Context: an optimization exercise on an open-source flow, tuned for small area, a short achievable clock period and few clock cycles. The choices shown serve that exercise and are no tape-out recipe.
Where RTL was checked, it was by simulation tests only, not by an equivalence proof against the original.
Some runs may be left out. An edit can pass the tests and still lose a function that they never use.
For runs 5 to 9, only the layout was checked, not whether the RTL still works.

File: design/flow/design.v
`timescale 1ns / 1ps
module adder_1bit(a, b, ci, s, co);
	input wire a,b,ci;
	output wire s,co;
	and (c1,a,b), (c2,b,ci), (c3,a,ci);
	xor (s1,a,b), (s,s1,ci);
	or (co,c1,c2,c3);
endmodule
`timescale 1ns / 1ps
module adder_32bits(A, B, Ctr, S, Co,Cy);
	parameter size=32;
   input [size:1] A;
   input [size:1] B;
   input Ctr;
   output [size:1] S;
   output Co;
	output Cy;
	wire[size-1:1]  Ctemp;
	wire[size:1]    Bo;
	assign Bo={32{Ctr}}^B;
adder_1bit 	A1(.a(A[1]),.b(Bo[1]),.ci(Ctr),.s(S[1]),.co(Ctemp[1])),
		A2(A[2],Bo[2],Ctemp[1],S[2],Ctemp[2]),
		A3(A[3],Bo[3],Ctemp[2],S[3],Ctemp[3]),
		A4(A[4],Bo[4],Ctemp[3],S[4],Ctemp[4]),
		A5(A[5],Bo[5],Ctemp[4],S[5],Ctemp[5]),
		A6(A[6],Bo[6],Ctemp[5],S[6],Ctemp[6]),
		A7(A[7],Bo[7],Ctemp[6],S[7],Ctemp[7]),
		A8(A[8],Bo[8],Ctemp[7],S[8],Ctemp[8]),
		A9(A[9],Bo[9],Ctemp[8],S[9],Ctemp[9]),
		A10(A[10],Bo[10],Ctemp[9],S[10],Ctemp[10]),
		A11(A[11],Bo[11],Ctemp[10],S[11],Ctemp[11]),
		A12(A[12],Bo[12],Ctemp[11],S[12],Ctemp[12]),
		A13(A[13],Bo[13],Ctemp[12],S[13],Ctemp[13]),
		A14(A[14],Bo[14],Ctemp[13],S[14],Ctemp[14]),
		A15(A[15],Bo[15],Ctemp[14],S[15],Ctemp[15]),
		A16(A[16],Bo[16],Ctemp[15],S[16],Ctemp[16]),
		A17(A[17],Bo[17],Ctemp[16],S[17],Ctemp[17]),
		A18(A[18],Bo[18],Ctemp[17],S[18],Ctemp[18]),
		A19(A[19],Bo[19],Ctemp[18],S[19],Ctemp[19]),
		A20(A[20],Bo[20],Ctemp[19],S[20],Ctemp[20]),
		A21(A[21],Bo[21],Ctemp[20],S[21],Ctemp[21]),
		A22(A[22],Bo[22],Ctemp[21],S[22],Ctemp[22]),
		A23(A[23],Bo[23],Ctemp[22],S[23],Ctemp[23]),
		A24(A[24],Bo[24],Ctemp[23],S[24],Ctemp[24]),
		A25(A[25],Bo[25],Ctemp[24],S[25],Ctemp[25]),
		A26(A[26],Bo[26],Ctemp[25],S[26],Ctemp[26]),
		A27(A[27],Bo[27],Ctemp[26],S[27],Ctemp[27]),
		A28(A[28],Bo[28],Ctemp[27],S[28],Ctemp[28]),
		A29(A[29],Bo[29],Ctemp[28],S[29],Ctemp[29]),
		A30(A[30],Bo[30],Ctemp[29],S[30],Ctemp[30]),
		A31(A[31],Bo[31],Ctemp[30],S[31],Ctemp[31]),
		A32(A[32],Bo[32],Ctemp[31],S[32],Co);
		assign Cy=(!(A[32]^Bo[32]))*(A[32]^S[32]);
endmodule
module mul_32_32_64(clk, rst, start, a, b, out, idle);
   input clk;
   input rst;
   input start;
   input [31:0] a, b;
   output reg [63:0] out;
   output idle;
   reg [63:0]        out_r;
   parameter START = 1'b0, CALC = 1'b1;
   reg [4:0]         count;
   reg               state;
   reg               last;
   wire [33:0]       tmp_sum;
   wire [33:0]       a_ext;
   wire [33:0]       addend;
   wire [2:0]        booth;
   assign idle = (state == START);
   assign a_ext = {{2{a[31]}}, a};
   assign booth = {out_r[1:0], last};
   assign addend = (booth[1] ^ booth[0]) ? a_ext : {a_ext[32:0], 1'b0} & {34{booth[2] ^ booth[0]}};
   assign tmp_sum = {{2{out_r[63]}}, out_r[63:32]} + (addend ^ {34{booth[2]}}) + {33'b0, booth[2]};
   always @(posedge clk) begin
      if (rst) begin
         state <= START;
         count <= 5'b00000;
      end else begin
      case (state)
        START: begin
           if (start) begin
              out_r <= {32'b0, b};
              last <= 1'b0;
              count <= 5'b00000;
              state <= CALC;
           end
        end
        CALC: begin
           if (~count[4]) begin
              count <= count + 1;
              out_r[63:30] <= tmp_sum[33:0];
              out_r[29:0] <= out_r[31:2];
              last <= out_r[1];
           end  
           else begin
              out <= out_r;
              state <= START;
              count <= 5'b00000;
           end
        end  
        default:;
      endcase  
      end
   end  
endmodule  
module div_64_32_32(clk, rst, start, a, b, quo, mod, idle);
   input clk;
   input rst;
   input start;
   input [63:0] a;
   input [31:0] b;
   output reg [31:0] quo, mod;
   output idle;
   reg [31:0]        quo_r;
   reg [33:0]        mod_r;
   parameter START = 2'b00, CALC = 2'b01, FIN = 2'b11;
   reg [1:0]         state;
   reg [4:0]         count;
   wire [33:0]       b_ext;
   wire [33:0]       tmp_sum;
   reg               op;
   assign idle = (state == START);
   assign b_ext = {2'b00, b};
   assign tmp_sum = mod_r + (b_ext ^ {34{op}}) + {33'b0, op};
   always @(posedge clk) begin
      if (rst) begin
         state <= START;
         count <= 5'b00000;
      end else begin
      case (state)
        START: begin
           if (start) begin
              mod_r <= {1'b0, a[63:31]};
              quo_r <= {a[30:0], 1'b0};
              op <= 1;     
              count <= 5'b00000;
              state <= CALC;
           end
        end
        CALC: begin
           if (count != 5'b11111) begin
              mod_r <= {tmp_sum[32:0], quo_r[31]};
              quo_r <= {quo_r[30:0], ~tmp_sum[33]};
              op <= ~tmp_sum[33];
              count <= count + 1;
           end
           else begin
              quo_r <= {quo_r[30:0], ~tmp_sum[33]};
              mod_r <= tmp_sum[33] ? tmp_sum + b_ext : tmp_sum;
              state <= FIN;
              count <= 5'b00000;
           end
        end
        FIN: begin
           quo <= quo_r;
           mod <= mod_r[31:0];
           state <= START;
           count <= 5'b00000;
        end
        default: state <= START;
      endcase  
      end
   end  
endmodule  
module int_calc(clk, rst, start, A, B, done, int_add, int_sub, int_mul, int_div, int_mod, addCo, addCy, subCo, subCy);
   input clk;
   input rst;
   input start;
   input [63:0] A;
   input [31:0] B;
   output done;
   output [31:0] int_add;
   output [31:0] int_sub;
   output [63:0] int_mul;
   output [31:0] int_div;
   output [31:0] int_mod;
	output addCo;
	output addCy;
	output subCo;
	output subCy;
   reg [31:0] a_r;
   reg [31:0] b_r;
   reg        busy;
   wire       mul_idle;
   wire       div_idle;
   assign done = busy & mul_idle & div_idle;
   always @(posedge clk) begin
      if (start) begin
         a_r <= A[31:0];
         b_r <= B;
      end
      if (rst) busy <= 1'b0;
      else if (start) busy <= 1'b1;
      else if (done) busy <= 1'b0;
   end
   adder_32bits adder(.A(a_r),
                      .B(b_r),
                      .Ctr(1'b0),
                      .S(int_add),
                      .Co(addCo),
                      .Cy(addCy));
   adder_32bits suber(.A(a_r),
                      .B(b_r),
                      .Ctr(1'b1),
                      .S(int_sub),
                      .Co(subCo),
                      .Cy(subCy));
   mul_32_32_64 muler(.clk(clk),
                      .rst(rst),
                      .start(start),
                      .a(a_r),
                      .b(B),
                      .out(int_mul),
                      .idle(mul_idle));
   div_64_32_32 diver(.clk(clk),
                      .rst(rst),
                      .start(start),
                      .a(A),
                      .b(b_r),
                      .quo(int_div),
                      .mod(int_mod),
                      .idle(div_idle));
endmodule  
File: design/flow/run.sh
#!/bin/bash
# synth_recipe.tcl (not shown) runs the flow's synth.tcl, then flattens the netlist and writes it again
# the make line also repeats each setting of config.mk as NAME=value (left out here)
make -C /OpenROAD-flow-scripts/flow DESIGN_CONFIG=/design/flow/config.mk WORK_HOME=/design/flow/orfs CLKGATE_MAP_FILE= SYNTH_SCRIPT=/design/flow/synth_recipe.tcl finish
File: design/flow/config.mk
export PLATFORM = sky130hd
export DESIGN_NAME = int_calc
export DESIGN_NICKNAME = int_calc
export VERILOG_FILES = /design/flow/design.v
export SDC_FILE = /design/flow/constraint.sdc
export NUM_CORES = 4
export LEC_CHECK = 0
export CAP_MARGIN = 20
export CORE_MARGIN = 2
export CORE_UTILIZATION = 40
export SETUP_SLACK_MARGIN = 1.5
export SLEW_MARGIN = 20
File: design/flow/constraint.sdc
create_clock -name core_clock -period 21.0 [get_ports {clk}]
set_input_delay 4.2000 -clock core_clock [delete_from_list [all_inputs] [get_ports {clk}]]
set_output_delay 4.2000 -clock core_clock [all_outputs]
set_load 0.01 [all_outputs]
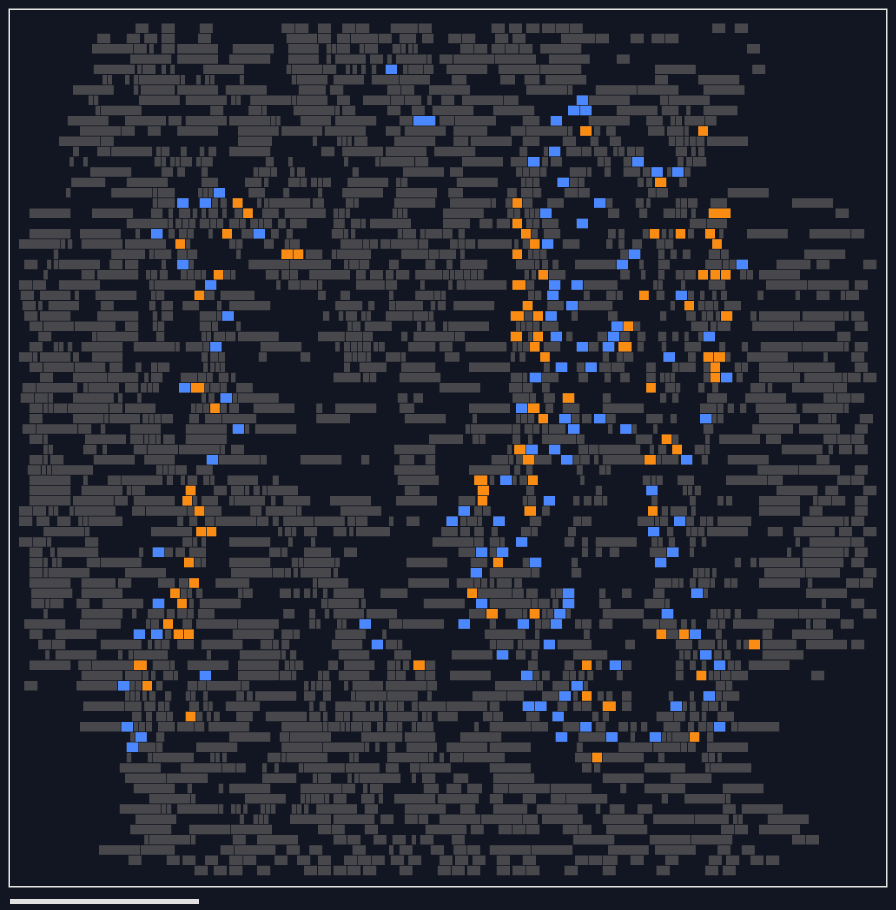
(run_1/gate_families.png)
The bar under the picture is 50 um long.
XOR/XNOR gates: shown in blue, cells 113. AND-OR and OR-AND gates: shown in orange, cells 88.
multi-input combinational area share: 0.384
Finished Layout Cells: 2850
commonest non-fill, non-tap cell in the layout: edfxtp_1

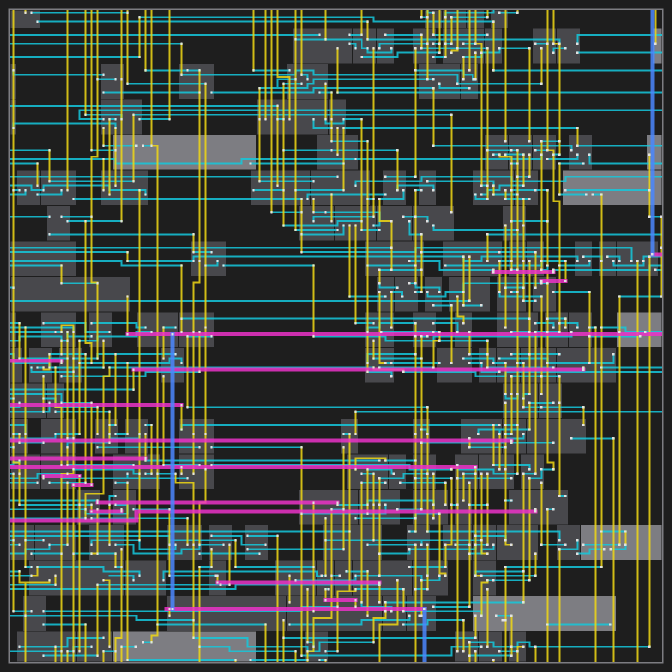
(run_1/zoom.png)
Region (149, 33) to (199, 83) um. Cells in grey, sequential cells in the stronger grey; small squares are vias.
met2: shown in yellow. met3: shown in magenta. met4: shown in blue. met1: shown in cyan.
Sequential cells in the window: 5. Netlist names of flops here include `diver.mod_r` (5). Most frequent: a21oi_1 (21), o21ai_0 (20). 144 logic cells have their middle in the window.

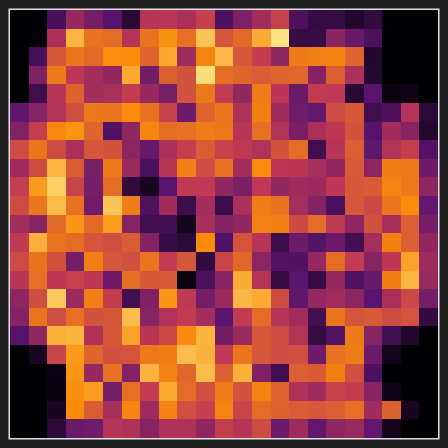
(run_1/density.png)
23 x 23 tiles, from black (low) to pale yellow (high), 0 to 100% covered.
7.8% of the tiles are over 75% full. 7.6% of the tiles are nearly empty. The emptiest ninth of the die: top right.
starting density of the core: 0.405
fin util: 0.495
Placeable Area: 51300 um^2

==> results.cfg, run 1 <==
[drt]
wl_per_cell_um = 22.7
via_per_inst = 5.56
route.detailed.drc = 0
met3_wirelength_um = 4290
drt.antenna.violating_nets = 0
top_layer_used = met5
wl_met1_um = 28900

[clock_tree]
insertion_delay_ns = 0.56
cts.sinks = 338

[min_path]
hp-class = reg -> reg
hold_depth = 0

[final_layout]
dominant_cells = sequential cells
seq_cells = 338
n_antenna_cell = 0
area_share_nonclk_buffers = 0.126
buffers = 325
multi_input_area_um2 = 9750

[sta]
finalCriticalPeriod_ns = 19.08
fmax_mhz = 52.4
final-max-slew-violation-count = 0
skew_ns = 0.0267
rsz0062_at_grt = no
hold_viol = 0
setup-tns-final_ns = 0

[die]
die_w_um = 232
dieArea_um2 = 53800

[global_route]
gr-max-usage-layer = met2
grt_max_degree = 62
grt.overflow.total = 0

[yosys]
synth_top_area_cell = edfxtp_1
synthTopCellsByArea = edfxtp_1, fa_1, ha_1
syn-num-nets = 2192
netlist_instances = 1926
ys.flop_type = edfxtp_1
synth_top_area_frac = 0.468
syn_avg_cell_area_um2 = 10.8
async_flop_share = 0
ys.warnings.count = 7

[outcome]
status = complete, no violations

[setup_path]
cp_data_required_time_ns = 16.80
cp-end-kind = primary output
cp_max_fo = 2
cp-start-kind = flop

[place]
place_ws_ns = 0.464
Testbench counts for the RTL of run 1, summed over its fixed seeds: cycles 108,808.
## run 1: flip-flops by register name (all words and copies together), names as in the netlist
signal	cells
a_r	32
b_r	32
busy	1
diver.count	5
diver.mod	32
diver.mod_r	34
diver.op	1
diver.quo	32
diver.quo_r	32
diver.state	2
muler.count	5
muler.last	1
muler.out	64
muler.out_r	64
muler.state	1
## run 1: worst max-delay path, delay by kind of cell (launching register included)
kind / cells / cell delay (ns)
adder cells (fa/ha/maj): 32 / 13.09
flip-flops: 1 / 0.38
buffers and inverters: 4 / 0.86
## run 1: placed cells by master, fill, tap and decap left out, types with 7 or more instances in the layout
cell,n
edfxtp_1,324
clkdlybuf4s50_1,291
nand2_1,208
a21oi_1,152
nor2_1,137
inv_1,108
o21ai_0,107
ha_1,101
xor2_1,59
fa_2,54
xnor2_1,53
a21o_1,48
clkbuf_16,41
a211oi_1,34
a221oi_1,33
mux2_2,31
buf_4,30
nor3_1,22
o22ai_1,22
nand3_1,20
nand4_1,17
a31oi_1,17
nand2b_1,16
o21a_1,16
o211ai_1,16
and3_1,13
dfxtp_1,13
fa_1,11
and2_1,10
o21bai_1,10
nor2b_1,8
clkinv_2,7
clkbuf_1,7
--- run 2 (diff from run 1) ---
==> design/flow/design.v (replaced) <==
module int_calc(clk, rst, start, A, B, done, int_add, int_sub, int_mul, int_div, int_mod, addCo, addCy, subCo, subCy);
   input clk;
   input rst;
   input start;
   input [63:0] A;
   input [31:0] B;
   output done;
   output [31:0] int_add;
   output [31:0] int_sub;
   output [63:0] int_mul;
   output [31:0] int_div;
   output [31:0] int_mod;
   output addCo;
   output addCy;
   output subCo;
   output subCy;
   localparam K  = 4;           
   localparam M  = K / 2;       
   localparam NC = 32 / K;      
   localparam CW = 3;           
   reg [31:0] a_r;              
   reg [31:0] b_r;              
   reg [63:0] p_r;              
   reg        last;             
   reg [31:0] r_r;              
   reg [31:0] q_r;              
   reg [CW-1:0] cnt;
   reg        busy;
   reg        done_r;
   assign done = done_r;
   assign int_mul = p_r;
   assign int_div = q_r;
   assign int_mod = r_r;
   wire [32:0] s_add = {1'b0, a_r} + {1'b0, b_r};
   wire [32:0] s_sub = {1'b0, a_r} + {1'b0, ~b_r} + 33'd1;
   assign int_add = s_add[31:0];
   assign addCo   = s_add[32];
   assign addCy   = (a_r[31] == b_r[31]) & (s_add[31] ^ a_r[31]);
   assign int_sub = s_sub[31:0];
   assign subCo   = s_sub[32];
   assign subCy   = (a_r[31] ^ b_r[31]) & (s_sub[31] ^ a_r[31]);
   localparam W = 34 + 2 * M;
   wire [33:0] a_ext = {{2{a_r[31]}}, a_r};
   wire [2*M:0] bw = {p_r[2*M-1:0], last};
   reg  [W-1:0] macc;
   integer i;
   reg [2:0]  bd;
   reg [33:0] pp;
   always @(*) begin
      macc = {{(W-32){p_r[63]}}, p_r[63:32]};
      for (i = 0; i < M; i = i + 1) begin
         bd = bw[2*i +: 3];
         pp = ((bd[1] ^ bd[0]) ? a_ext : (bd[2] ^ bd[0]) ? {a_ext[32:0], 1'b0} : 34'd0)
              ^ {34{bd[2]}};
         macc = macc + ({{(W-34){pp[33]}}, pp} << (2 * i)) + ({{(W-1){1'b0}}, bd[2]} << (2 * i));
      end
   end
   wire [63:0] p_next = {macc[2*M+31:2*M], macc[2*M-1:0], p_r[31:2*M]};
   reg [31:0] r_n;
   reg [31:0] q_n;
   reg [32:0] rr;
   reg [33:0] t;
   integer j;
   always @(*) begin
      r_n = r_r;
      q_n = q_r;
      for (j = 0; j < K; j = j + 1) begin
         rr = {r_n, q_n[31]};
         t = {1'b0, rr} - {2'b00, b_r};
         q_n = {q_n[30:0], ~t[33]};
         r_n = t[33] ? rr[31:0] : t[31:0];
      end
   end
   always @(posedge clk) begin
      if (start) begin
         a_r <= A[31:0];
         b_r <= B;
      end
      if (start) begin
         p_r  <= {32'd0, B};
         last <= 1'b0;
         r_r  <= A[63:32];
         q_r  <= A[31:0];
      end else begin
         p_r  <= p_next;
         last <= p_r[2*M-1];
         r_r  <= r_n;
         q_r  <= q_n;
      end
      if (rst) begin
         busy   <= 1'b0;
         done_r <= 1'b0;
         cnt    <= 0;
      end else if (start) begin
         busy   <= 1'b1;
         done_r <= 1'b0;
         cnt    <= 0;
      end else begin
         cnt    <= cnt + 1'b1;
         done_r <= busy & (cnt == NC - 1);
         if (cnt == NC - 1) busy <= 1'b0;
      end
   end
endmodule  
==> run 2 against run 1 <==
Compared with the run above:
- still clean
- core utilization is 2.0 points lower
- worst hold slack worse by 0.010 ns
- sequential share of layout area down 22 points
- wire length up 28%
- die area grew 9.6%
- flip-flop and latch count shrank 140
- clock skew down 0.0057 ns
- final cell count increased by 33%
- clock-buffer cell count decreased by 31
- first-iteration DRC count rose by 50%
- setup slack gained 5.1 ns
- highest routed layer unchanged
==> results.cfg, run 2 <==
[outcome]
status = complete, no violations

[final_layout]
regMostFlops = p_r
buffers = 312
multi_input_area_um2 = 17000
final_common_cell = a21oi_1
multi_input_area_share = 0.633
n_antenna_cell = 2
clkbuf_count = 17
largest_reg_flops = 64
finalNonFillerCells = 3795
seq_cells = 198
area_share_nonclk_buffers = 0.115
dominant_cells = multi-input combinational cells
final_cell_mix = a21oi_1, clkdlybuf4s50_1, nand2_1

[yosys]
synth_top_area_cell = ha_1
synth_top_area_frac = 0.143
syn_avg_cell_area_um2 = 7.95
synthTopCellsByArea = ha_1, dfxtp_1, edfxtp_1
syn-num-nets = 3273

[global_route]
grt.overflow.total = 0
grt_max_degree = 131
gr-max-usage-layer = met2

[sta]
final-max-slew-violation-count = 0
skew_ns = 0.0210
setup-tns-final_ns = 0
rsz0062_at_grt = no

[min_path]
hold_depth = 1
hp-class = reg -> reg

[setup_path]
cp-start-kind = flop
max_stage_delay_ns = 0.65
cp-end-kind = flop
cp_max_fo = 55

[drt]
top_layer_used = met5
wl_per_cell_um = 21.8
met3_wirelength_um = 4750
drt.antenna.violating_nets = 0
route.detailed.drc = 0
via_per_inst = 5.89

[die]
die_w_um = 243
dieArea_um2 = 59000

[clock_tree]
cts.sinks = 198
insertion_delay_ns = 0.51

[place]
place_ws_ns = 7.15
Testbench counts for the RTL of run 2, summed over its fixed seeds: cycles 28,808.
-- run 2: worst max-delay path by stage --
stage | endpoint | slack (ns) | cells after the start
after floorplan | r_r[9] | 10.14 | 50
after global placement | r_r[0] | 7.70 | 45
after detailed placement | r_r[0] | 7.15 | 45
after CTS | r_r[0] | 7.12 | 45
after global routing | r_r[0] | 6.15 | 45
final | r_r[0] | 7.04 | 45
-- run 2: cell families (layout without fill, tap and decap cells) --
logic type,count (synthesis),in the layout,synth area share
compound gates,937,937,0.259
simple gates,754,754,0.151
fa+ha+maj,362,362,0.205
buf+inv,315,480,0.0549
flops,198,198,0.202
xor+xnor,197,197,0.0756
mux,109,109,0.0529
other cells,0,2,0
-- run 2: worst max-delay path: cells and delay by family (launching register included) --
family	cells	cell delay, ns
buffers and inverters	4	1.35
AND/OR/NAND/NOR	8	2.42
adder cells (fa/ha/maj)	4	1.46
flip-flops	1	0.65
multiplexers	4	1.30
AO/OA/AOI/OAI	25	6.55
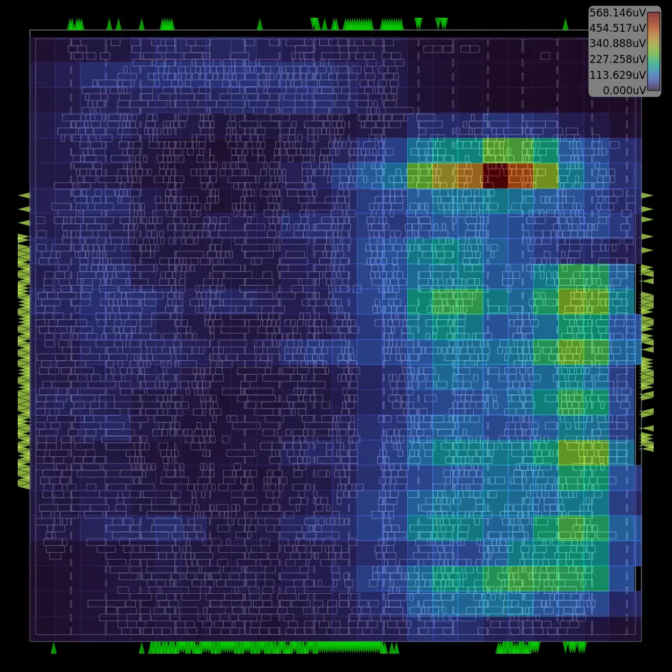
(run_2/final_ir_drop.png)

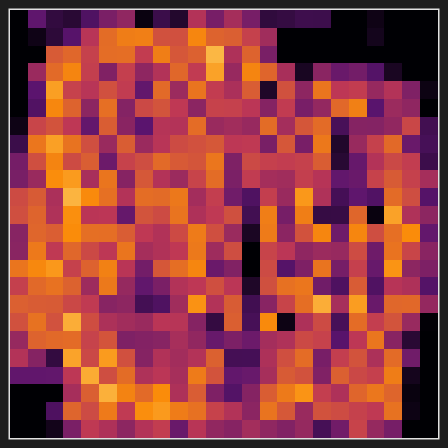
(run_2/density.png)
24 x 24 tiles, from black (low) to pale yellow (high), 0 to 100% covered.
The densest ninth of the die: left middle. 8.5% of the tiles are nearly empty. 4.0% of the tiles are over 75% full. The fullest tile reaches 84%.
Placeable Area: 56400 um^2
starting density of the core: 0.405
fin util: 0.475

--- run 3 (changed files replaced; the others as in run 2) ---
removed: design/flow/run.sh
==> design/flow/design.v <==
module pfx_add(a, b, ci, s, co);
   parameter W = 32;
   parameter T = 1;
   input  [W-1:0] a, b;
   input          ci;
   output [W-1:0] s;
   output         co;
   reg [W-1:0] p, g, pp, gg;
   reg [W:0]   c;
   integer i, j;
   always @(*) begin
      p = a ^ b;
      g = a & b;
      g[0] = g[0] | (p[0] & ci);
      pp = p;
      gg = g;
      if (T == 0) begin
         for (i = 1; i < W; i = i + 1)
            gg[i] = g[i] | (p[i] & gg[i-1]);
      end else if (T == 1) begin
         for (i = 0; i < 7; i = i + 1)
            for (j = 2 * (1 << i) - 1; j < W; j = j + 2 * (1 << i)) begin
               gg[j] = gg[j] | (pp[j] & gg[j - (1 << i)]);
               pp[j] = pp[j] & pp[j - (1 << i)];
            end
         for (i = 6; i >= 0; i = i - 1)
            for (j = 3 * (1 << i) - 1; j < W; j = j + 2 * (1 << i)) begin
               gg[j] = gg[j] | (pp[j] & gg[j - (1 << i)]);
               pp[j] = pp[j] & pp[j - (1 << i)];
            end
      end else if (T == 2) begin
         for (i = 0; i < 7; i = i + 1)
            for (j = 0; j < W; j = j + 1)
               if ((j >> i) % 2 == 1) begin
                  gg[j] = gg[j] | (pp[j] & gg[((j >> i) << i) - 1]);
                  pp[j] = pp[j] & pp[((j >> i) << i) - 1];
               end
      end else begin
         for (i = 0; i < 7; i = i + 1)
            for (j = W - 1; j >= (1 << i); j = j - 1) begin
               gg[j] = gg[j] | (pp[j] & gg[j - (1 << i)]);
               pp[j] = pp[j] & pp[j - (1 << i)];
            end
      end
      c = {gg, ci};
   end
   assign s  = p ^ c[W-1:0];
   assign co = c[W];
endmodule
module int_calc(clk, rst, start, A, B, done, int_add, int_sub, int_mul, int_div, int_mod, addCo, addCy, subCo, subCy);
   input clk;
   input rst;
   input start;
   input [63:0] A;
   input [31:0] B;
   output done;
   output [31:0] int_add;
   output [31:0] int_sub;
   output [63:0] int_mul;
   output [31:0] int_div;
   output [31:0] int_mod;
   output addCo;
   output addCy;
   output subCo;
   output subCy;
   localparam K  = 2;           
   localparam M  = K / 2;       
   localparam NC = 32 / K;      
   localparam CW = 4;           
   localparam TD = 1;           
   localparam TM = 1;           
   localparam TA = 1;           
   reg [31:0] a_r;              
   reg [31:0] b_r;              
   reg [63:0] p_r;              
   reg        last;             
   reg [31:0] r_r;              
   reg [31:0] q_r;              
   reg [CW-1:0] cnt;
   reg        busy;
   reg        done_r;
   reg        add_co, add_cy, sub_co, sub_cy;
   wire       fin = busy & (cnt == NC - 1);    
   assign done    = done_r;
   assign int_mul = p_r;
   assign int_div = q_r;
   assign int_mod = r_r;
   wire [31:0] s_add, s_sub;
   wire        s_add_co, s_sub_co;
   pfx_add #(.W(32), .T(TA)) u_add(.a(a_r), .b(b_r),  .ci(1'b0), .s(s_add), .co(s_add_co));
   pfx_add #(.W(32), .T(TA)) u_sub(.a(a_r), .b(~b_r), .ci(1'b1), .s(s_sub), .co(s_sub_co));
   assign int_add = a_r;
   assign int_sub = b_r;
   assign addCo   = add_co;
   assign addCy   = add_cy;
   assign subCo   = sub_co;
   assign subCy   = sub_cy;
   wire [33:0] a_ext = {{2{a_r[31]}}, a_r};
   wire [31:0] mh [0:M];
   wire [2*M-1:0] ml;
   assign mh[0] = p_r[63:32];
   genvar gi;
   generate for (gi = 0; gi < M; gi = gi + 1) begin : g_mul
      wire [2:0]  bd = (gi == 0) ? {p_r[1:0], last} : {p_r[2*gi+1:2*gi-1]};
      wire [33:0] pp = ((bd[1] ^ bd[0]) ? a_ext : (bd[2] ^ bd[0]) ? {a_ext[32:0], 1'b0} : 34'd0)
                       ^ {34{bd[2]}};
      wire [33:0] t;
      wire        co_unused;
      pfx_add #(.W(34), .T(TM)) u(.a({{2{mh[gi][31]}}, mh[gi]}), .b(pp), .ci(bd[2]), .s(t), .co(co_unused));
      assign mh[gi+1] = t[33:2];
      assign ml[2*gi +: 2] = t[1:0];
   end endgenerate
   wire [63:0] p_next = {mh[M], ml, p_r[31:2*M]};
   wire [31:0] dr [0:K];
   wire [31:0] dq [0:K];
   assign dr[0] = r_r;
   assign dq[0] = q_r;
   generate for (gi = 0; gi < K; gi = gi + 1) begin : g_div
      wire [32:0] rr = {dr[gi], dq[gi][31]};
      wire [32:0] t;
      wire        nb;        
      pfx_add #(.W(33), .T(TD)) u(.a(rr), .b({1'b1, ~b_r}), .ci(1'b1), .s(t), .co(nb));
      assign dr[gi+1] = nb ? t[31:0] : rr[31:0];
      assign dq[gi+1] = {dq[gi][30:0], nb};
   end endgenerate
   always @(posedge clk) begin
      if (!busy) begin
         a_r <= A[31:0];
         b_r <= B;
      end else if (fin) begin
         a_r <= s_add;
         b_r <= s_sub;
      end
      add_co <= s_add_co;
      add_cy <= (a_r[31] == b_r[31]) & (s_add[31] ^ a_r[31]);
      sub_co <= s_sub_co;
      sub_cy <= (a_r[31] ^ b_r[31]) & (s_sub[31] ^ a_r[31]);
      if (!busy) begin
         p_r  <= {32'd0, B};
         last <= 1'b0;
         r_r  <= A[63:32];
         q_r  <= A[31:0];
      end else begin
         p_r  <= p_next;
         last <= p_r[2*M-1];
         r_r  <= dr[K];
         q_r  <= dq[K];
      end
      if (rst) begin
         busy   <= 1'b0;
         done_r <= 1'b0;
         cnt    <= 0;
      end else begin
         busy   <= start | (busy & ~fin);
         done_r <= fin;
         cnt    <= busy ? cnt + 1'b1 : 0;
      end
   end
endmodule  
==> design/flow/flow/run.sh <==
#!/bin/bash
# Standard synthesis, then the ORFS layout with two changes: ports are
# buffered with buf_1 cells, and timing repair aims at a larger setup slack
# margin (the clock period and all constraints are unchanged).
set -euo pipefail
W=$(pwd)
MARGIN=${MARGIN:-14}
bash standard.sh synth > synth.log 2>&1
make -C "$FLOW_HOME" DESIGN_CONFIG="$FLOW_CONFIG" WORK_HOME="$W/orfs" CLKGATE_MAP_FILE= \
  SYNTH_SCRIPT="$W/synth_recipe.tcl" CAP_MARGIN=20 CORE_MARGIN=2 CORE_UTILIZATION=40 \
  SETUP_SLACK_MARGIN=$MARGIN SLEW_MARGIN=20 \
  BUFFER_PORTS_ARGS="-buffer_cell sky130_fd_sc_hd__buf_1" finish > layout.log 2>&1
R="$W/orfs/results/$FLOW_PLATFORM/int_calc/base"
: # left out here: write the final layout as DEF
==> design/flow/standard.sh <==
#!/bin/bash
# synth_recipe.tcl (not shown) runs the flow's synth.tcl, then flattens the netlist and writes it again
# the make line also repeats each setting of config.mk as NAME=value (left out here)
make -C /OpenROAD-flow-scripts/flow DESIGN_CONFIG=/design/flow/config.mk WORK_HOME=/design/flow/orfs CLKGATE_MAP_FILE= SYNTH_SCRIPT=/design/flow/synth_recipe.tcl "${@:-finish}"
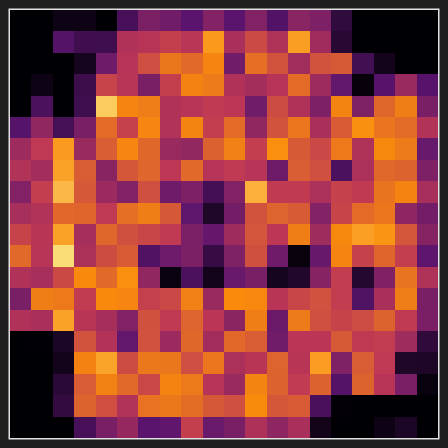
(run_3/density.png)
20 x 20 tiles, from black (low) to pale yellow (high), 0 to 100% covered.
4.3% of the tiles are over 75% full. The mean over all tiles is 43%. The emptiest ninth of the die: top left. The fullest tile reaches 93%. 11% of the tiles are nearly empty.
Placeable Area: 36500 um^2
starting density of the core: 0.406
fin util: 0.470

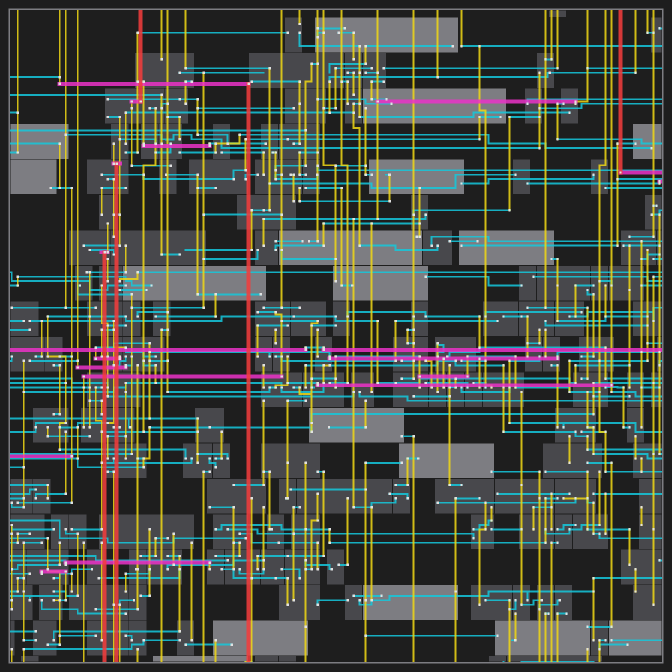
(run_3/zoom.png)
Region (122, 24) to (172, 74) um. Cells in grey, sequential cells in the stronger grey; small squares are vias.
met4: shown in red. met1: shown in cyan. met3: shown in magenta. met2: shown in yellow.
Most frequent: nor2_1 (29). Sequential cells in the window: 14. Netlist names of flops here include `p_r` (6), `a_r` (2), `b_r` (2). 149 logic cells have their middle in the window.

==> run 3 against run 2 <==
Compared with the run above:
- still clean on timing, DRC and antenna
- synthesized area fell by 35%
- critical path depth down 24
- clock skew is 0.016 ns higher
- via count down 43%
- maximum frequency grew 110%
- sequential share of layout area is 10 points higher
- synthesized cell count down 43%
- design area shrank 36%
- non-clock buffer count fell by 6
- critical path type unchanged
- critical endpoint is now r_r[22]
- largest cell class unchanged
==> results.cfg, run 3 <==
[outcome]
status = complete, no violations

[sta]
rsz0062_at_grt = yes
setup-tns-final_ns = 0
final-max-slew-violation-count = 0
fmax_mhz = 151
hold_viol = 0

[die]
dieArea_um2 = 38600

[yosys]
synth_top_area_cell = dfxtp_1
synthTopCellsByArea = dfxtp_1, ha_1, edfxtp_1
netlist_instances = 1648

[setup_path]
cp-start-kind = flop
cp-end-kind = flop
critPathBufInv = 2

[final_layout]
final_cell_mix = buf_1, nand2_1, ha_1
largest_reg_flops = 64
final_common_cell = buf_1

[drt]
wl_per_cell_um = 20.0
met3_wirelength_um = 2310
via_per_inst = 5.36
wl_met1_um = 20400

[global_route]
grt_max_degree = 77

[min_path]
hp-class = reg -> reg
hold_depth = 2
Testbench counts for the RTL of run 3, summed over its fixed seeds: cycles 54,408.
[run 3: changes by cell type after synthesis, sizes merged, moves of 53 or more]
cell,previous run,this run
o22ai,64,2
ha,261,155
a21oi,304,73
o21ai,192,94
clkbuf,129,65
nor2,206,153
a21o,81,26
mux2,90,28
xnor2,121,21
maj3,60,0
[run 3: layout make-up]
class	count	area [um^2]
fillers	3586	19400
clock buffers	38	787
well taps	468	586
repair buffers	306	1190
clock inverters	10	53.8
multi-input cells	1231	9330
flip-flops and latches	203	4710
inverters	135	509
[run 3: through the flow]
stage,util,std cells
floorplan,-,1648
global placement,0.447,2343
detailed placement,0.447,2343
CTS,0.470,2391
global route,0.470,2391
finish,0.470,2391
[run 3: logic make-up (layout without fill, tap and decap cells)]
group,after synthesis,in the layout,synth area share
adders and majority gates,237,237,0.242
buffers and inverters,214,489,0.0555
AOI/OAI and AO/OA,367,367,0.165
and+or+nand+nor,511,511,0.146
xor gates and xnor gates,81,81,0.0479
muxes,35,35,0.0262
DFF,203,203,0.317
[run 3: tightest hold or removal path, delay by kind of cell (launching register included)]
family | cells | cell delay [ns]
flops | 1 | 0.31
simple gates | 2 | 0.11
--- run 4 (diff from run 3) ---
==> design/flow/run.sh (new file) <==
#!/bin/bash
# synth_recipe.tcl (not shown) runs the flow's synth.tcl, then flattens the netlist and writes it again
# the make line also repeats each setting of config.mk as NAME=value (left out here)
make -C /OpenROAD-flow-scripts/flow DESIGN_CONFIG=/design/flow/config.mk WORK_HOME=/design/flow/orfs CLKGATE_MAP_FILE= SYNTH_SCRIPT=/design/flow/synth_recipe.tcl finish
removed: design/flow/flow/run.sh
removed: design/flow/standard.sh
==> run 4 against run 3 <==
Compared with the run above:
- die area unchanged
- non-clock buffer count down 1
- synthesized area unchanged
- global-route usage up 0.71 points
- design area up 11%
- final cell count unchanged
- synthesized cell count unchanged
- core utilization up 5.0 points
- still clean
- first-iteration DRC count up 19%
- critical path type unchanged
==> results.cfg, run 4 <==
[yosys]
synth_mux_area_frac = 0.0262
netlist_instances = 1648
yosys.area_share.xor_xnor = 0.0479
yosys.area_share.adder = 0.242
ys.flop_type = dfxtp_1
syn-num-nets = 1984
syn_avg_cell_area_um2 = 9.00
ys.warnings.count = 4
async_flop_share = 0
ys_types = 65
synthTopCellsByArea = dfxtp_1, ha_1, edfxtp_1
synth_top_area_cell = dfxtp_1
synth_top_area_frac = 0.188
synth-compound-area-share = 0.165
synth_top_family_by_area = adder cells

[setup_path]
path_delay_family = compound AO/OA/AOI/OAI gates
cp_max_fo = 20
cp-end-kind = flop
cp_data_required_time_ns = 21.44
critPathBufInv = 2
max_stage_delay_ns = 0.60
cp-start-kind = flop

[sta]
final-max-slew-violation-count = 0
hold-worst-slack_ns = 0.450
hold_viol = 0
skew_ns = 0.0162
setup-tns-final_ns = 0
fmax_mhz = 141
finalCriticalPeriod_ns = 7.07

[drt]
top_layer_used = met5
drt.antenna.violating_nets = 0
route.detailed.drc = 0
via_per_inst = 5.38
wl_per_cell_um = 20.7
met3_wirelength_um = 2650
wl_met1_um = 20600

[place]
place_ws_ns = 14.01

[global_route]
grt.overflow.total = 0
grt_max_degree = 98
gr-max-usage-layer = met2

[die]
dieArea_um2 = 38600
start_util = 0.406

[min_path]
hold_depth = 2
hp-class = reg -> reg

[clock_tree]
insertion_delay_ns = 0.56
cts.sinks = 203

[final_layout]
n_fill_cell = 3477
regMostFlops = p_r
largest_reg_flops = 64

[outcome]
status = complete, no violations
[run 4: cell counts after synthesis]
No cell type changed its count.
[run 4: final timing paths]
check | start | end | slack, ns
hold / removal | p_r[4] | p_r[2] | 0.45
hold reg to reg | p_r[4] | p_r[2] | 0.45
setup reg to reg | b_r[0] | r_r[31] | 13.93
setup / recovery | b_r[0] | r_r[31] | 13.93
[run 4: cell type report]
| cell class | instances | area (um^2) | share of cell area |
|---|---|---|---|
| tap | 468 | 586 | 0.0308 |
| timing repair buffer | 305 | 3030 | 0.159 |
| inverter | 135 | 509 | 0.0268 |
| multi-input combinational | 1231 | 9330 | 0.491 |
| clock inverter | 10 | 56.3 | 0.00296 |
| clock buffer | 38 | 777 | 0.0409 |
| antenna | 1 | 2.50 | 0.000132 |
| sequential | 203 | 4710 | 0.248 |
[run 4: through the flow]
stage,std cells,cell area (um^2),util
2_1_floorplan,1648,14800,-
3_3_place_gp,2342,18200,0.497
3_5_place_dp,2342,18200,0.497
4_1_cts,2390,19000,0.520
5_1_grt,2391,19000,0.520
6_report,2391,19000,0.520
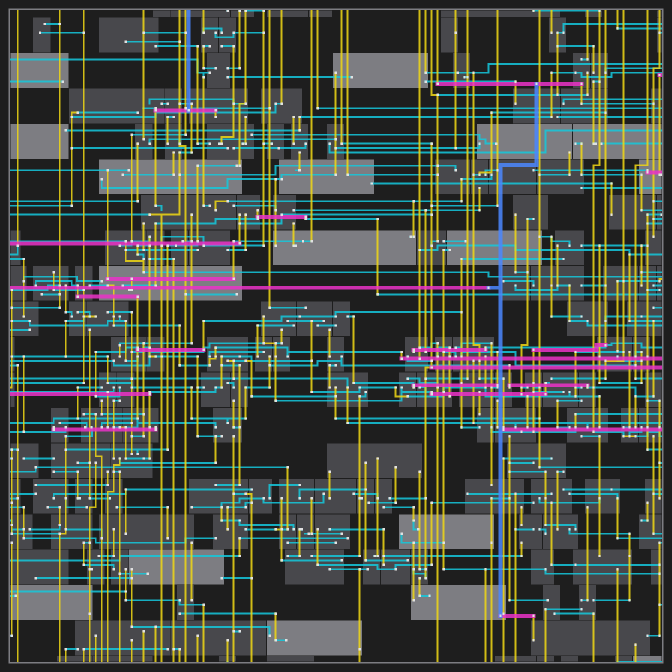
(run_4/zoom.png)
Region (122, 24) to (172, 74) um. Cells in grey, sequential cells in the stronger grey; small squares are vias.
met3: shown in magenta. met4: shown in blue. met1: shown in cyan. met2: shown in yellow.
Most frequent: nor2_1 (29), inv_1 (11), a211oi_1 (11). 139 logic cells have their middle in the window. Netlist names of flops here include `p_r` (5), `a_r` (2), `b_r` (2). Sequential cells in the window: 14.

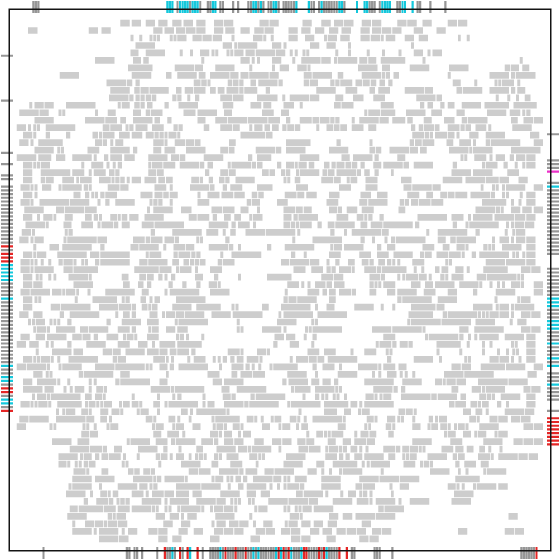
(run_4/pins.png)
Pins as bars across the die edge, other pins in grey.
`start`: shown in magenta, pins 1, direction input, edge right. `A`: shown in cyan, pins 64, direction input, edge 32 top, 11 right, 11 left, 10 bottom. `int_add`: shown in red, pins 32, direction output, edge 17 bottom, 8 right, 7 left.
port bufs: 295
Die Height: 197 um
Die X: 197 um

==> run 5: a larger rewrite; changed files in full <==
removed: design/flow/run.sh
==> design/flow/design.v <==
module pfx_add(a, b, ci, s, co);
   parameter W = 32;
   parameter T = 1;
   input  [W-1:0] a, b;
   input          ci;
   output [W-1:0] s;
   output         co;
   reg [W-1:0] p, g, pp, gg;
   reg [W:0]   c;
   integer i, j;
   always @(*) begin
      p = a ^ b;
      g = a & b;
      g[0] = g[0] | (p[0] & ci);
      pp = p;
      gg = g;
      if (T == 0) begin
         for (i = 1; i < W; i = i + 1)
            gg[i] = g[i] | (p[i] & gg[i-1]);
      end else if (T == 1) begin
         for (i = 0; i < 7; i = i + 1)
            for (j = 2 * (1 << i) - 1; j < W; j = j + 2 * (1 << i)) begin
               gg[j] = gg[j] | (pp[j] & gg[j - (1 << i)]);
               pp[j] = pp[j] & pp[j - (1 << i)];
            end
         for (i = 6; i >= 0; i = i - 1)
            for (j = 3 * (1 << i) - 1; j < W; j = j + 2 * (1 << i)) begin
               gg[j] = gg[j] | (pp[j] & gg[j - (1 << i)]);
               pp[j] = pp[j] & pp[j - (1 << i)];
            end
      end else if (T == 2) begin
         for (i = 0; i < 7; i = i + 1)
            for (j = 0; j < W; j = j + 1)
               if ((j >> i) % 2 == 1) begin
                  gg[j] = gg[j] | (pp[j] & gg[((j >> i) << i) - 1]);
                  pp[j] = pp[j] & pp[((j >> i) << i) - 1];
               end
      end else begin
         for (i = 0; i < 7; i = i + 1)
            for (j = W - 1; j >= (1 << i); j = j - 1) begin
               gg[j] = gg[j] | (pp[j] & gg[j - (1 << i)]);
               pp[j] = pp[j] & pp[j - (1 << i)];
            end
      end
      c = {gg, ci};
   end
   assign s  = p ^ c[W-1:0];
   assign co = c[W];
endmodule
module int_calc(clk, rst, start, A, B, done, int_add, int_sub, int_mul, int_div, int_mod, addCo, addCy, subCo, subCy);
   input clk;
   input rst;
   input start;
   input [63:0] A;
   input [31:0] B;
   output done;
   output [31:0] int_add;
   output [31:0] int_sub;
   output [63:0] int_mul;
   output [31:0] int_div;
   output [31:0] int_mod;
   output addCo;
   output addCy;
   output subCo;
   output subCy;
   localparam TD = 1;           
   localparam TM = 1;           
   reg [31:0] b_r;              
   reg [63:0] p_r;              
   reg        last;             
   reg [31:0] r_r;              
   reg [31:0] q_r;              
   reg [31:0] sum_r;            
   reg [31:0] dif_r;            
   reg        add_c, sub_c;     
   reg        add_v, sub_v;     
   reg [3:0]  cnt;
   reg        busy;
   reg        done_r;
   wire       fin = busy & (cnt == 4'd15);    
   assign done    = done_r;
   assign int_mul = p_r;
   assign int_div = q_r;
   assign int_mod = r_r;
   assign int_add = sum_r;
   assign int_sub = dif_r;
   assign addCo   = add_c;
   assign addCy   = add_v;
   assign subCo   = sub_c;
   assign subCy   = sub_v;
   wire [1:0] sa = p_r[1:0];                   
   wire [1:0] sb = b_r[{cnt, 1'b0} +: 2];      
   wire       ac1 = (sa[0] & sb[0]) | (sa[0] & add_c) | (sb[0] & add_c);
   wire       ac2 = (sa[1] & sb[1]) | (sa[1] & ac1) | (sb[1] & ac1);
   wire [1:0] as = {sa[1] ^ sb[1] ^ ac1, sa[0] ^ sb[0] ^ add_c};
   wire       sc1 = (sa[0] & ~sb[0]) | (sa[0] & sub_c) | (~sb[0] & sub_c);
   wire       sc2 = (sa[1] & ~sb[1]) | (sa[1] & sc1) | (~sb[1] & sc1);
   wire [1:0] ds = {sa[1] ^ ~sb[1] ^ sc1, sa[0] ^ ~sb[0] ^ sub_c};
   wire [33:0] m_ext = {{2{b_r[31]}}, b_r};
   wire [2:0]  bd = {p_r[1:0], last};
   wire [33:0] pp = ((bd[1] ^ bd[0]) ? m_ext : (bd[2] ^ bd[0]) ? {m_ext[32:0], 1'b0} : 34'd0)
                    ^ {34{bd[2]}};
   wire [33:0] mt;
   wire        mco_unused;
   pfx_add #(.W(34), .T(TM)) u_mul(.a({{2{p_r[63]}}, p_r[63:32]}), .b(pp), .ci(bd[2]), .s(mt), .co(mco_unused));
   wire [63:0] p_next = {mt, p_r[31:2]};
   wire [33:0] R = {r_r, q_r[31:30]};
   wire [33:0] s1;              
   wire        c1;              
   pfx_add #(.W(34), .T(TD)) u_d1(.a(R), .b(~{2'b00, b_r}), .ci(1'b1), .s(s1), .co(c1));
   wire [32:0] s2;              
   wire        c2;              
   pfx_add #(.W(33), .T(TD)) u_d2(.a(R[33:1]), .b(~{1'b0, b_r}), .ci(1'b1), .s(s2), .co(c2));
   wire [35:0] x3 = {2'b00, R};
   wire [35:0] y3 = ~{4'b0000, b_r};
   wire [35:0] z3 = ~{3'b000, b_r, 1'b0};
   wire [35:0] cs_s = x3 ^ y3 ^ z3;
   wire [35:0] cs_c = (x3 & y3) | (x3 & z3) | (y3 & z3);
   wire [35:0] s3;              
   wire        co3_unused;
   pfx_add #(.W(36), .T(TD)) u_d3(.a(cs_s), .b({cs_c[34:0], 1'b1}), .ci(1'b1), .s(s3), .co(co3_unused));
   wire        c3 = ~s3[35];    
   wire        sel0 = ~c1;
   wire        sel1 = c1 & ~c2;
   wire        sel2 = c2 & ~c3;
   wire        sel3 = c3;
   wire [31:0] r_n = ({32{sel0}} & R[31:0]) | ({32{sel1}} & s1[31:0]) |
                     ({32{sel2}} & {s2[30:0], R[0]}) | ({32{sel3}} & s3[31:0]);
   wire [31:0] q_n = {q_r[29:0], c2, sel1 | sel3};
   always @(posedge clk) begin
      if (!busy) begin
         b_r  <= B;
         p_r  <= {32'd0, A[31:0]};
         last <= 1'b0;
         r_r  <= A[63:32];
         q_r  <= A[31:0];
      end else begin
         p_r  <= p_next;
         last <= p_r[1];
         r_r  <= r_n;
         q_r  <= q_n;
      end
      sum_r <= {as, sum_r[31:2]};
      dif_r <= {ds, dif_r[31:2]};
      add_c <= busy ? ac2 : 1'b0;
      sub_c <= busy ? sc2 : 1'b1;
      add_v <= ac1 ^ ac2;
      sub_v <= sc1 ^ sc2;
      if (rst) begin
         busy   <= 1'b0;
         done_r <= 1'b0;
         cnt    <= 4'd0;
      end else begin
         busy   <= start | (busy & ~fin);
         done_r <= fin;
         cnt    <= busy ? cnt + 4'd1 : 4'd0;
      end
   end
endmodule  
==> design/flow/flow/run.sh <==
#!/bin/bash
# Standard synthesis, then the ORFS layout with two changes: ports are
# buffered with buf_1 cells, and timing repair aims at a larger setup slack
# margin (the clock period and all constraints are unchanged).
set -euo pipefail
W=$(pwd)
MARGIN=${MARGIN:-1.5}
bash standard.sh synth > synth.log 2>&1
make -C "$FLOW_HOME" DESIGN_CONFIG="$FLOW_CONFIG" WORK_HOME="$W/orfs" CLKGATE_MAP_FILE= \
  SYNTH_SCRIPT="$W/synth_recipe.tcl" CAP_MARGIN=20 CORE_MARGIN=2 CORE_UTILIZATION=40 \
  SETUP_SLACK_MARGIN=$MARGIN SLEW_MARGIN=20 \
  BUFFER_PORTS_ARGS="-buffer_cell sky130_fd_sc_hd__buf_1" finish > layout.log 2>&1
R="$W/orfs/results/$FLOW_PLATFORM/int_calc/base"
: # left out here: write the final layout as DEF
==> design/flow/standard.sh <==
#!/bin/bash
# synth_recipe.tcl (not shown) runs the flow's synth.tcl, then flattens the netlist and writes it again
# the make line also repeats each setting of config.mk as NAME=value (left out here)
make -C /OpenROAD-flow-scripts/flow DESIGN_CONFIG=/design/flow/config.mk WORK_HOME=/design/flow/orfs CLKGATE_MAP_FILE= SYNTH_SCRIPT=/design/flow/synth_recipe.tcl "${@:-finish}"
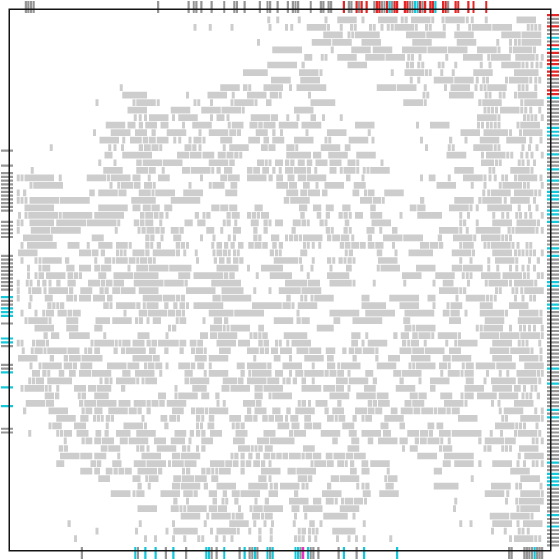
(run_5/pins.png)
Pins as bars across the die edge, other pins in grey.
`A`: shown in cyan, pins 64, direction input, edge 33 right, 18 bottom, 9 left, 4 top. `start`: shown in magenta, pins 1, direction input, edge bottom. `int_add`: shown in red, pins 32, direction output, edge 22 top, 10 right.
All pins by edge: 142 right, 64 top, 45 bottom, 45 left.
Die Height: 195 um
Die X: 195 um

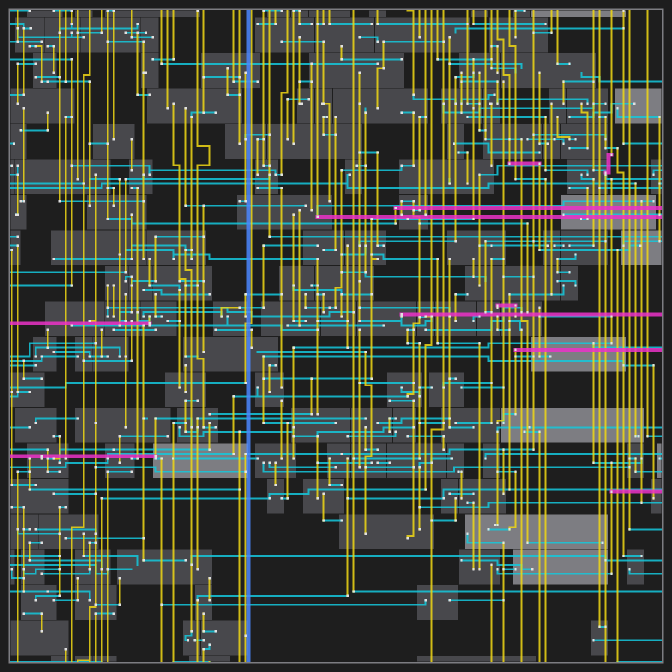
(run_5/zoom.png)
Region (122, 24) to (172, 74) um. Cells in grey, sequential cells in the stronger grey; small squares are vias.
met1: shown in cyan. met4: shown in blue. met3: shown in magenta. met2: shown in yellow.
120 logic cells have their middle in the window. Sequential cells in the window: 6. Most frequent: ha_1 (19), fa_1 (17), inv_1 (13). Netlist names of flops here include `r_r` (4), `b_r` (2).

==> run 5 against run 4 <==
Compared with the run above:
- largest cell class unchanged
- clock skew up 0.021 ns
- core utilization decreased by 5.2 points
- maximum frequency increased by 21%
- non-clock buffer count is 4 lower
- synthesized cell count fell by 7.7%
- synthesized area is 1.2% lower
- global-route usage decreased by 2.7 points
- worst hold slack got worse by 0.10 ns
- via count fell by 6.4%
- design area decreased by 10%
==> results.cfg, run 5 <==
[outcome]
status = complete, no violations

[setup_path]
cp_data_required_time_ns = 16.80
cp_max_fo = 16
path_delay_family = flip-flops
reg2reg_slack_ns = 15.68
cp-end-kind = primary output
cp-start-kind = flop

[yosys]
ys.flop_type = dfxtp_1
ys_types = 65
syn-num-nets = 1847
synth_top_area_cell = dfxtp_1
synthTopCellsByArea = dfxtp_1, fa_1, ha_1
netlist_instances = 1521
syn_avg_cell_area_um2 = 9.63
async_flop_share = 0
synth_top_area_frac = 0.278

[drt]
drt.antenna.violating_nets = 0
wl_per_cell_um = 19.0
via_per_inst = 5.28
route.detailed.drc = 0

[final_layout]
multi_input_comb_cells = 1077
area_share_nonclk_buffers = 0.0677
buffers = 301
finalNonFillerCells = 2280
n_fill_cell = 3540
final_area_um2 = 17000
n_antenna_cell = 1
final_common_cell = buf_1
clkbuf_count = 37
seqCellArea_um2 = 5030
largest_reg_flops = 64
regMostFlops = p_r
inv_count = 146
fin_util = 0.468
multi_input_area_share = 0.516
multi_input_area_um2 = 8790

[place]
place_area_um2 = 16100
dp.cells = 2227
port_buffers = 295

[sta]
hold_viol = 0
final-max-slew-violation-count = 0
rsz0062_at_grt = no
skew_ns = 0.0375
finalCriticalPeriod_ns = 5.82

[global_route]
grt.overflow.total = 0

[min_path]
hp-class = reg -> reg
[run 5: cells by family after synthesis]
kind of cell | Yosys count | synth area share
AND/OR/NAND/NOR | 406 | 0.121
XOR/XNOR | 66 | 0.0395
flip-flops | 235 | 0.343
adder cells (fa/ha/maj) | 227 | 0.245
AO/OA/AOI/OAI | 357 | 0.171
multiplexers | 21 | 0.0232
buffers and inverters | 209 | 0.0570
[run 5: layer usage]
layer	up-vias	routed length, um
met4	2	1180
met1	5740	17300
met5	-	13
met3	61	2820
li1	5831	-
met2	412	21900
[run 5: path summary, 6_finish.rpt]
check / startpoint / to / depth (start not counted)
hold / removal: sum_r[21] / sum_r[19] / 0
hold reg to reg: sum_r[21] / sum_r[19] / 0
setup reg to reg: last / p_r[62] / 15
setup / recovery: p_r[0] / int_mul[0] / 1
--- run 6 (diff from run 5) ---
--- a/design/flow/flow/run.sh
+++ b/design/flow/flow/run.sh
@@ -4,7 +4,7 @@
 # margin (the clock period and all constraints are unchanged).
 set -euo pipefail
 W=$(pwd)
-MARGIN=${MARGIN:-1.5}
+MARGIN=${MARGIN:-15.5}
 bash standard.sh synth > synth.log 2>&1
 make -C "$FLOW_HOME" DESIGN_CONFIG="$FLOW_CONFIG" WORK_HOME="$W/orfs" CLKGATE_MAP_FILE= \
   SYNTH_SCRIPT="$W/synth_recipe.tcl" CAP_MARGIN=20 CORE_MARGIN=2 CORE_UTILIZATION=40 \
==> run 6 against run 5 <==
Compared with the run above:
- setup slack gained 0.37 ns
- wire length grew 0.82%
- via count grew 0.42%
- core utilization grew 0.32 points
- largest cell class unchanged
- global-route usage grew 0.18 points
- register-to-register slack gained 0.31 ns
- worst hold slack is essentially flat
- non-clock buffer count grew 4
- synthesized cell count is the same
- flip-flop and latch count is the same
==> results.cfg, run 6 <==
[final_layout]
final_area_um2 = 17100
fin_util = 0.472
n_antenna_cell = 1
final_cell_mix = buf_1, nand2_1, dfxtp_1
seq_cells = 235
seqCellArea_um2 = 5070
clkbuf_count = 37
buffers = 305
multi_input_area_share = 0.513
n_fill_cell = 3519
finalNonFillerCells = 2284
sh_seq_area = 0.296
dominant_cells = multi-input combinational cells
multi_input_comb_cells = 1077

[drt]
via_per_inst = 5.30
routed-wl-met2_um = 22000
wl_met1_um = 17600
met3_wirelength_um = 2700
route.detailed.drc = 0

[place]
place_area_um2 = 16100
port_buffers = 295
dp.cells = 2227

[sta]
rsz0062_at_grt = yes
setup-tns-final_ns = 0
fmax_mhz = 183
finalCriticalPeriod_ns = 5.45
hold-worst-slack_ns = 0.348

[yosys]
async_flop_share = 0
ys.warnings.count = 4
ys.flop_type = dfxtp_1
syn_avg_cell_area_um2 = 9.63

[global_route]
grt_max_degree = 88
grt.overflow.total = 0

[clock_tree]
insertion_delay_ns = 0.59
cts.sinks = 235

[setup_path]
cp-start-kind = flop
path_delay_family = flip-flops
cp_data_required_time_ns = 16.80
cp_max_fo = 5
critPathBufInv = 1
cp-end-kind = primary output

[die]
dieHeight_um = 195
nWellTaps = 468
start_util = 0.403
dieArea_um2 = 38200

[min_path]
hp-class = reg -> reg

[outcome]
status = complete, no violations
[run 6: cell counts after synthesis]
No cell type changed its count.
[run 6: worst paths after layout]
| check | endpoint | slack, ns | start | cells past startpoint |
|---|---|---|---|---|
| setup / recovery | int_mod[24] | 15.55 | r_r[24] | 1 |
| hold / removal | sum_r[19] | 0.35 | sum_r[21] | 0 |
| setup reg to reg | p_r[62] | 15.99 | last | 15 |
| hold reg to reg | sum_r[19] | 0.35 | sum_r[21] | 0 |
[run 6: what timing repair did]
| action | CTS | global route |
|---|---|---|
| hold buffers | 0 | 0 |
| hold endpoints to repair | 0 | 0 |
| setup endpoints to repair | 22 | 21 |
| gates cloned | 1 | 0 |
| gates resized for setup | 29 | 13 |
| setup buffers | 1 | 2 |
[run 6: cells by family after synthesis]
| group | count (synthesis) | synth area share |
|---|---|---|
| flops | 235 | 0.343 |
| buf+inv | 209 | 0.0570 |
| mux | 21 | 0.0232 |
| simple gates | 406 | 0.121 |
| fa+ha+maj | 227 | 0.245 |
| xor+xnor | 66 | 0.0395 |
| compound gates | 357 | 0.171 |
[run 6: layer usage]
metal,up-vias,global-route usage
li1,5836,-
met1,5796,0.268
met2,398,0.413
met3,65,0.0478
met4,2,0.0645
met5,-,0
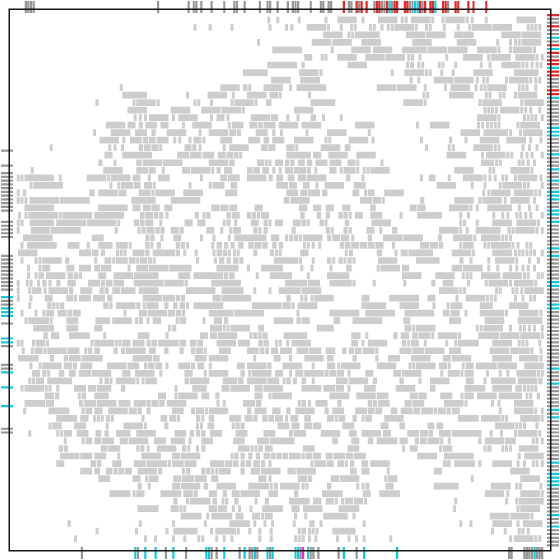
(run_6/pins.png)
Pins as bars across the die edge, other pins in grey.
`start`: shown in magenta, pins 1, direction input, edge bottom. `A`: shown in cyan, pins 64, direction input, edge 33 right, 18 bottom, 9 left, 4 top. `int_add`: shown in red, pins 32, direction output, edge 22 top, 10 right.
All pins by edge: 142 right, 64 top, 45 bottom, 45 left.

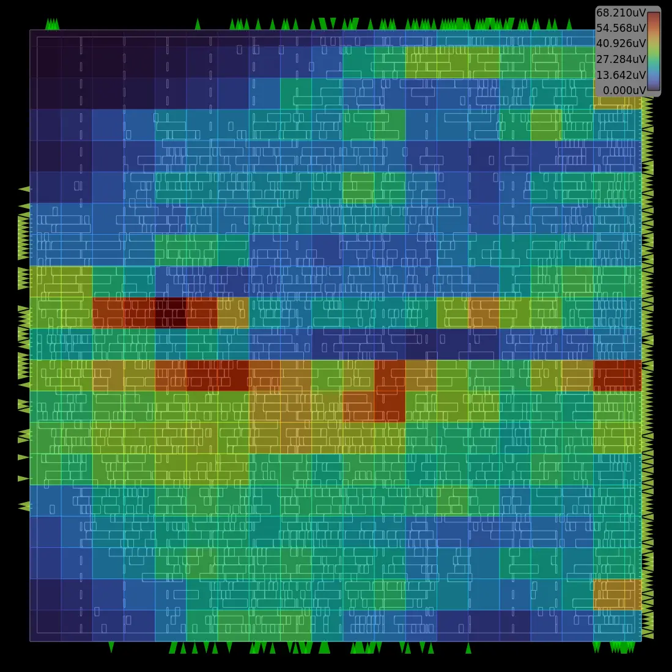
(run_6/final_ir_drop.png)

--- run 7 (diff from run 6) ---
==> design/flow/flow/run.sh (replaced) <==
#!/bin/bash
# Standard synthesis, then the ORFS layout with these changes: ports are
# buffered with buf_1 cells, timing repair aims at a larger setup slack
# margin, and the settings in params.sh (the clock period and all
# constraints are unchanged).
set -euo pipefail
W=$(pwd)
MARGIN=15.5
EXTRA=()
source flow/params.sh
bash standard.sh synth > synth.log 2>&1
make -C "$FLOW_HOME" DESIGN_CONFIG="$FLOW_CONFIG" WORK_HOME="$W/orfs" CLKGATE_MAP_FILE= \
  SYNTH_SCRIPT="$W/synth_recipe.tcl" CAP_MARGIN=20 CORE_MARGIN=2 CORE_UTILIZATION=40 \
  SETUP_SLACK_MARGIN=$MARGIN SLEW_MARGIN=20 \
  BUFFER_PORTS_ARGS="-buffer_cell sky130_fd_sc_hd__buf_1" "${EXTRA[@]}" finish > layout.log 2>&1
R="$W/orfs/results/$FLOW_PLATFORM/int_calc/base"
: # left out here: write the final layout as DEF
==> design/flow/flow/params.sh (new file) <==
MARGIN=16.0
EXTRA=( )
==> run 7 against run 6 <==
Compared with the run above:
- final cell count up 5.0%
- die area stayed put
- maximum frequency increased by 1.9%
- register-to-register slack better by 0.38 ns
- synthesized area stayed put
- design area up 15%
- critical endpoint is now int_mul[1]
==> results.cfg, run 7 <==
[final_layout]
final_area_um2 = 19800
regMostFlops = p_r
largest_reg_flops = 64
clkCellAreaFrac = 0.0464
n_fill_cell = 3143
dominant_cells = multi-input combinational cells
area_share_nonclk_buffers = 0.178
buffers = 418
multi_input_comb_cells = 1078
multi_input_area_um2 = 8810

[yosys]
async_flop_share = 0
netlist_instances = 1521
syn_avg_cell_area_um2 = 9.63
synth-compound-area-share = 0.171
synthTopCellsByArea = dfxtp_1, fa_1, ha_1
ys.flop_type = dfxtp_1
ys.warnings.count = 4
synth_mux_area_frac = 0.0232
synth_top_area_frac = 0.278
yosys.area_share.xor_xnor = 0.0395

[sta]
rsz0062_at_grt = yes
setup-tns-final_ns = 0
hold_viol = 0
skew_ns = 0.0351
hold-worst-slack_ns = 0.356
final-max-slew-violation-count = 0

[setup_path]
critical_path.startpoint = p_r[1]
cp-start-kind = flop
r2r_start = b_r[8]
max_stage_delay_ns = 0.35
path_delay_family = flip-flops
rr_endpoint = r_r[10]
cp_max_fo = 2
path_depth = 2
cp-end-kind = primary output

[drt]
route.detailed.drc = 0
drt.antenna.violating_nets = 0
wl_per_cell_um = 19.7
wl_met1_um = 18100
routed-wl-met2_um = 24000
via_per_inst = 5.34

[clock_tree]
insertion_delay_ns = 0.59
ctsResizeCount = 646
hold_buffers = 0

[outcome]
status = complete, no violations

[place]
place_ws_ns = 15.43
port_buffers = 295

[global_route]
grtUsageMet3 = 0.0511
met1_usage = 0.280
grt.overflow.total = 0

[die]
die_w_um = 195
nWellTaps = 468
dieArea_um2 = 38200
-- run 7: worst min path at each step --
stage,from,endpoint,slack [ns],cells past startpoint
3_5_place_dp,sum_r[19],sum_r[17],0.33,0
6_report,sum_r[19],sum_r[17],0.36,0
3_3_place_gp,sum_r[19],sum_r[17],0.33,0
2_1_floorplan,dif_r[2],dif_r[0],0.38,0
5_1_grt,sum_r[12],sum_r[10],0.36,0
4_1_cts,sum_r[19],sum_r[17],0.34,0
-- run 7: worst register-to-register path, cell delays in order (launching register included) --
cell      delay (ns)
edfxtp_1        0.51
inv_1           0.35
fa_1            0.49
ha_1            0.34
a21o_1          0.19
a21o_1          0.17
a221o_1         0.37
nand4b_4        0.20
a21o_1          0.24
nand4_4         0.28
and2_2          0.73
o221ai_1        0.27
o32a_1          0.34
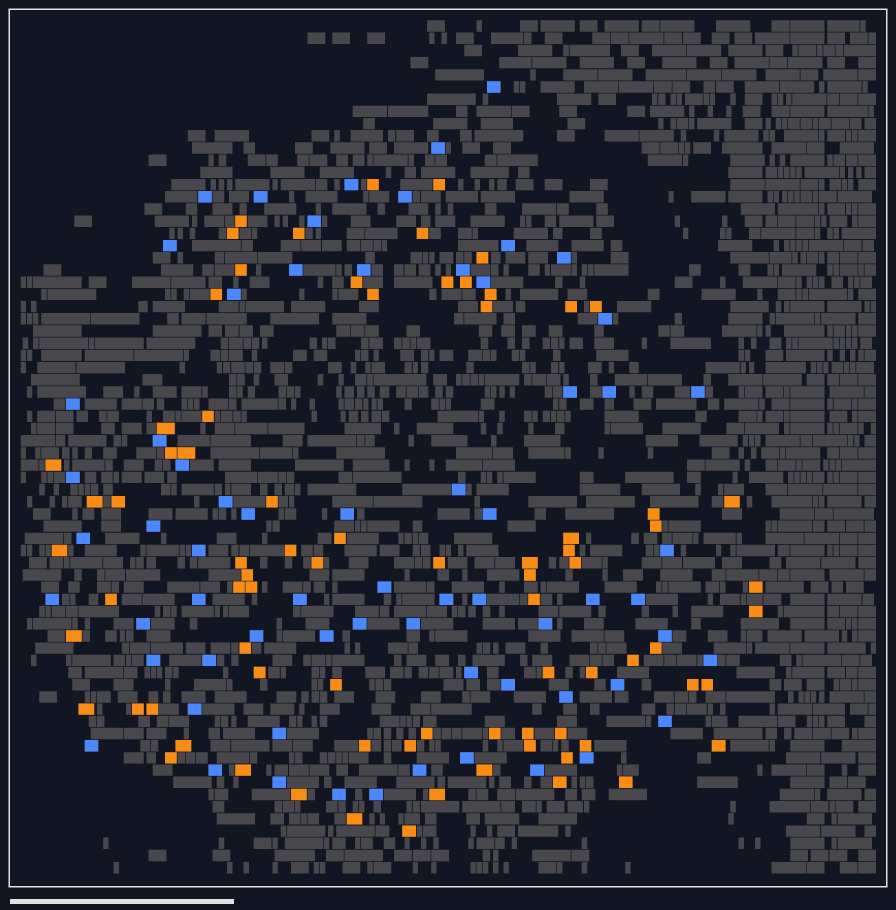
(run_7/gate_families.png)
The bar under the picture is 50 um long.
AND-OR and OR-AND gates: shown in orange, cells 79. XOR/XNOR gates: shown in blue, cells 66.
commonest non-fill, non-tap cell in the layout: nand2_1
multi-input combinational area share: 0.445
Finished Layout Cells: 2398

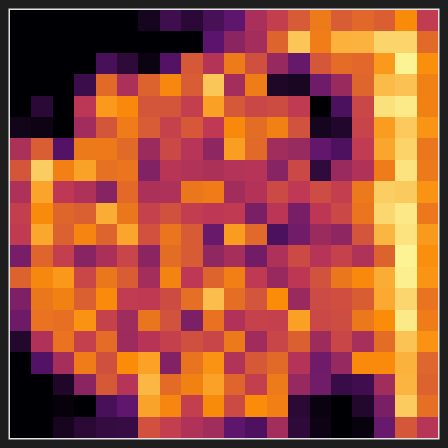
(run_7/density.png)
20 x 20 tiles, from black (low) to pale yellow (high), 0 to 100% covered.
9.2% of the tiles are nearly empty. The fullest tile reaches 97%. 15% of the tiles are over 75% full.
fin util: 0.544
Placeable Area: 36300 um^2
starting density of the core: 0.403

--- run 8 (diff from run 7) ---
==> design/flow/flow/params.sh (replaced) <==
MARGIN=15.5
EXTRA=( CORE_UTILIZATION=75 )
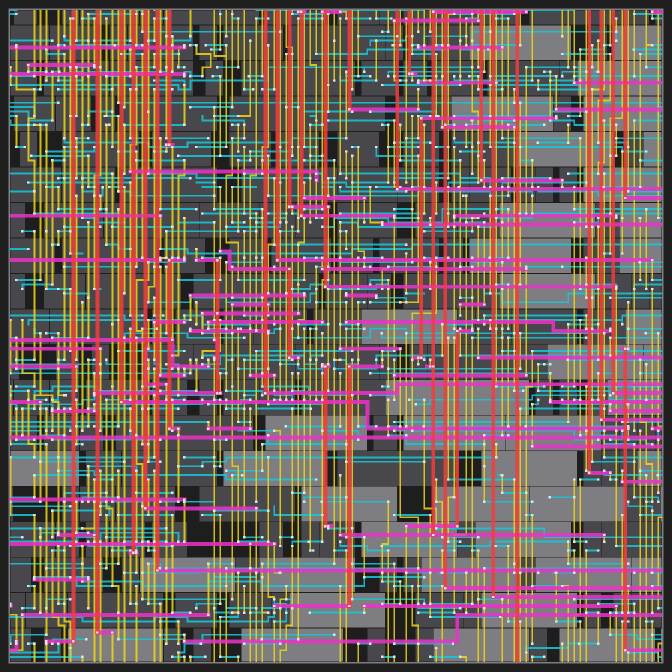
(run_8/zoom.png)
Region (83, 11) to (133, 61) um. Cells in grey, sequential cells in the stronger grey; small squares are vias.
met2: shown in yellow. met1: shown in cyan. met3: shown in magenta. met4: shown in red.
Most frequent: buf_1 (29), dfxtp_1 (26), nand2_1 (18). Netlist names of flops here include `dif_r` (14), `r_r` (8), `p_r` (6). 213 logic cells have their middle in the window. Sequential cells in the window: 35.

==> run 8 against run 7 <==
Compared with the run above:
- die area fell by 46%
- core utilization grew 32 points
- design area down 16%
- critical endpoint is now int_mod[29]
- largest cell class unchanged
==> results.cfg, run 8 <==
[sta]
fmax_mhz = 184
rsz0062_at_grt = yes
finalCriticalPeriod_ns = 5.45
hold-worst-slack_ns = 0.342
hold_viol = 0

[final_layout]
final_cell_mix = buf_1, nand2_1, dfxtp_1
n_fill_cell = 1092
finalNonFillerCells = 2069
largest_reg_flops = 64
fin_util = 0.862

[setup_path]
cp-start-kind = flop
cp_data_required_time_ns = 16.80
path_delay_family = flip-flops
cp-end-kind = primary output
max_stage_delay_ns = 0.44
cp_max_fo = 5

[die]
dieArea_um2 = 20700
start_util = 0.757
die_w_um = 144

[min_path]
hp-class = reg -> reg

[outcome]
status = complete, no violations

[clock_tree]
insertion_delay_ns = 0.54
hold_buffers = 0

[global_route]
grt_max_degree = 93

[drt]
route.detailed.drc = 0
via_per_inst = 6.34

[yosys]
synth-simple-area-share = 0.121
ys.warnings.count = 4
synth_top_area_cell = dfxtp_1
synth-compound-area-share = 0.171
synth_mux_area_frac = 0.0232
ys_types = 65
synth_top_family_by_area = adder cells
syn_avg_cell_area_um2 = 9.63
ys.flop_type = dfxtp_1
yosys.area_share.xor_xnor = 0.0395
synthTopCellsByArea = dfxtp_1, fa_1, ha_1

[place]
port_buffers = 295
dp.cells = 2024
place_ws_ns = 15.42
place_area_um2 = 15800
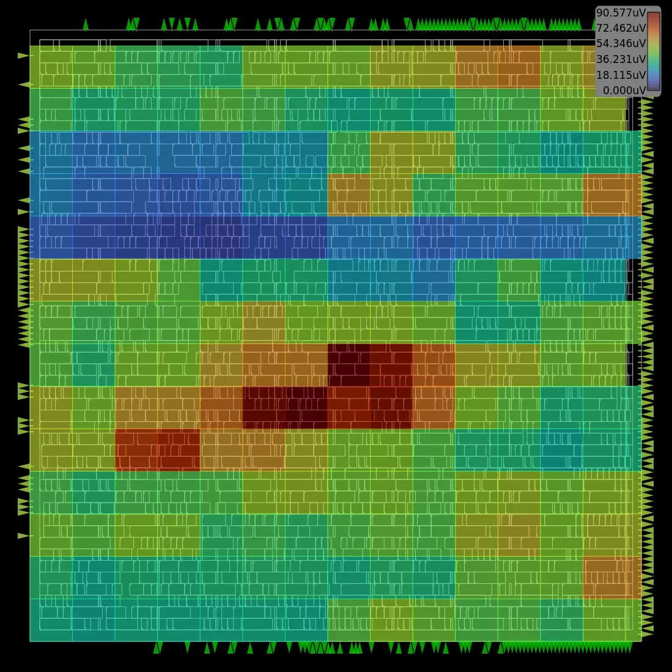
(run_8/final_ir_drop.png)

[run 8: layer usage]
metal  vias up  wire length, um
li1       5825                -
met1      6208            15300
met2       868            21500
met3       218             4400
met4         0             3320
met5         -                0
[run 8: worst paths after layout]
| check | from | end | slack, ns | cells after the start |
|---|---|---|---|---|
| max | r_r[29] | int_mod[29] | 15.55 | 1 |
| min | dif_r[29] | dif_r[27] | 0.34 | 0 |
| max reg2reg | last | p_r[62] | 15.84 | 15 |
| min reg2reg | dif_r[29] | dif_r[27] | 0.34 | 0 |
[run 8: area by class of cell]
type,instances,area [um^2],area share
Multi-Input combinational cell,1077,8800,0.527
Sequential cell,235,5050,0.303
Timing Repair Buffer,301,1150,0.0692
Clock buffer,34,691,0.0414
Inverter,146,549,0.0329
Tap cell,265,332,0.0199
Clock inverter,10,106,0.00638
Antenna cell,1,2.50,0.000150
[run 8: timing repair]
action	4_1_cts	5_1_grt
hold endpoints to repair	0	0
setup buffers	0	0
setup endpoints to repair	4	13
pin swaps	0	0
resized for setup	3	13
--- run 9 (diff from run 8) ---
==> design/flow/flow/params.sh (replaced) <==
MARGIN=15.5
EXTRA=( CORE_UTILIZATION=65 CTS_CLUSTER_SIZE=25 CTS_CLUSTER_DIAMETER=60 )
==> run 9 against run 8 <==
Compared with the run above:
- still clean
- sequential share of layout area up 0.12 points
- worst hold slack better by 0.0049 ns
- synthesized cell count unchanged
- non-clock buffer count unchanged
- via count down 6.4%
- global-route usage down 9.3 points
- critical path depth unchanged
- clock-buffer cell count down 10
- setup slack better by 0.0025 ns
==> results.cfg, run 9 <==
[die]
start_util = 0.667
dieHeight_um = 154

[sta]
fmax_mhz = 184
finalCriticalPeriod_ns = 5.45
hold-worst-slack_ns = 0.347
hold_viol = 0
rsz0062_at_grt = no
setup-tns-final_ns = 0
skew_ns = 0.0230

[yosys]
synth_top_area_cell = dfxtp_1
synth_top_area_frac = 0.278
async_flop_share = 0
netlist_instances = 1521
ys_types = 65
synthTopCellsByArea = dfxtp_1, fa_1, ha_1
syn_avg_cell_area_um2 = 9.63
ys.flop_type = dfxtp_1

[drt]
drt.antenna.violating_nets = 0
via_per_inst = 5.92
wl_per_cell_um = 19.2
route.detailed.drc = 0

[min_path]
hp-class = reg -> reg

[clock_tree]
hold_buffers = 0
insertion_delay_ns = 0.52
ctsResizeCount = 4

[place]
dp.cells = 2039
place_ws_ns = 15.55
place_area_um2 = 15900
port_buffers = 295

[final_layout]
fin_util = 0.755
largest_reg_flops = 64
n_antenna_cell = 0
n_fill_cell = 1654
regMostFlops = p_r

[outcome]
status = complete, no violations

[setup_path]
critPathBufInv = 1
cp-start-kind = flop
path_delay_family = flip-flops
cp_data_required_time_ns = 16.80
max_stage_delay_ns = 0.47
cp_max_fo = 5
## run 9: cell counts after synthesis
Identical to the previous run, type by type.
## run 9: path summary, 6_finish.rpt
path                                 from     endpoint  slack (ns)  cells after the start
worst max-delay path              r_r[29]  int_mod[29]       15.55                      1
worst min-delay path            dif_r[14]    dif_r[12]        0.35                      0
worst max register to register       last      p_r[62]       15.93                     15
worst min register to register  dif_r[14]    dif_r[12]        0.35                      0
## run 9: kinds of logic after synthesis
group,share of synthesized area
and+or+nand+nor,0.121
AOI/OAI and AO/OA,0.171
DFF,0.343
adders and majority gates,0.245
buffers and inverters,0.0570
xor gates and xnor gates,0.0395
muxes,0.0232
## run 9: routing by layer
metal  up-vias  share of wire  track usage
met5         -              0            0
met2       540           0.50        0.594
li1       5801              -            -
met3        95          0.073       0.0572
met1      5840           0.38        0.406
met4         0          0.044        0.133
## run 9: final cells by class
type / count / area [um^2] / share of cell area
Clock buffer: 24 / 541 / 0.0326
Sequential cell: 235 / 5040 / 0.304
Timing Repair Buffer: 301 / 1150 / 0.0696
Multi-Input combinational cell: 1077 / 8800 / 0.530
Tap cell: 280 / 350 / 0.0211
Clock inverter: 11 / 156 / 0.00943
Inverter: 146 / 549 / 0.0331
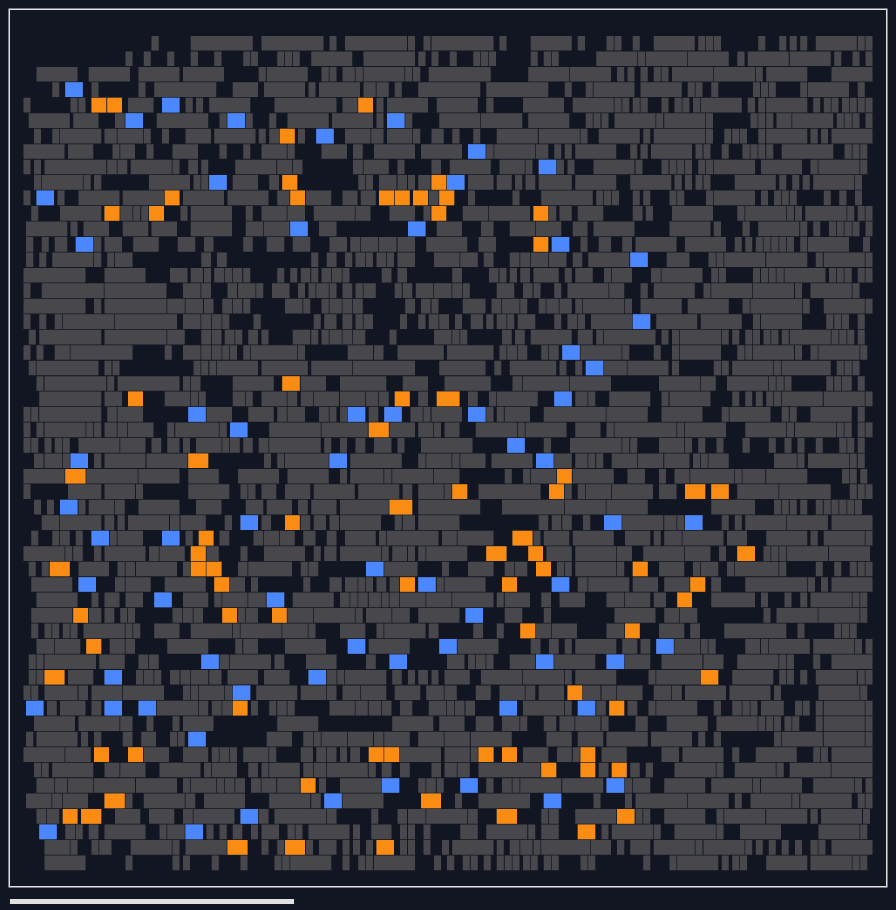
(run_9/gate_families.png)
The bar under the picture is 50 um long.
AND-OR and OR-AND gates: shown in orange, cells 79, where spread over the die. XOR/XNOR gates: shown in blue, cells 66.
multi-input combinational area share: 0.530
Finished Layout Cells: 2074
commonest non-fill, non-tap cell in the layout: buf_1

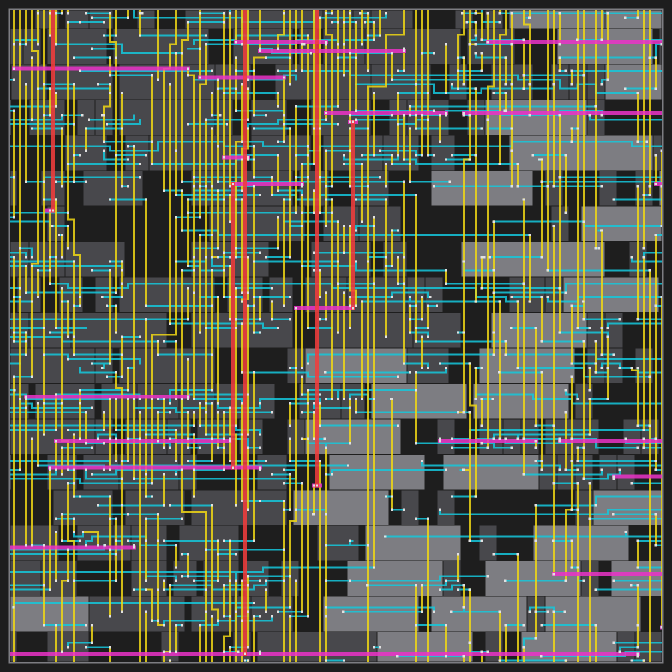
(run_9/zoom.png)
Region (91, 14) to (141, 64) um. Cells in grey, sequential cells in the stronger grey; small squares are vias.
met4: shown in red. met2: shown in yellow. met1: shown in cyan. met3: shown in magenta.
195 logic cells have their middle in the window. Netlist names of flops here include `dif_r` (15), `r_r` (5), `q_r` (3). Sequential cells in the window: 31. Most frequent: buf_1 (27), dfxtp_1 (26), ha_1 (19).

==> run_9/pins.png <==
Pins as bars across the die edge, other pins in grey.
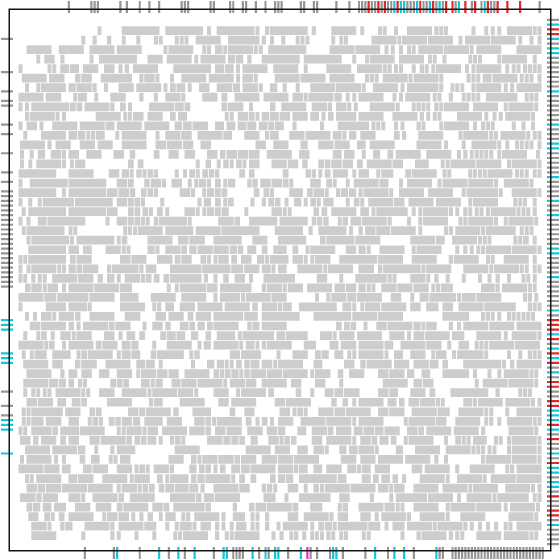

--- run 10 (diff from run 9) ---
--- a/design/flow/design.v
+++ b/design/flow/design.v
@@ -67,7 +67,7 @@
    localparam TM = 1;           
    reg [31:0] b_r;              
    reg [63:0] p_r;              
-   reg        last;             
+   reg        one_x, two_x;     
    reg [31:0] r_r;              
    reg [31:0] q_r;              
    reg [31:0] sum_r;            
@@ -97,12 +97,11 @@
    wire       sc2 = (sa[1] & ~sb[1]) | (sa[1] & sc1) | (~sb[1] & sc1);
    wire [1:0] ds = {sa[1] ^ ~sb[1] ^ sc1, sa[0] ^ ~sb[0] ^ sub_c};
    wire [33:0] m_ext = {{2{b_r[31]}}, b_r};
-   wire [2:0]  bd = {p_r[1:0], last};
-   wire [33:0] pp = ((bd[1] ^ bd[0]) ? m_ext : (bd[2] ^ bd[0]) ? {m_ext[32:0], 1'b0} : 34'd0)
-                    ^ {34{bd[2]}};
+   wire        neg = p_r[1];
+   wire [33:0] pp = (({34{one_x}} & m_ext) | ({34{two_x}} & {m_ext[32:0], 1'b0})) ^ {34{neg}};
    wire [33:0] mt;
    wire        mco_unused;
-   pfx_add #(.W(34), .T(TM)) u_mul(.a({{2{p_r[63]}}, p_r[63:32]}), .b(pp), .ci(bd[2]), .s(mt), .co(mco_unused));
+   pfx_add #(.W(34), .T(TM)) u_mul(.a({{2{p_r[63]}}, p_r[63:32]}), .b(pp), .ci(neg), .s(mt), .co(mco_unused));
    wire [63:0] p_next = {mt, p_r[31:2]};
    wire [33:0] R = {r_r, q_r[31:30]};
    wire [33:0] s1;              
@@ -131,12 +130,14 @@
       if (!busy) begin
          b_r  <= B;
          p_r  <= {32'd0, A[31:0]};
-         last <= 1'b0;
+         one_x <= A[0];
+         two_x <= A[1] & ~A[0];
          r_r  <= A[63:32];
          q_r  <= A[31:0];
       end else begin
          p_r  <= p_next;
-         last <= p_r[1];
+         one_x <= p_r[2] ^ p_r[1];
+         two_x <= (p_r[3] ^ p_r[1]) & ~(p_r[2] ^ p_r[1]);
          r_r  <= r_n;
          q_r  <= q_n;
       end
==> design/flow/flow/params.sh (replaced) <==
MARGIN=1.5
EXTRA=( CORE_UTILIZATION=65 CTS_CLUSTER_SIZE=25 CTS_CLUSTER_DIAMETER=60 )
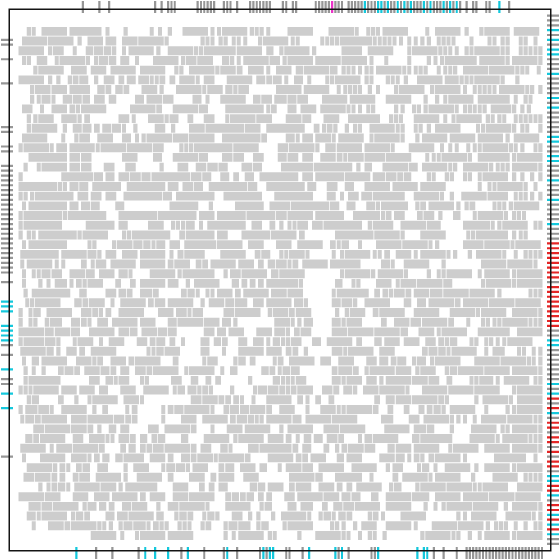
(run_10/pins.png)
Pins as bars across the die edge, other pins in grey.
`start`: shown in magenta, pins 1, direction input, edge top. `A`: shown in cyan, pins 64, direction input, edge 25 right, 16 bottom, 13 top, 10 left. `int_add`: shown in red, pins 32, direction output, edge right.
Die X: 152 um
Die Height: 152 um

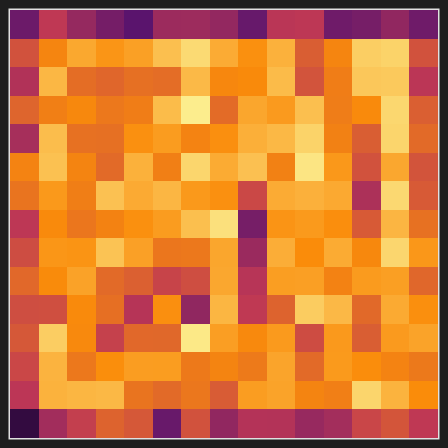
(run_10/density.png)
15 x 15 tiles, from black (low) to pale yellow (high), 0 to 100% covered.
The mean over all tiles is 69%. 44% of the tiles are over 75% full. The fullest tile reaches 96%.
Placeable Area: 21200 um^2
fin util: 0.763
starting density of the core: 0.667

==> run 10 against run 9 <==
Compared with the run above:
- critical endpoint is now int_mul[1]
- register-to-register slack better by 0.46 ns
- first-iteration DRC count decreased by 34%
- core utilization increased by 0.79 points
- largest cell class unchanged
- flip-flop and latch count increased by 1
- via count is 5.6% lower
==> results.cfg, run 10 <==
[outcome]
status = complete, no violations

[place]
port_buffers = 295
place_ws_ns = 15.58

[global_route]
grt.overflow.total = 0
met1_usage = 0.393
use_met2 = 0.565

[setup_path]
path_depth = 1
max_stage_delay_ns = 1.02
critical_path.startpoint = p_r[1]
r2r_start = b_r[6]
reg2reg_slack_ns = 16.39
critPathBufInv = 1

[yosys]
synth_top_area_cell = dfxtp_1
synthTopCellsByArea = dfxtp_1, fa_1, ha_1
ys_types = 59
async_flop_share = 0
syn_avg_cell_area_um2 = 9.78

[sta]
setup-tns-final_ns = 0
hold_viol = 0
skew_ns = 0.0188
final-max-slew-violation-count = 0

[clock_tree]
hold_buffers = 0

[drt]
via_per_inst = 5.79
wl_per_cell_um = 18.6
top_layer_used = met4

[final_layout]
clkCellAreaFrac = 0.0487
clkbuf_count = 22
finalNonFillerCells = 2003
final_cell_mix = buf_1, nand2_1, dfxtp_1
Testbench counts for the RTL of run 10, summed over its fixed seeds: cycles 54,408.
run 10: changes by cell type after synthesis, moves of 7 or more:
cell and change:
a21oi_1 -36, nor2_1 -27, a221oi_1 -29, xnor2_1 +33, o221ai_2 -9, o21ai_0 +8, a22oi_1 +30, a31oi_1 +30
nand2_1 -8, o221ai_1 -7, o31ai_1 +10, inv_1 -15, a41oi_1 -18, o22ai_1 -7
run 10: cells by family (layout without fill, tap and decap cells):
family	after synthesis	after routing	share of synthesized area
adder cells (fa/ha/maj)	227	227	0.253
XOR/XNOR	98	98	0.0607
buffers and inverters	186	467	0.0517
other	0	1	0
multiplexers	14	14	0.0189
AO/OA/AOI/OAI	319	319	0.149
flip-flops	236	236	0.357
AND/OR/NAND/NOR	366	366	0.109
--- run 11 (diff from run 10) ---
==> design/flow/flow/params.sh (replaced) <==
MARGIN=15.65
EXTRA=( CORE_UTILIZATION=65 CTS_CLUSTER_SIZE=25 CTS_CLUSTER_DIAMETER=60 )
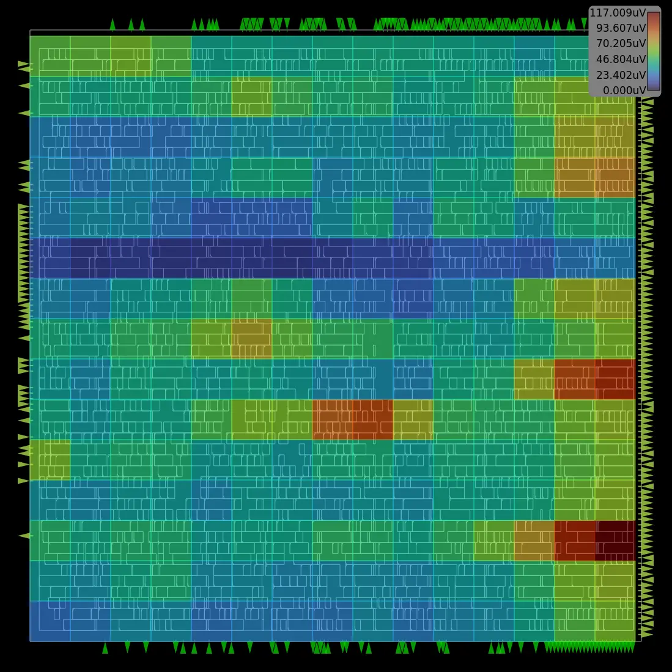
(run_11/final_ir_drop.png)

==> run 11 against run 10 <==
Compared with the run above:
- still clean on timing, DRC and antenna
- maximum frequency is 12% higher
- wire length grew 1.8%
- design area rose by 1.0%
- final cell count increased by 0.15%
- worst hold slack worse by 0.00080 ns
- global-route usage up 0.39 points
- clock skew decreased by 0.0023 ns
- largest cell class unchanged
==> results.cfg, run 11 <==
[outcome]
status = complete, no violations

[setup_path]
crit_end = int_mod[28]
r2r_cells = 15
path_depth = 1
path_delay_family = flip-flops
rr_endpoint = r_r[22]
cp-end-kind = primary output
r2r_start = b_r[6]
cp_max_fo = 6
critical_path.startpoint = r_r[28]
critPathBufInv = 1
cp-start-kind = flop
reg2reg_slack_ns = 16.37

[sta]
fmax_mhz = 188
finalCriticalPeriod_ns = 5.31
final-max-slew-violation-count = 0
rsz0062_at_grt = no

[yosys]
synthTopCellsByArea = dfxtp_1, fa_1, ha_1
async_flop_share = 0
synth_top_family_by_area = adder cells
syn_avg_cell_area_um2 = 9.78
synth-simple-area-share = 0.109
synth_top_area_cell = dfxtp_1
ys_types = 59
ys.warnings.count = 4
synth-compound-area-share = 0.149
yosys.area_share.adder = 0.253
synth_top_area_frac = 0.289
ys.flop_type = dfxtp_1

[die]
core_area_um2 = 21200
dieArea_um2 = 23000
start_util = 0.667
dieHeight_um = 152

[drt]
wl_met1_um = 14600
drt.antenna.violating_nets = 0
route.detailed.drc = 0
wl_per_cell_um = 18.9
top_layer_used = met4

[final_layout]
seqCellArea_um2 = 5150
regMostFlops = p_r
final_cell_mix = buf_1, nand2_1, dfxtp_1
multi_input_area_um2 = 8370
final_common_cell = buf_1
final_area_um2 = 16400

[min_path]
worst_hold_path.endpoint = sum_r[1]
worstHoldStart = sum_r[3]
hold_depth = 0

[global_route]
gr-max-usage-layer = met2
grt_max_degree = 88
grt.overflow.total = 0

[place]
place_area_um2 = 15400
port_buffers = 295
place_ws_ns = 15.58

[clock_tree]
cts.sinks = 236
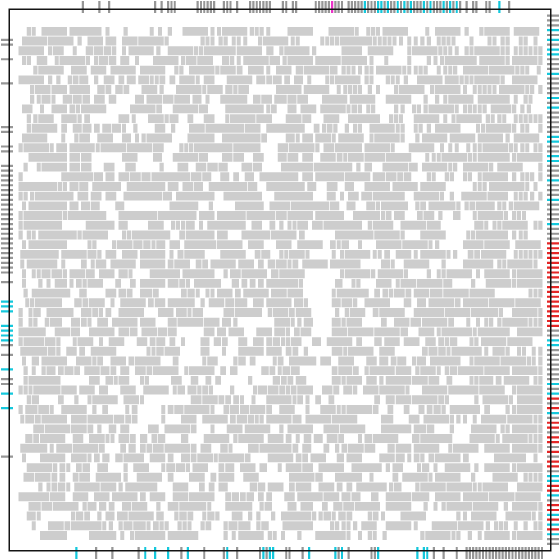
(run_11/pins.png)
Pins as bars across the die edge, other pins in grey.
`A`: shown in cyan, pins 64, direction input, edge 25 right, 16 bottom, 13 top, 10 left. `int_add`: shown in red, pins 32, direction output, edge right. `start`: shown in magenta, pins 1, direction input, edge top.

[run 11: layout make-up]
cell class	count	area share
repair buffers	303	0.0740
diodes	1	0.000153
clock buffers	22	0.0330
well taps	275	0.0210
multi-input cells	1024	0.512
flip-flops and latches	236	0.315
clock inverters	15	0.0152
inverters	130	0.0299
[run 11: through the flow]
stage          std cells  hold WS, ns
2_1_floorplan       1446        0.382
3_3_place_gp        1965        0.332
3_5_place_dp        1965        0.335
4_1_cts             2004        0.353
5_1_grt             2006        0.360
6_report            2006        0.353
[run 11: worst reg2reg max path: stages, from the launching register on]
cell and delay [ns]:
edfxtp_1 0.48, inv_1 0.31, fa_1 0.48, ha_1 0.34, a2111o_1 0.44, o2111ai_1 0.23, and2_1 0.22, o21ai_0 0.17
nor2_1 0.20, nor2_1 0.11, a31o_2 0.26, a21boi_0 0.32, fa_1 0.45, o21ai_0 0.21, a31oi_1 0.09, a31oi_1 0.23
[run 11: repair_timing]
item / in CTS / in global routing
gates resized for setup: 43 / 27
hold buffers: 0 / 0
endpoints found under the setup margin: 34 / 27
buffers inserted: 2 / 1
==> run_11/density.png <==
15 x 15 tiles, from black (low) to pale yellow (high), 0 to 100% covered.
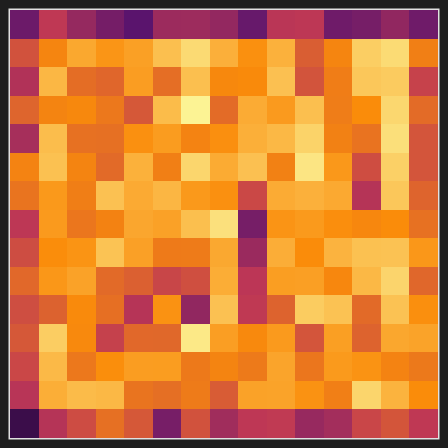

--- run 12 (diff from run 11) ---
==> design/flow/flow/params.sh (replaced) <==
MARGIN=15.8
EXTRA=( CORE_UTILIZATION=65 CTS_CLUSTER_SIZE=25 CTS_CLUSTER_DIAMETER=60 )
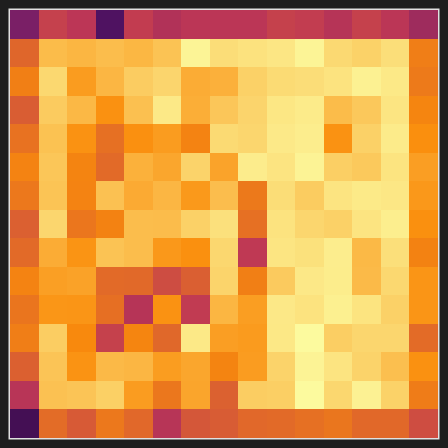
(run_12/density.png)
15 x 15 tiles, from black (low) to pale yellow (high), 0 to 100% covered.
The mean over all tiles is 79%. The fullest tile reaches 99%. 67% of the tiles are over 75% full.
fin util: 0.871

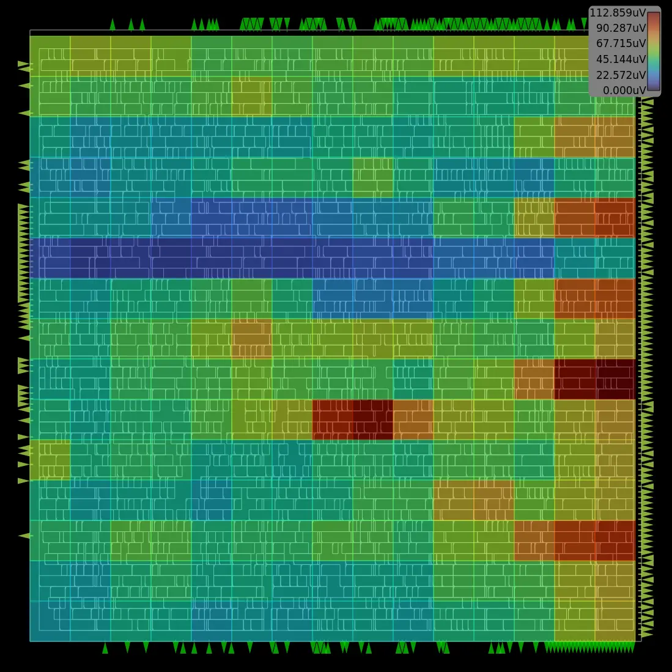
(run_12/final_ir_drop.png)

==> run 12 against run 11 <==
Compared with the run above:
- clock-buffer cell count unchanged
- clock skew up 0.016 ns
- still clean
- first-iteration DRC count up 130%
- critical path type unchanged
- maximum frequency down 0.31%
==> results.cfg, run 12 <==
[global_route]
grt_max_degree = 88
use_met2 = 0.641
met1_usage = 0.412
grtUsageMet3 = 0.0593

[clock_tree]
postCtsSetupBuffers = 63

[sta]
hold-worst-slack_ns = 0.362
rsz0062_at_grt = yes
finalCriticalPeriod_ns = 5.32
skew_ns = 0.0320

[final_layout]
n_fill_cell = 1020
seqCellArea_um2 = 5370
multi_input_area_um2 = 8370
final_cell_mix = nand2_1, buf_6, dfxtp_2

[setup_path]
cp-start-kind = flop
path_delay_family = flip-flops
reg2reg_slack_ns = 16.24
rr_endpoint = r_r[2]
r2r_cells = 12
cp_max_fo = 2
critPathBufInv = 1
r2r_start = b_r[6]

[yosys]
async_flop_share = 0
synth_mux_area_frac = 0.0189
ys.warnings.count = 4
netlist_instances = 1446
syn_avg_cell_area_um2 = 9.78
syn-num-nets = 1772
synth_top_area_frac = 0.289
yosys.area_share.xor_xnor = 0.0607

[min_path]
worst_hold_path.endpoint = sum_r[13]
hold_depth = 0

[place]
port_buffers = 295

[die]
dieHeight_um = 152
core_area_um2 = 21200

[drt]
route.detailed.drc = 0

[outcome]
status = complete, no violations
run 12: cell types whose count changed in the layout (fill, tap and decap cells not counted), sizes merged:
cell    before  now
buf        295  388
diode        1    5
clkbuf      30   22
run 12: worst max-delay path by stage:
stage                          from           to  slack [ns]  depth (start not counted)
final                       q_r[12]  int_div[12]       15.68                          1
after CTS                   p_r[42]  int_mul[42]       15.77                          1
after detailed placement     p_r[1]   int_mul[1]       15.58                          1
after global placement       p_r[1]   int_mul[1]       15.59                          1
after global routing      sum_r[12]  int_add[12]       15.67                          1
after floorplan              r_r[0]   int_mod[0]       16.30                          0
run 12: metal layers:
| metal | wire length [um] | vias to the layer above |
|---|---|---|
| li1 | - | 5677 |
| met1 | 17700 | 6344 |
| met2 | 24400 | 1094 |
| met3 | 6200 | 365 |
| met4 | 4310 | 2 |
| met5 | 14 | - |
run 12: cell type report:
| cell class | count | share of cell area |
|---|---|---|
| sequential | 236 | 0.291 |
| timing repair buffer | 388 | 0.168 |
| inverter | 130 | 0.0265 |
| tap | 275 | 0.0186 |
| antenna | 5 | 0.000677 |
| clock buffer | 22 | 0.0292 |
| multi-input combinational | 1024 | 0.453 |
| clock inverter | 15 | 0.0135 |
--- run 13 (diff from run 12) ---
==> design/flow/flow/params.sh (replaced) <==
MARGIN=15.5
EXTRA=( CORE_UTILIZATION=65 CTS_CLUSTER_SIZE=25 CTS_CLUSTER_DIAMETER=60 )
==> run 13 against run 12 <==
Compared with the run above:
- non-clock buffer count fell by 86
- synthesized area did not move
- via count fell by 14%
==> results.cfg, run 13 <==
[outcome]
status = complete, no violations

[die]
die_w_um = 152
start_util = 0.667
core_area_um2 = 21200

[sta]
fmax_mhz = 183
final-max-slew-violation-count = 0
finalCriticalPeriod_ns = 5.45
skew_ns = 0.0171
setup-tns-final_ns = 0

[setup_path]
rr_endpoint = r_r[22]
crit_end = int_mod[28]
max_stage_delay_ns = 0.48
cp_data_required_time_ns = 16.80
critical_path.startpoint = r_r[28]
reg2reg_slack_ns = 16.39

[global_route]
grt.overflow.total = 0
use_met2 = 0.572
gr-max-usage-layer = met2

[final_layout]
largest_reg_flops = 64
multi_input_area_um2 = 8370
final_common_cell = buf_1
n_fill_cell = 1558
finalNonFillerCells = 2005

[yosys]
ys.warnings.count = 4
synthTopCellsByArea = dfxtp_1, fa_1, ha_1
ys_types = 59

[min_path]
hp-class = reg -> reg

[clock_tree]
hold_buffers = 0
cts.sinks = 236

[drt]
route.detailed.drc = 0
met3_wirelength_um = 2910
drt.antenna.violating_nets = 0

[place]
place_ws_ns = 15.58
[run 13: cell counts after synthesis]
Identical to the previous run, type by type.
[run 13: timing repair]
item                                    in CTS  in global routing
endpoints found under the setup margin       1                  6
pin swaps                                    0                  0
gates resized for setup                      1                  6
setup buffers                                2                  0
[run 13: layout make-up]
cell class,instances,area share
multi-input combinational,1024,0.515
sequential,236,0.312
timing repair buffer,302,0.0731
clock buffer,22,0.0332
inverter,130,0.0301
tap,275,0.0212
clock inverter,15,0.0153
antenna,1,0.000154
[run 13: metrics by stage]
step	hold WS [ns]	area [um^2]	util
6_report	0.353	16200	0.766
5_1_grt	0.360	16200	0.766
4_1_cts	0.353	16200	0.765
3_5_place_dp	0.335	15400	0.726
3_3_place_gp	0.332	15400	0.726
2_1_floorplan	0.382	14100	-
[run 13: kinds of logic after synthesis]
| logic type | count (synthesis) | share of synthesized area |
|---|---|---|
| flip-flops | 236 | 0.357 |
| AO/OA/AOI/OAI | 319 | 0.149 |
| buffers and inverters | 186 | 0.0517 |
| AND/OR/NAND/NOR | 366 | 0.109 |
| XOR/XNOR | 98 | 0.0607 |
| adder cells (fa/ha/maj) | 227 | 0.253 |
| multiplexers | 14 | 0.0189 |
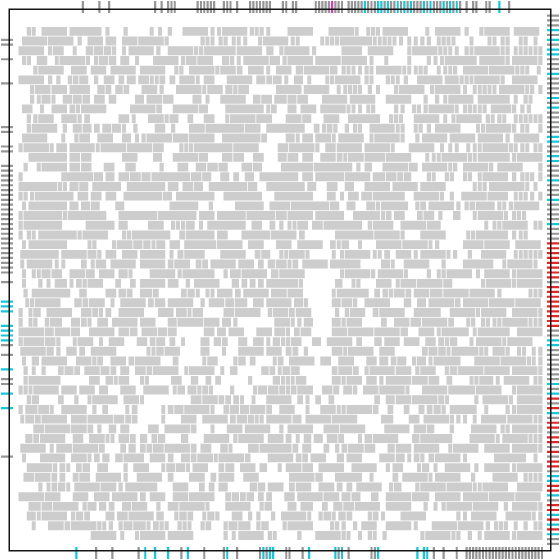
(run_13/pins.png)
Pins as bars across the die edge, other pins in grey.
`int_add`: shown in red, pins 32, direction output, edge right. `A`: shown in cyan, pins 64, direction input, edge 25 right, 16 bottom, 13 top, 10 left. `start`: shown in magenta, pins 1, direction input, edge top.

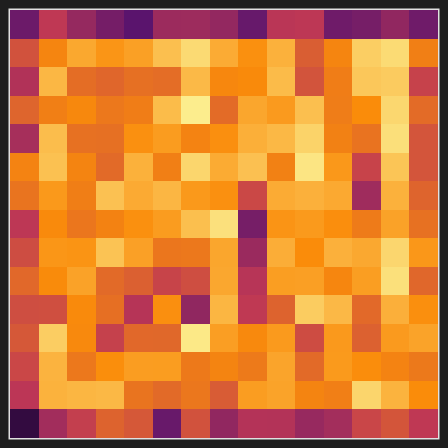
(run_13/density.png)
15 x 15 tiles, from black (low) to pale yellow (high), 0 to 100% covered.
The mean over all tiles is 69%. 44% of the tiles are over 75% full. The fullest tile reaches 96%.
fin util: 0.766

--- run 14 (diff from run 13) ---
==> design/flow/flow/params.sh (replaced) <==
MARGIN=15.65
EXTRA=( CORE_UTILIZATION=65 GPL_TIMING_DRIVEN=1 CTS_ARGS=-sink_clustering_enable\ -repair_clock_nets\ -sink_clustering_size\ 25\ -sink_clustering_max_diameter\ 60\ -dont_use_dummy_load )
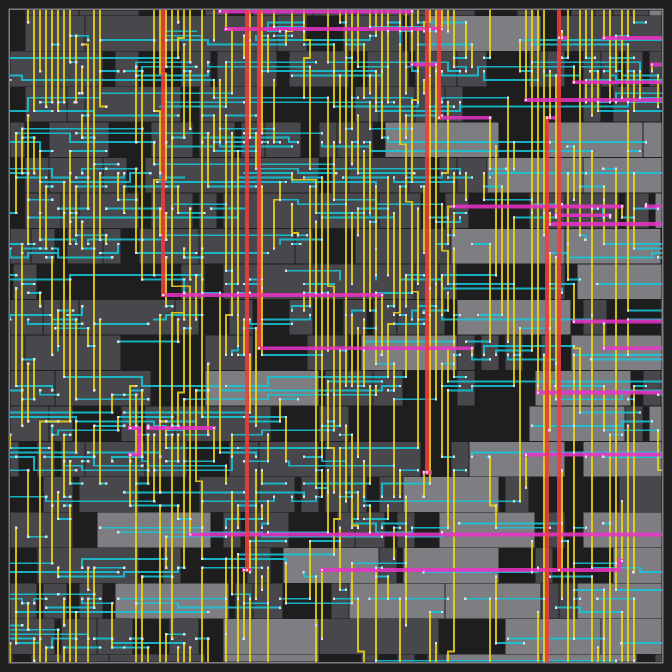
(run_14/zoom.png)
Region (89, 13) to (139, 63) um. Cells in grey, sequential cells in the stronger grey; small squares are vias.
met3: shown in magenta. met1: shown in cyan. met2: shown in yellow. met4: shown in red.
182 logic cells have their middle in the window. Most frequent: dfxtp_1 (23), ha_1 (19). Netlist names of flops here include `dif_r` (15), `r_r` (6), `sum_r` (5). Sequential cells in the window: 30.

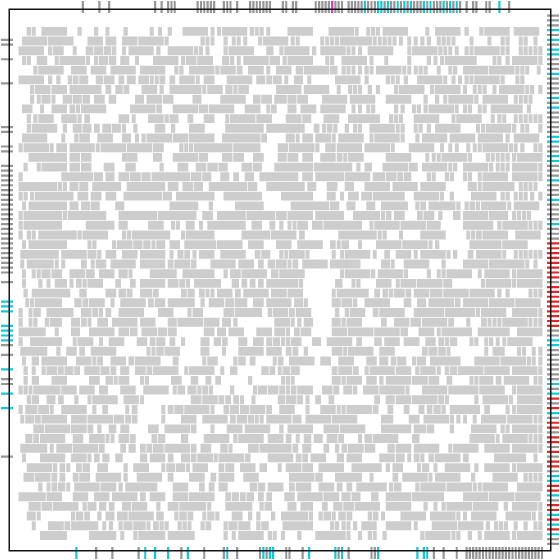
(run_14/pins.png)
Pins as bars across the die edge, other pins in grey.
`int_add`: shown in red, pins 32, direction output, edge right. `start`: shown in magenta, pins 1, direction input, edge top. `A`: shown in cyan, pins 64, direction input, edge 25 right, 16 bottom, 13 top, 10 left.
All pins by edge: 110 right, 80 top, 59 bottom, 47 left.

==> run 14 against run 13 <==
Compared with the run above:
- still clean
- final cell count fell by 0.70%
- maximum frequency rose by 2.2%
- non-clock buffer count rose by 1
- flip-flop and latch count did not move
- via count fell by 1.0%
- critical path depth did not move
- clock skew rose by 0.041 ns
- critical endpoint is now int_mod[31]
==> results.cfg, run 14 <==
[final_layout]
multi_input_area_um2 = 8370
clkbuf_count = 21
final_area_um2 = 16100
final_cell_mix = buf_1, nand2_1, dfxtp_1
largest_reg_flops = 64
buffers = 303
n_antenna_cell = 2

[yosys]
yosys.area_share.xor_xnor = 0.0607
ys_types = 59
netlist_instances = 1446
synth-simple-area-share = 0.109
synth_top_area_frac = 0.289
syn_avg_cell_area_um2 = 9.78
ys.warnings.count = 4
synth_mux_area_frac = 0.0189
synth_top_family_by_area = adder cells

[die]
core_area_um2 = 21200
die_w_um = 152

[clock_tree]
hold_buffers = 0

[min_path]
hp-class = reg -> reg

[place]
port_buffers = 295

[sta]
hold-worst-slack_ns = 0.332
skew_ns = 0.0579
fmax_mhz = 187
rsz0062_at_grt = no

[drt]
top_layer_used = met4
route.detailed.drc = 0
drt.antenna.violating_nets = 0

[setup_path]
max_stage_delay_ns = 0.43
path_delay_family = flip-flops
cp_max_fo = 5

[global_route]
met1_usage = 0.392
grt.overflow.total = 0

[outcome]
status = complete, no violations
==> run 14: what timing repair did <==
item,CTS,global route
cloned,0,0
resized for setup,33,20
setup buffers,2,1
setup endpoints to repair,27,20
==> run 14: path summary, 6_finish.rpt <==
kind | startpoint | to | slack (ns) | cells after the start
max reg2reg | b_r[6] | r_r[22] | 16.38 | 15
min | sum_r[13] | sum_r[11] | 0.33 | 0
min reg2reg | sum_r[13] | sum_r[11] | 0.33 | 0
max | r_r[31] | int_mod[31] | 15.67 | 1
==> run 14: worst reg2reg max path, stage by stage, from the launching register on <==
cell and delay (ns):
edfxtp_1 0.47, inv_1 0.30, fa_1 0.48, ha_1 0.34, a2111o_1 0.44, o2111ai_1 0.23, and2_1 0.22, o21ai_0 0.18
nor2_1 0.21, nor2_1 0.11, a31o_2 0.26, a21boi_0 0.32, fa_1 0.45, o21ai_0 0.22, a31oi_1 0.09, a31oi_1 0.22
==> run_14/gate_families.png <==
The bar under the picture is 50 um long.
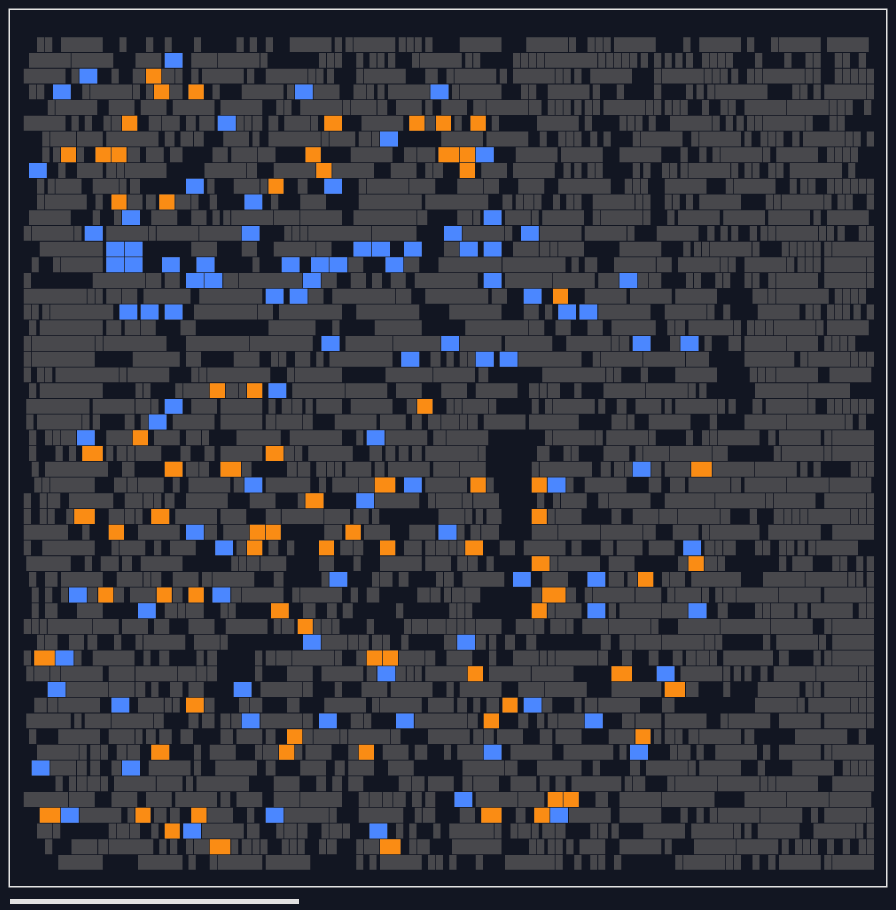

--- run 15 (diff from run 14) ---
==> design/flow/flow/params.sh (replaced) <==
MARGIN=15.65
EXTRA=( CORE_UTILIZATION=75 CTS_ARGS=-sink_clustering_enable\ -repair_clock_nets\ -sink_clustering_size\ 25\ -sink_clustering_max_diameter\ 60\ -dont_use_dummy_load )
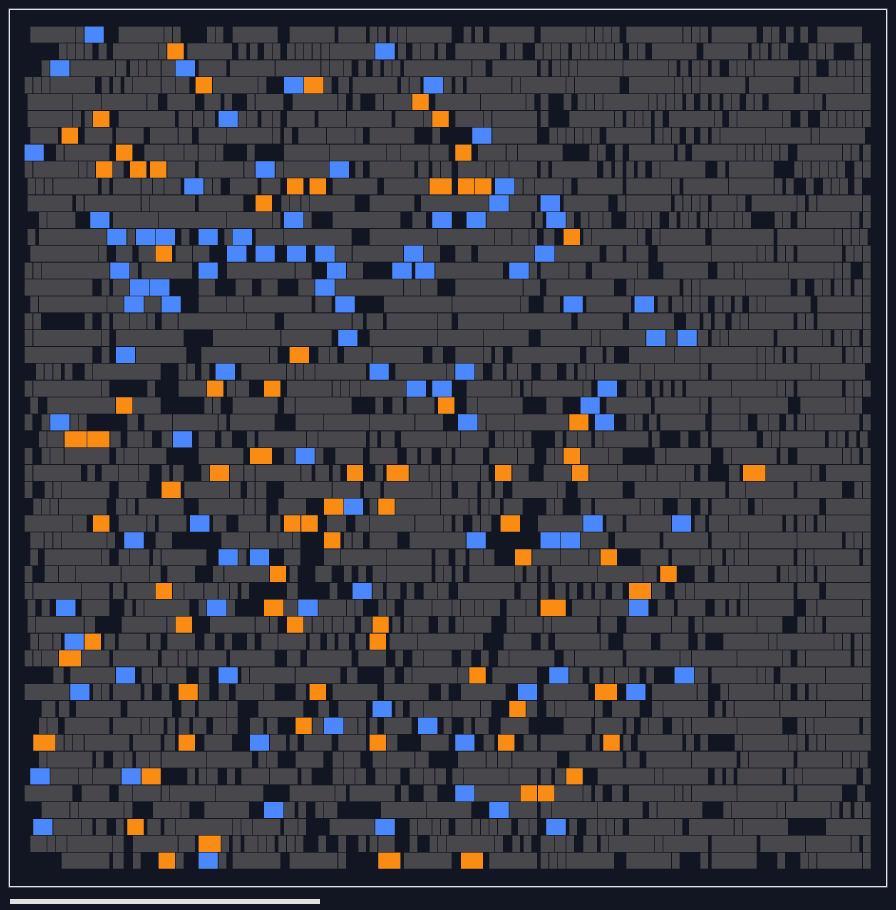
(run_15/gate_families.png)
The bar under the picture is 50 um long.
AND-OR and OR-AND gates: shown in orange, cells 78. XOR/XNOR gates: shown in blue, cells 98.
Finished Layout Cells: 1948
multi-input combinational area share: 0.526

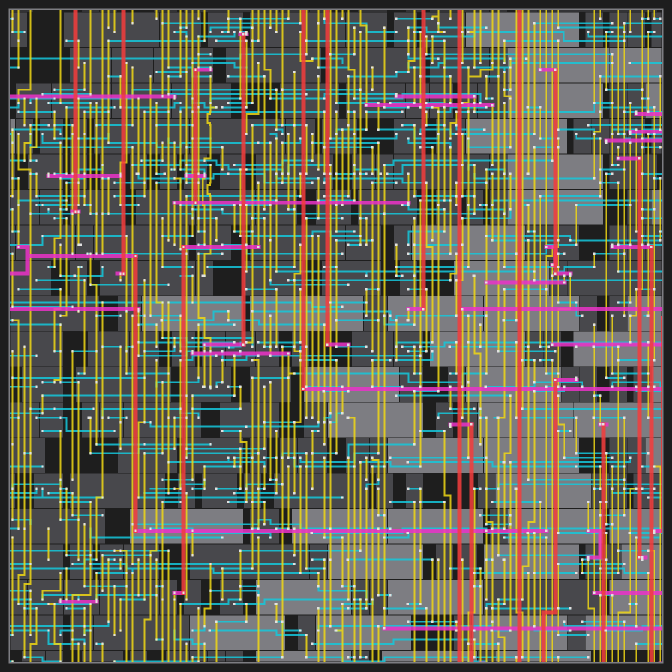
(run_15/zoom.png)
Region (81, 10) to (131, 60) um. Cells in grey, sequential cells in the stronger grey; small squares are vias.
met2: shown in yellow. met1: shown in cyan. met4: shown in red. met3: shown in magenta.
216 logic cells have their middle in the window. Most frequent: buf_1 (40), dfxtp_1 (30), ha_1 (20). Sequential cells in the window: 37. Netlist names of flops here include `dif_r` (21), `r_r` (7), `sum_r` (6).

==> run 15 against run 14 <==
Compared with the run above:
- die area fell by 13%
- clock-buffer cell count shrank 3
- synthesized cell count stayed put
- worst hold slack got worse by 0.025 ns
- register-to-register slack got worse by 0.02 ns
- global-route usage up 6.6 points
- setup slack better by 0.0049 ns
- first-iteration DRC count grew 32%
- critical path type unchanged
- largest cell class unchanged
- highest routed layer unchanged
==> results.cfg, run 15 <==
[outcome]
status = complete, no violations

[final_layout]
dominant_cells = multi-input combinational cells
multi_input_area_um2 = 8370
seqCellArea_um2 = 5100
largest_reg_flops = 64
regMostFlops = p_r
final_common_cell = buf_1
n_fill_cell = 1072
fin_util = 0.857
inv_count = 130
n_antenna_cell = 2
final_area_um2 = 15900
clkbuf_count = 18
multi_input_comb_cells = 1024
clkCellAreaFrac = 0.0283

[sta]
hold_viol = 0
final-max-slew-violation-count = 0
fmax_mhz = 188
skew_ns = 0.0545
hold-worst-slack_ns = 0.307
finalCriticalPeriod_ns = 5.33
setup-tns-final_ns = 0

[die]
die_w_um = 141
nWellTaps = 234
start_util = 0.761
dieHeight_um = 141
core_area_um2 = 18600

[yosys]
ys.flop_type = dfxtp_1
syn_avg_cell_area_um2 = 9.78
ys.warnings.count = 4
async_flop_share = 0
synth_top_area_frac = 0.289
ys_types = 59

[clock_tree]
insertion_delay_ns = 0.51
cts.sinks = 236

[setup_path]
critPathBufInv = 1
r2r_cells = 14
cp-start-kind = flop
reg2reg_slack_ns = 16.36
path_depth = 1
crit_end = int_mod[31]
r2r_start = one_x

[min_path]
hold_depth = 0
hp-class = reg -> reg
worstHoldStart = sum_r[8]
worst_hold_path.endpoint = sum_r[6]

[drt]
via_per_inst = 6.10
route.detailed.drc = 0
wl_per_cell_um = 19.8

[place]
port_buffers = 295
place_ws_ns = 15.57
dp.cells = 1924
place_area_um2 = 15300

[global_route]
grt.overflow.total = 0
grt_max_degree = 112
==> run 15: per-layer routing <==
| metal | up-vias | GRT usage | part of all wire |
|---|---|---|---|
| met1 | 5696 | 0.455 | 0.37 |
| met2 | 561 | 0.658 | 0.49 |
| met5 | - | 0 | 0 |
| li1 | 5470 | - | - |
| met4 | 0 | 0.238 | 0.069 |
| met3 | 164 | 0.0631 | 0.072 |
==> run 15: cells by family after synthesis <==
logic type,share of synthesized area
buffers and inverters,0.0517
AND/OR/NAND/NOR,0.109
XOR/XNOR,0.0607
AO/OA/AOI/OAI,0.149
flip-flops,0.357
multiplexers,0.0189
adder cells (fa/ha/maj),0.253
==> run 15: repair_timing <==
item                                    4_1_cts  5_1_grt
buffers inserted                              2        2
endpoints found under the setup margin       22       16
gates resized for setup                      24       15
--- run 16 (diff from run 15) ---
==> design/flow/flow/params.sh (replaced) <==
MARGIN=15.65
EXTRA=( CORE_UTILIZATION=75 CAP_MARGIN=5 SLEW_MARGIN=5 CTS_ARGS=-sink_clustering_enable\ -repair_clock_nets\ -sink_clustering_size\ 25\ -sink_clustering_max_diameter\ 60\ -dont_use_dummy_load )
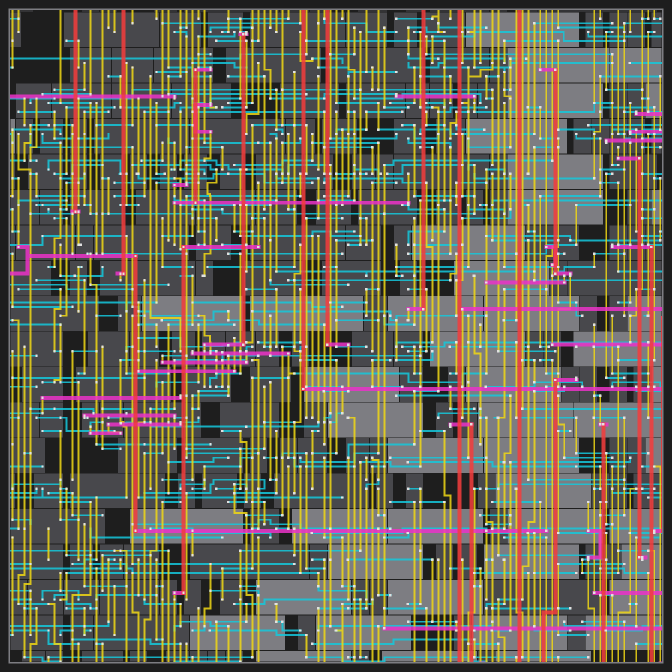
(run_16/zoom.png)
Region (81, 10) to (131, 60) um. Cells in grey, sequential cells in the stronger grey; small squares are vias.
met4: shown in red. met2: shown in yellow. met3: shown in magenta. met1: shown in cyan.
Netlist names of flops here include `dif_r` (21), `r_r` (7), `sum_r` (6). 216 logic cells have their middle in the window. Sequential cells in the window: 37. Most frequent: buf_1 (40), dfxtp_1 (30), ha_1 (20).

==> run 16 against run 15 <==
Compared with the run above:
- still clean
- clock skew down 0.0020 ns
- synthesized area unchanged
- setup slack lost 0.0015 ns
- critical endpoint unchanged
==> results.cfg, run 16 <==
[place]
port_buffers = 295
dp.cells = 1924
place_ws_ns = 15.57

[sta]
final-max-slew-violation-count = 0
rsz0062_at_grt = no
hold-worst-slack_ns = 0.307
finalCriticalPeriod_ns = 5.33
setup-tns-final_ns = 0
fmax_mhz = 188

[final_layout]
final_area_um2 = 15900
fin_util = 0.857
largest_reg_flops = 64
final_cell_mix = buf_1, nand2_1, dfxtp_1
finalNonFillerCells = 1948
regMostFlops = p_r

[min_path]
hp-class = reg -> reg
worstHoldStart = sum_r[8]

[drt]
wl_per_cell_um = 19.8
via_per_inst = 6.12

[global_route]
grt.overflow.total = 0
grt_max_degree = 112

[setup_path]
path_delay_family = flip-flops
cp-start-kind = flop
r2r_start = one_x
rr_endpoint = p_r[53]

[yosys]
ys.warnings.count = 4
synth-simple-area-share = 0.109
yosys.area_share.xor_xnor = 0.0607
ys_types = 59

[die]
dieArea_um2 = 20000
die_w_um = 141

[clock_tree]
hold_buffers = 0

[outcome]
status = complete, no violations
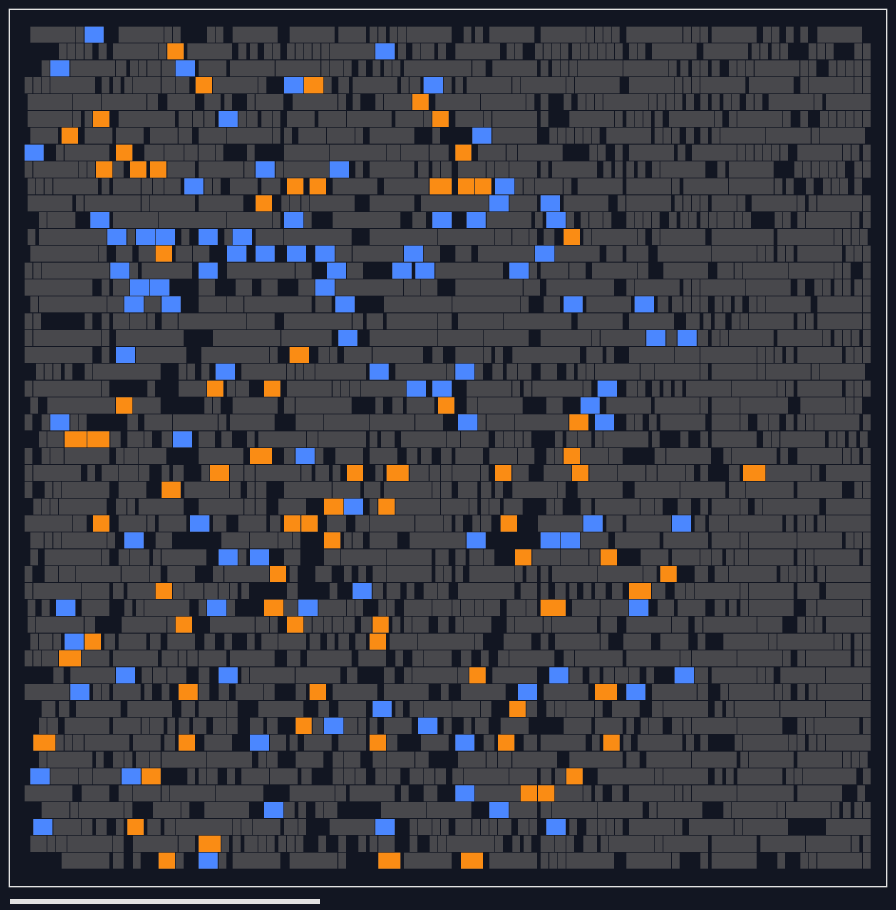
(run_16/gate_families.png)
The bar under the picture is 50 um long.
XOR/XNOR gates: shown in blue, cells 98. AND-OR and OR-AND gates: shown in orange, cells 78.
multi-input combinational area share: 0.526

[run 16: worst max path at each step]
stage | cells after the start | start | slack [ns] | endpoint
after floorplan | 0 | r_r[0] | 16.30 | int_mod[0]
after global placement | 1 | p_r[1] | 15.60 | int_mul[1]
after detailed placement | 1 | p_r[1] | 15.57 | int_mul[1]
after CTS | 1 | p_r[1] | 15.59 | int_mul[1]
after global routing | 1 | p_r[3] | 15.65 | int_mul[3]
final | 1 | r_r[31] | 15.67 | int_mod[31]
[run 16: routing by layer]
metal  part of all wire  up-vias
met5                  0        -
met4              0.069        0
met3              0.072      161
met2               0.49      563
met1               0.37     5717
li1                   -     5475
[run 16: cell type report]
class / instances / area (um^2)
multi-input combinational: 1024 / 8370
sequential: 236 / 5100
fill: 1073 / 2670
timing repair buffer: 304 / 1200
inverter: 130 / 489
clock buffer: 18 / 450
tap: 234 / 293
antenna: 2 / 5.00
[run 16: repair_timing]
| action | 4_1_cts | 5_1_grt |
|---|---|---|
| setup buffers | 2 | 2 |
| resized for setup | 24 | 15 |
| setup endpoints to repair | 22 | 16 |

[static timing again, ports no longer ideal]
No port has a modelled driver above. Below, the same layouts with a new extraction and two added sets of constraints.
Step 1 assumes that a clkbuf_16 drives the clock port and a buf_2 every other input.
Step 2 moves the port delays by t, midway between the first and last clock arrival at a register: inputs arrive t later, outputs are due t later. That takes back most of the time a late clock gives input paths.
a / b / c = no drivers / after step 1 / after step 2; a / b = the first two.
run	t (ns)	slack for setup (ns)	hold WS [ns]
run 1	0.609	1.916 / 1.859 / 2.467	0.440 / 0.440 / 0.440
run 2	0.558	7.040 / 7.040 / 7.040	0.430 / 0.430 / 0.430
run 3	0.593	14.372 / 14.372 / 14.372	0.452 / 0.452 / 0.452
run 4	0.599	13.932 / 13.932 / 13.932	0.450 / 0.450 / 0.450
run 5	0.631	15.182 / 15.122 / 15.683	0.348 / 0.348 / 0.348
run 6	0.631	15.549 / 15.489 / 15.991	0.348 / 0.348 / 0.348
run 7	0.633	15.652 / 15.594 / 16.209	0.356 / 0.356 / 0.356
run 8	0.571	15.551 / 15.507 / 15.844	0.342 / 0.342 / 0.342
run 9	0.558	15.553 / 15.505 / 15.926	0.347 / 0.347 / 0.347
run 10	0.568	15.035 / 14.986 / 15.554	0.354 / 0.354 / 0.354
run 11	0.567	15.692 / 15.642 / 16.197	0.353 / 0.353 / 0.353
run 12	0.585	15.675 / 15.626 / 15.994	0.362 / 0.362 / 0.362
run 13	0.567	15.549 / 15.499 / 16.066	0.353 / 0.353 / 0.353
run 14	0.545	15.666 / 15.617 / 16.162	0.332 / 0.332 / 0.332
run 15	0.536	15.671 / 15.622 / 16.158	0.307 / 0.307 / 0.307
run 16	0.536	15.670 / 15.620 / 16.156	0.307 / 0.307 / 0.307
After both steps setup and hold are still met in every run listed.
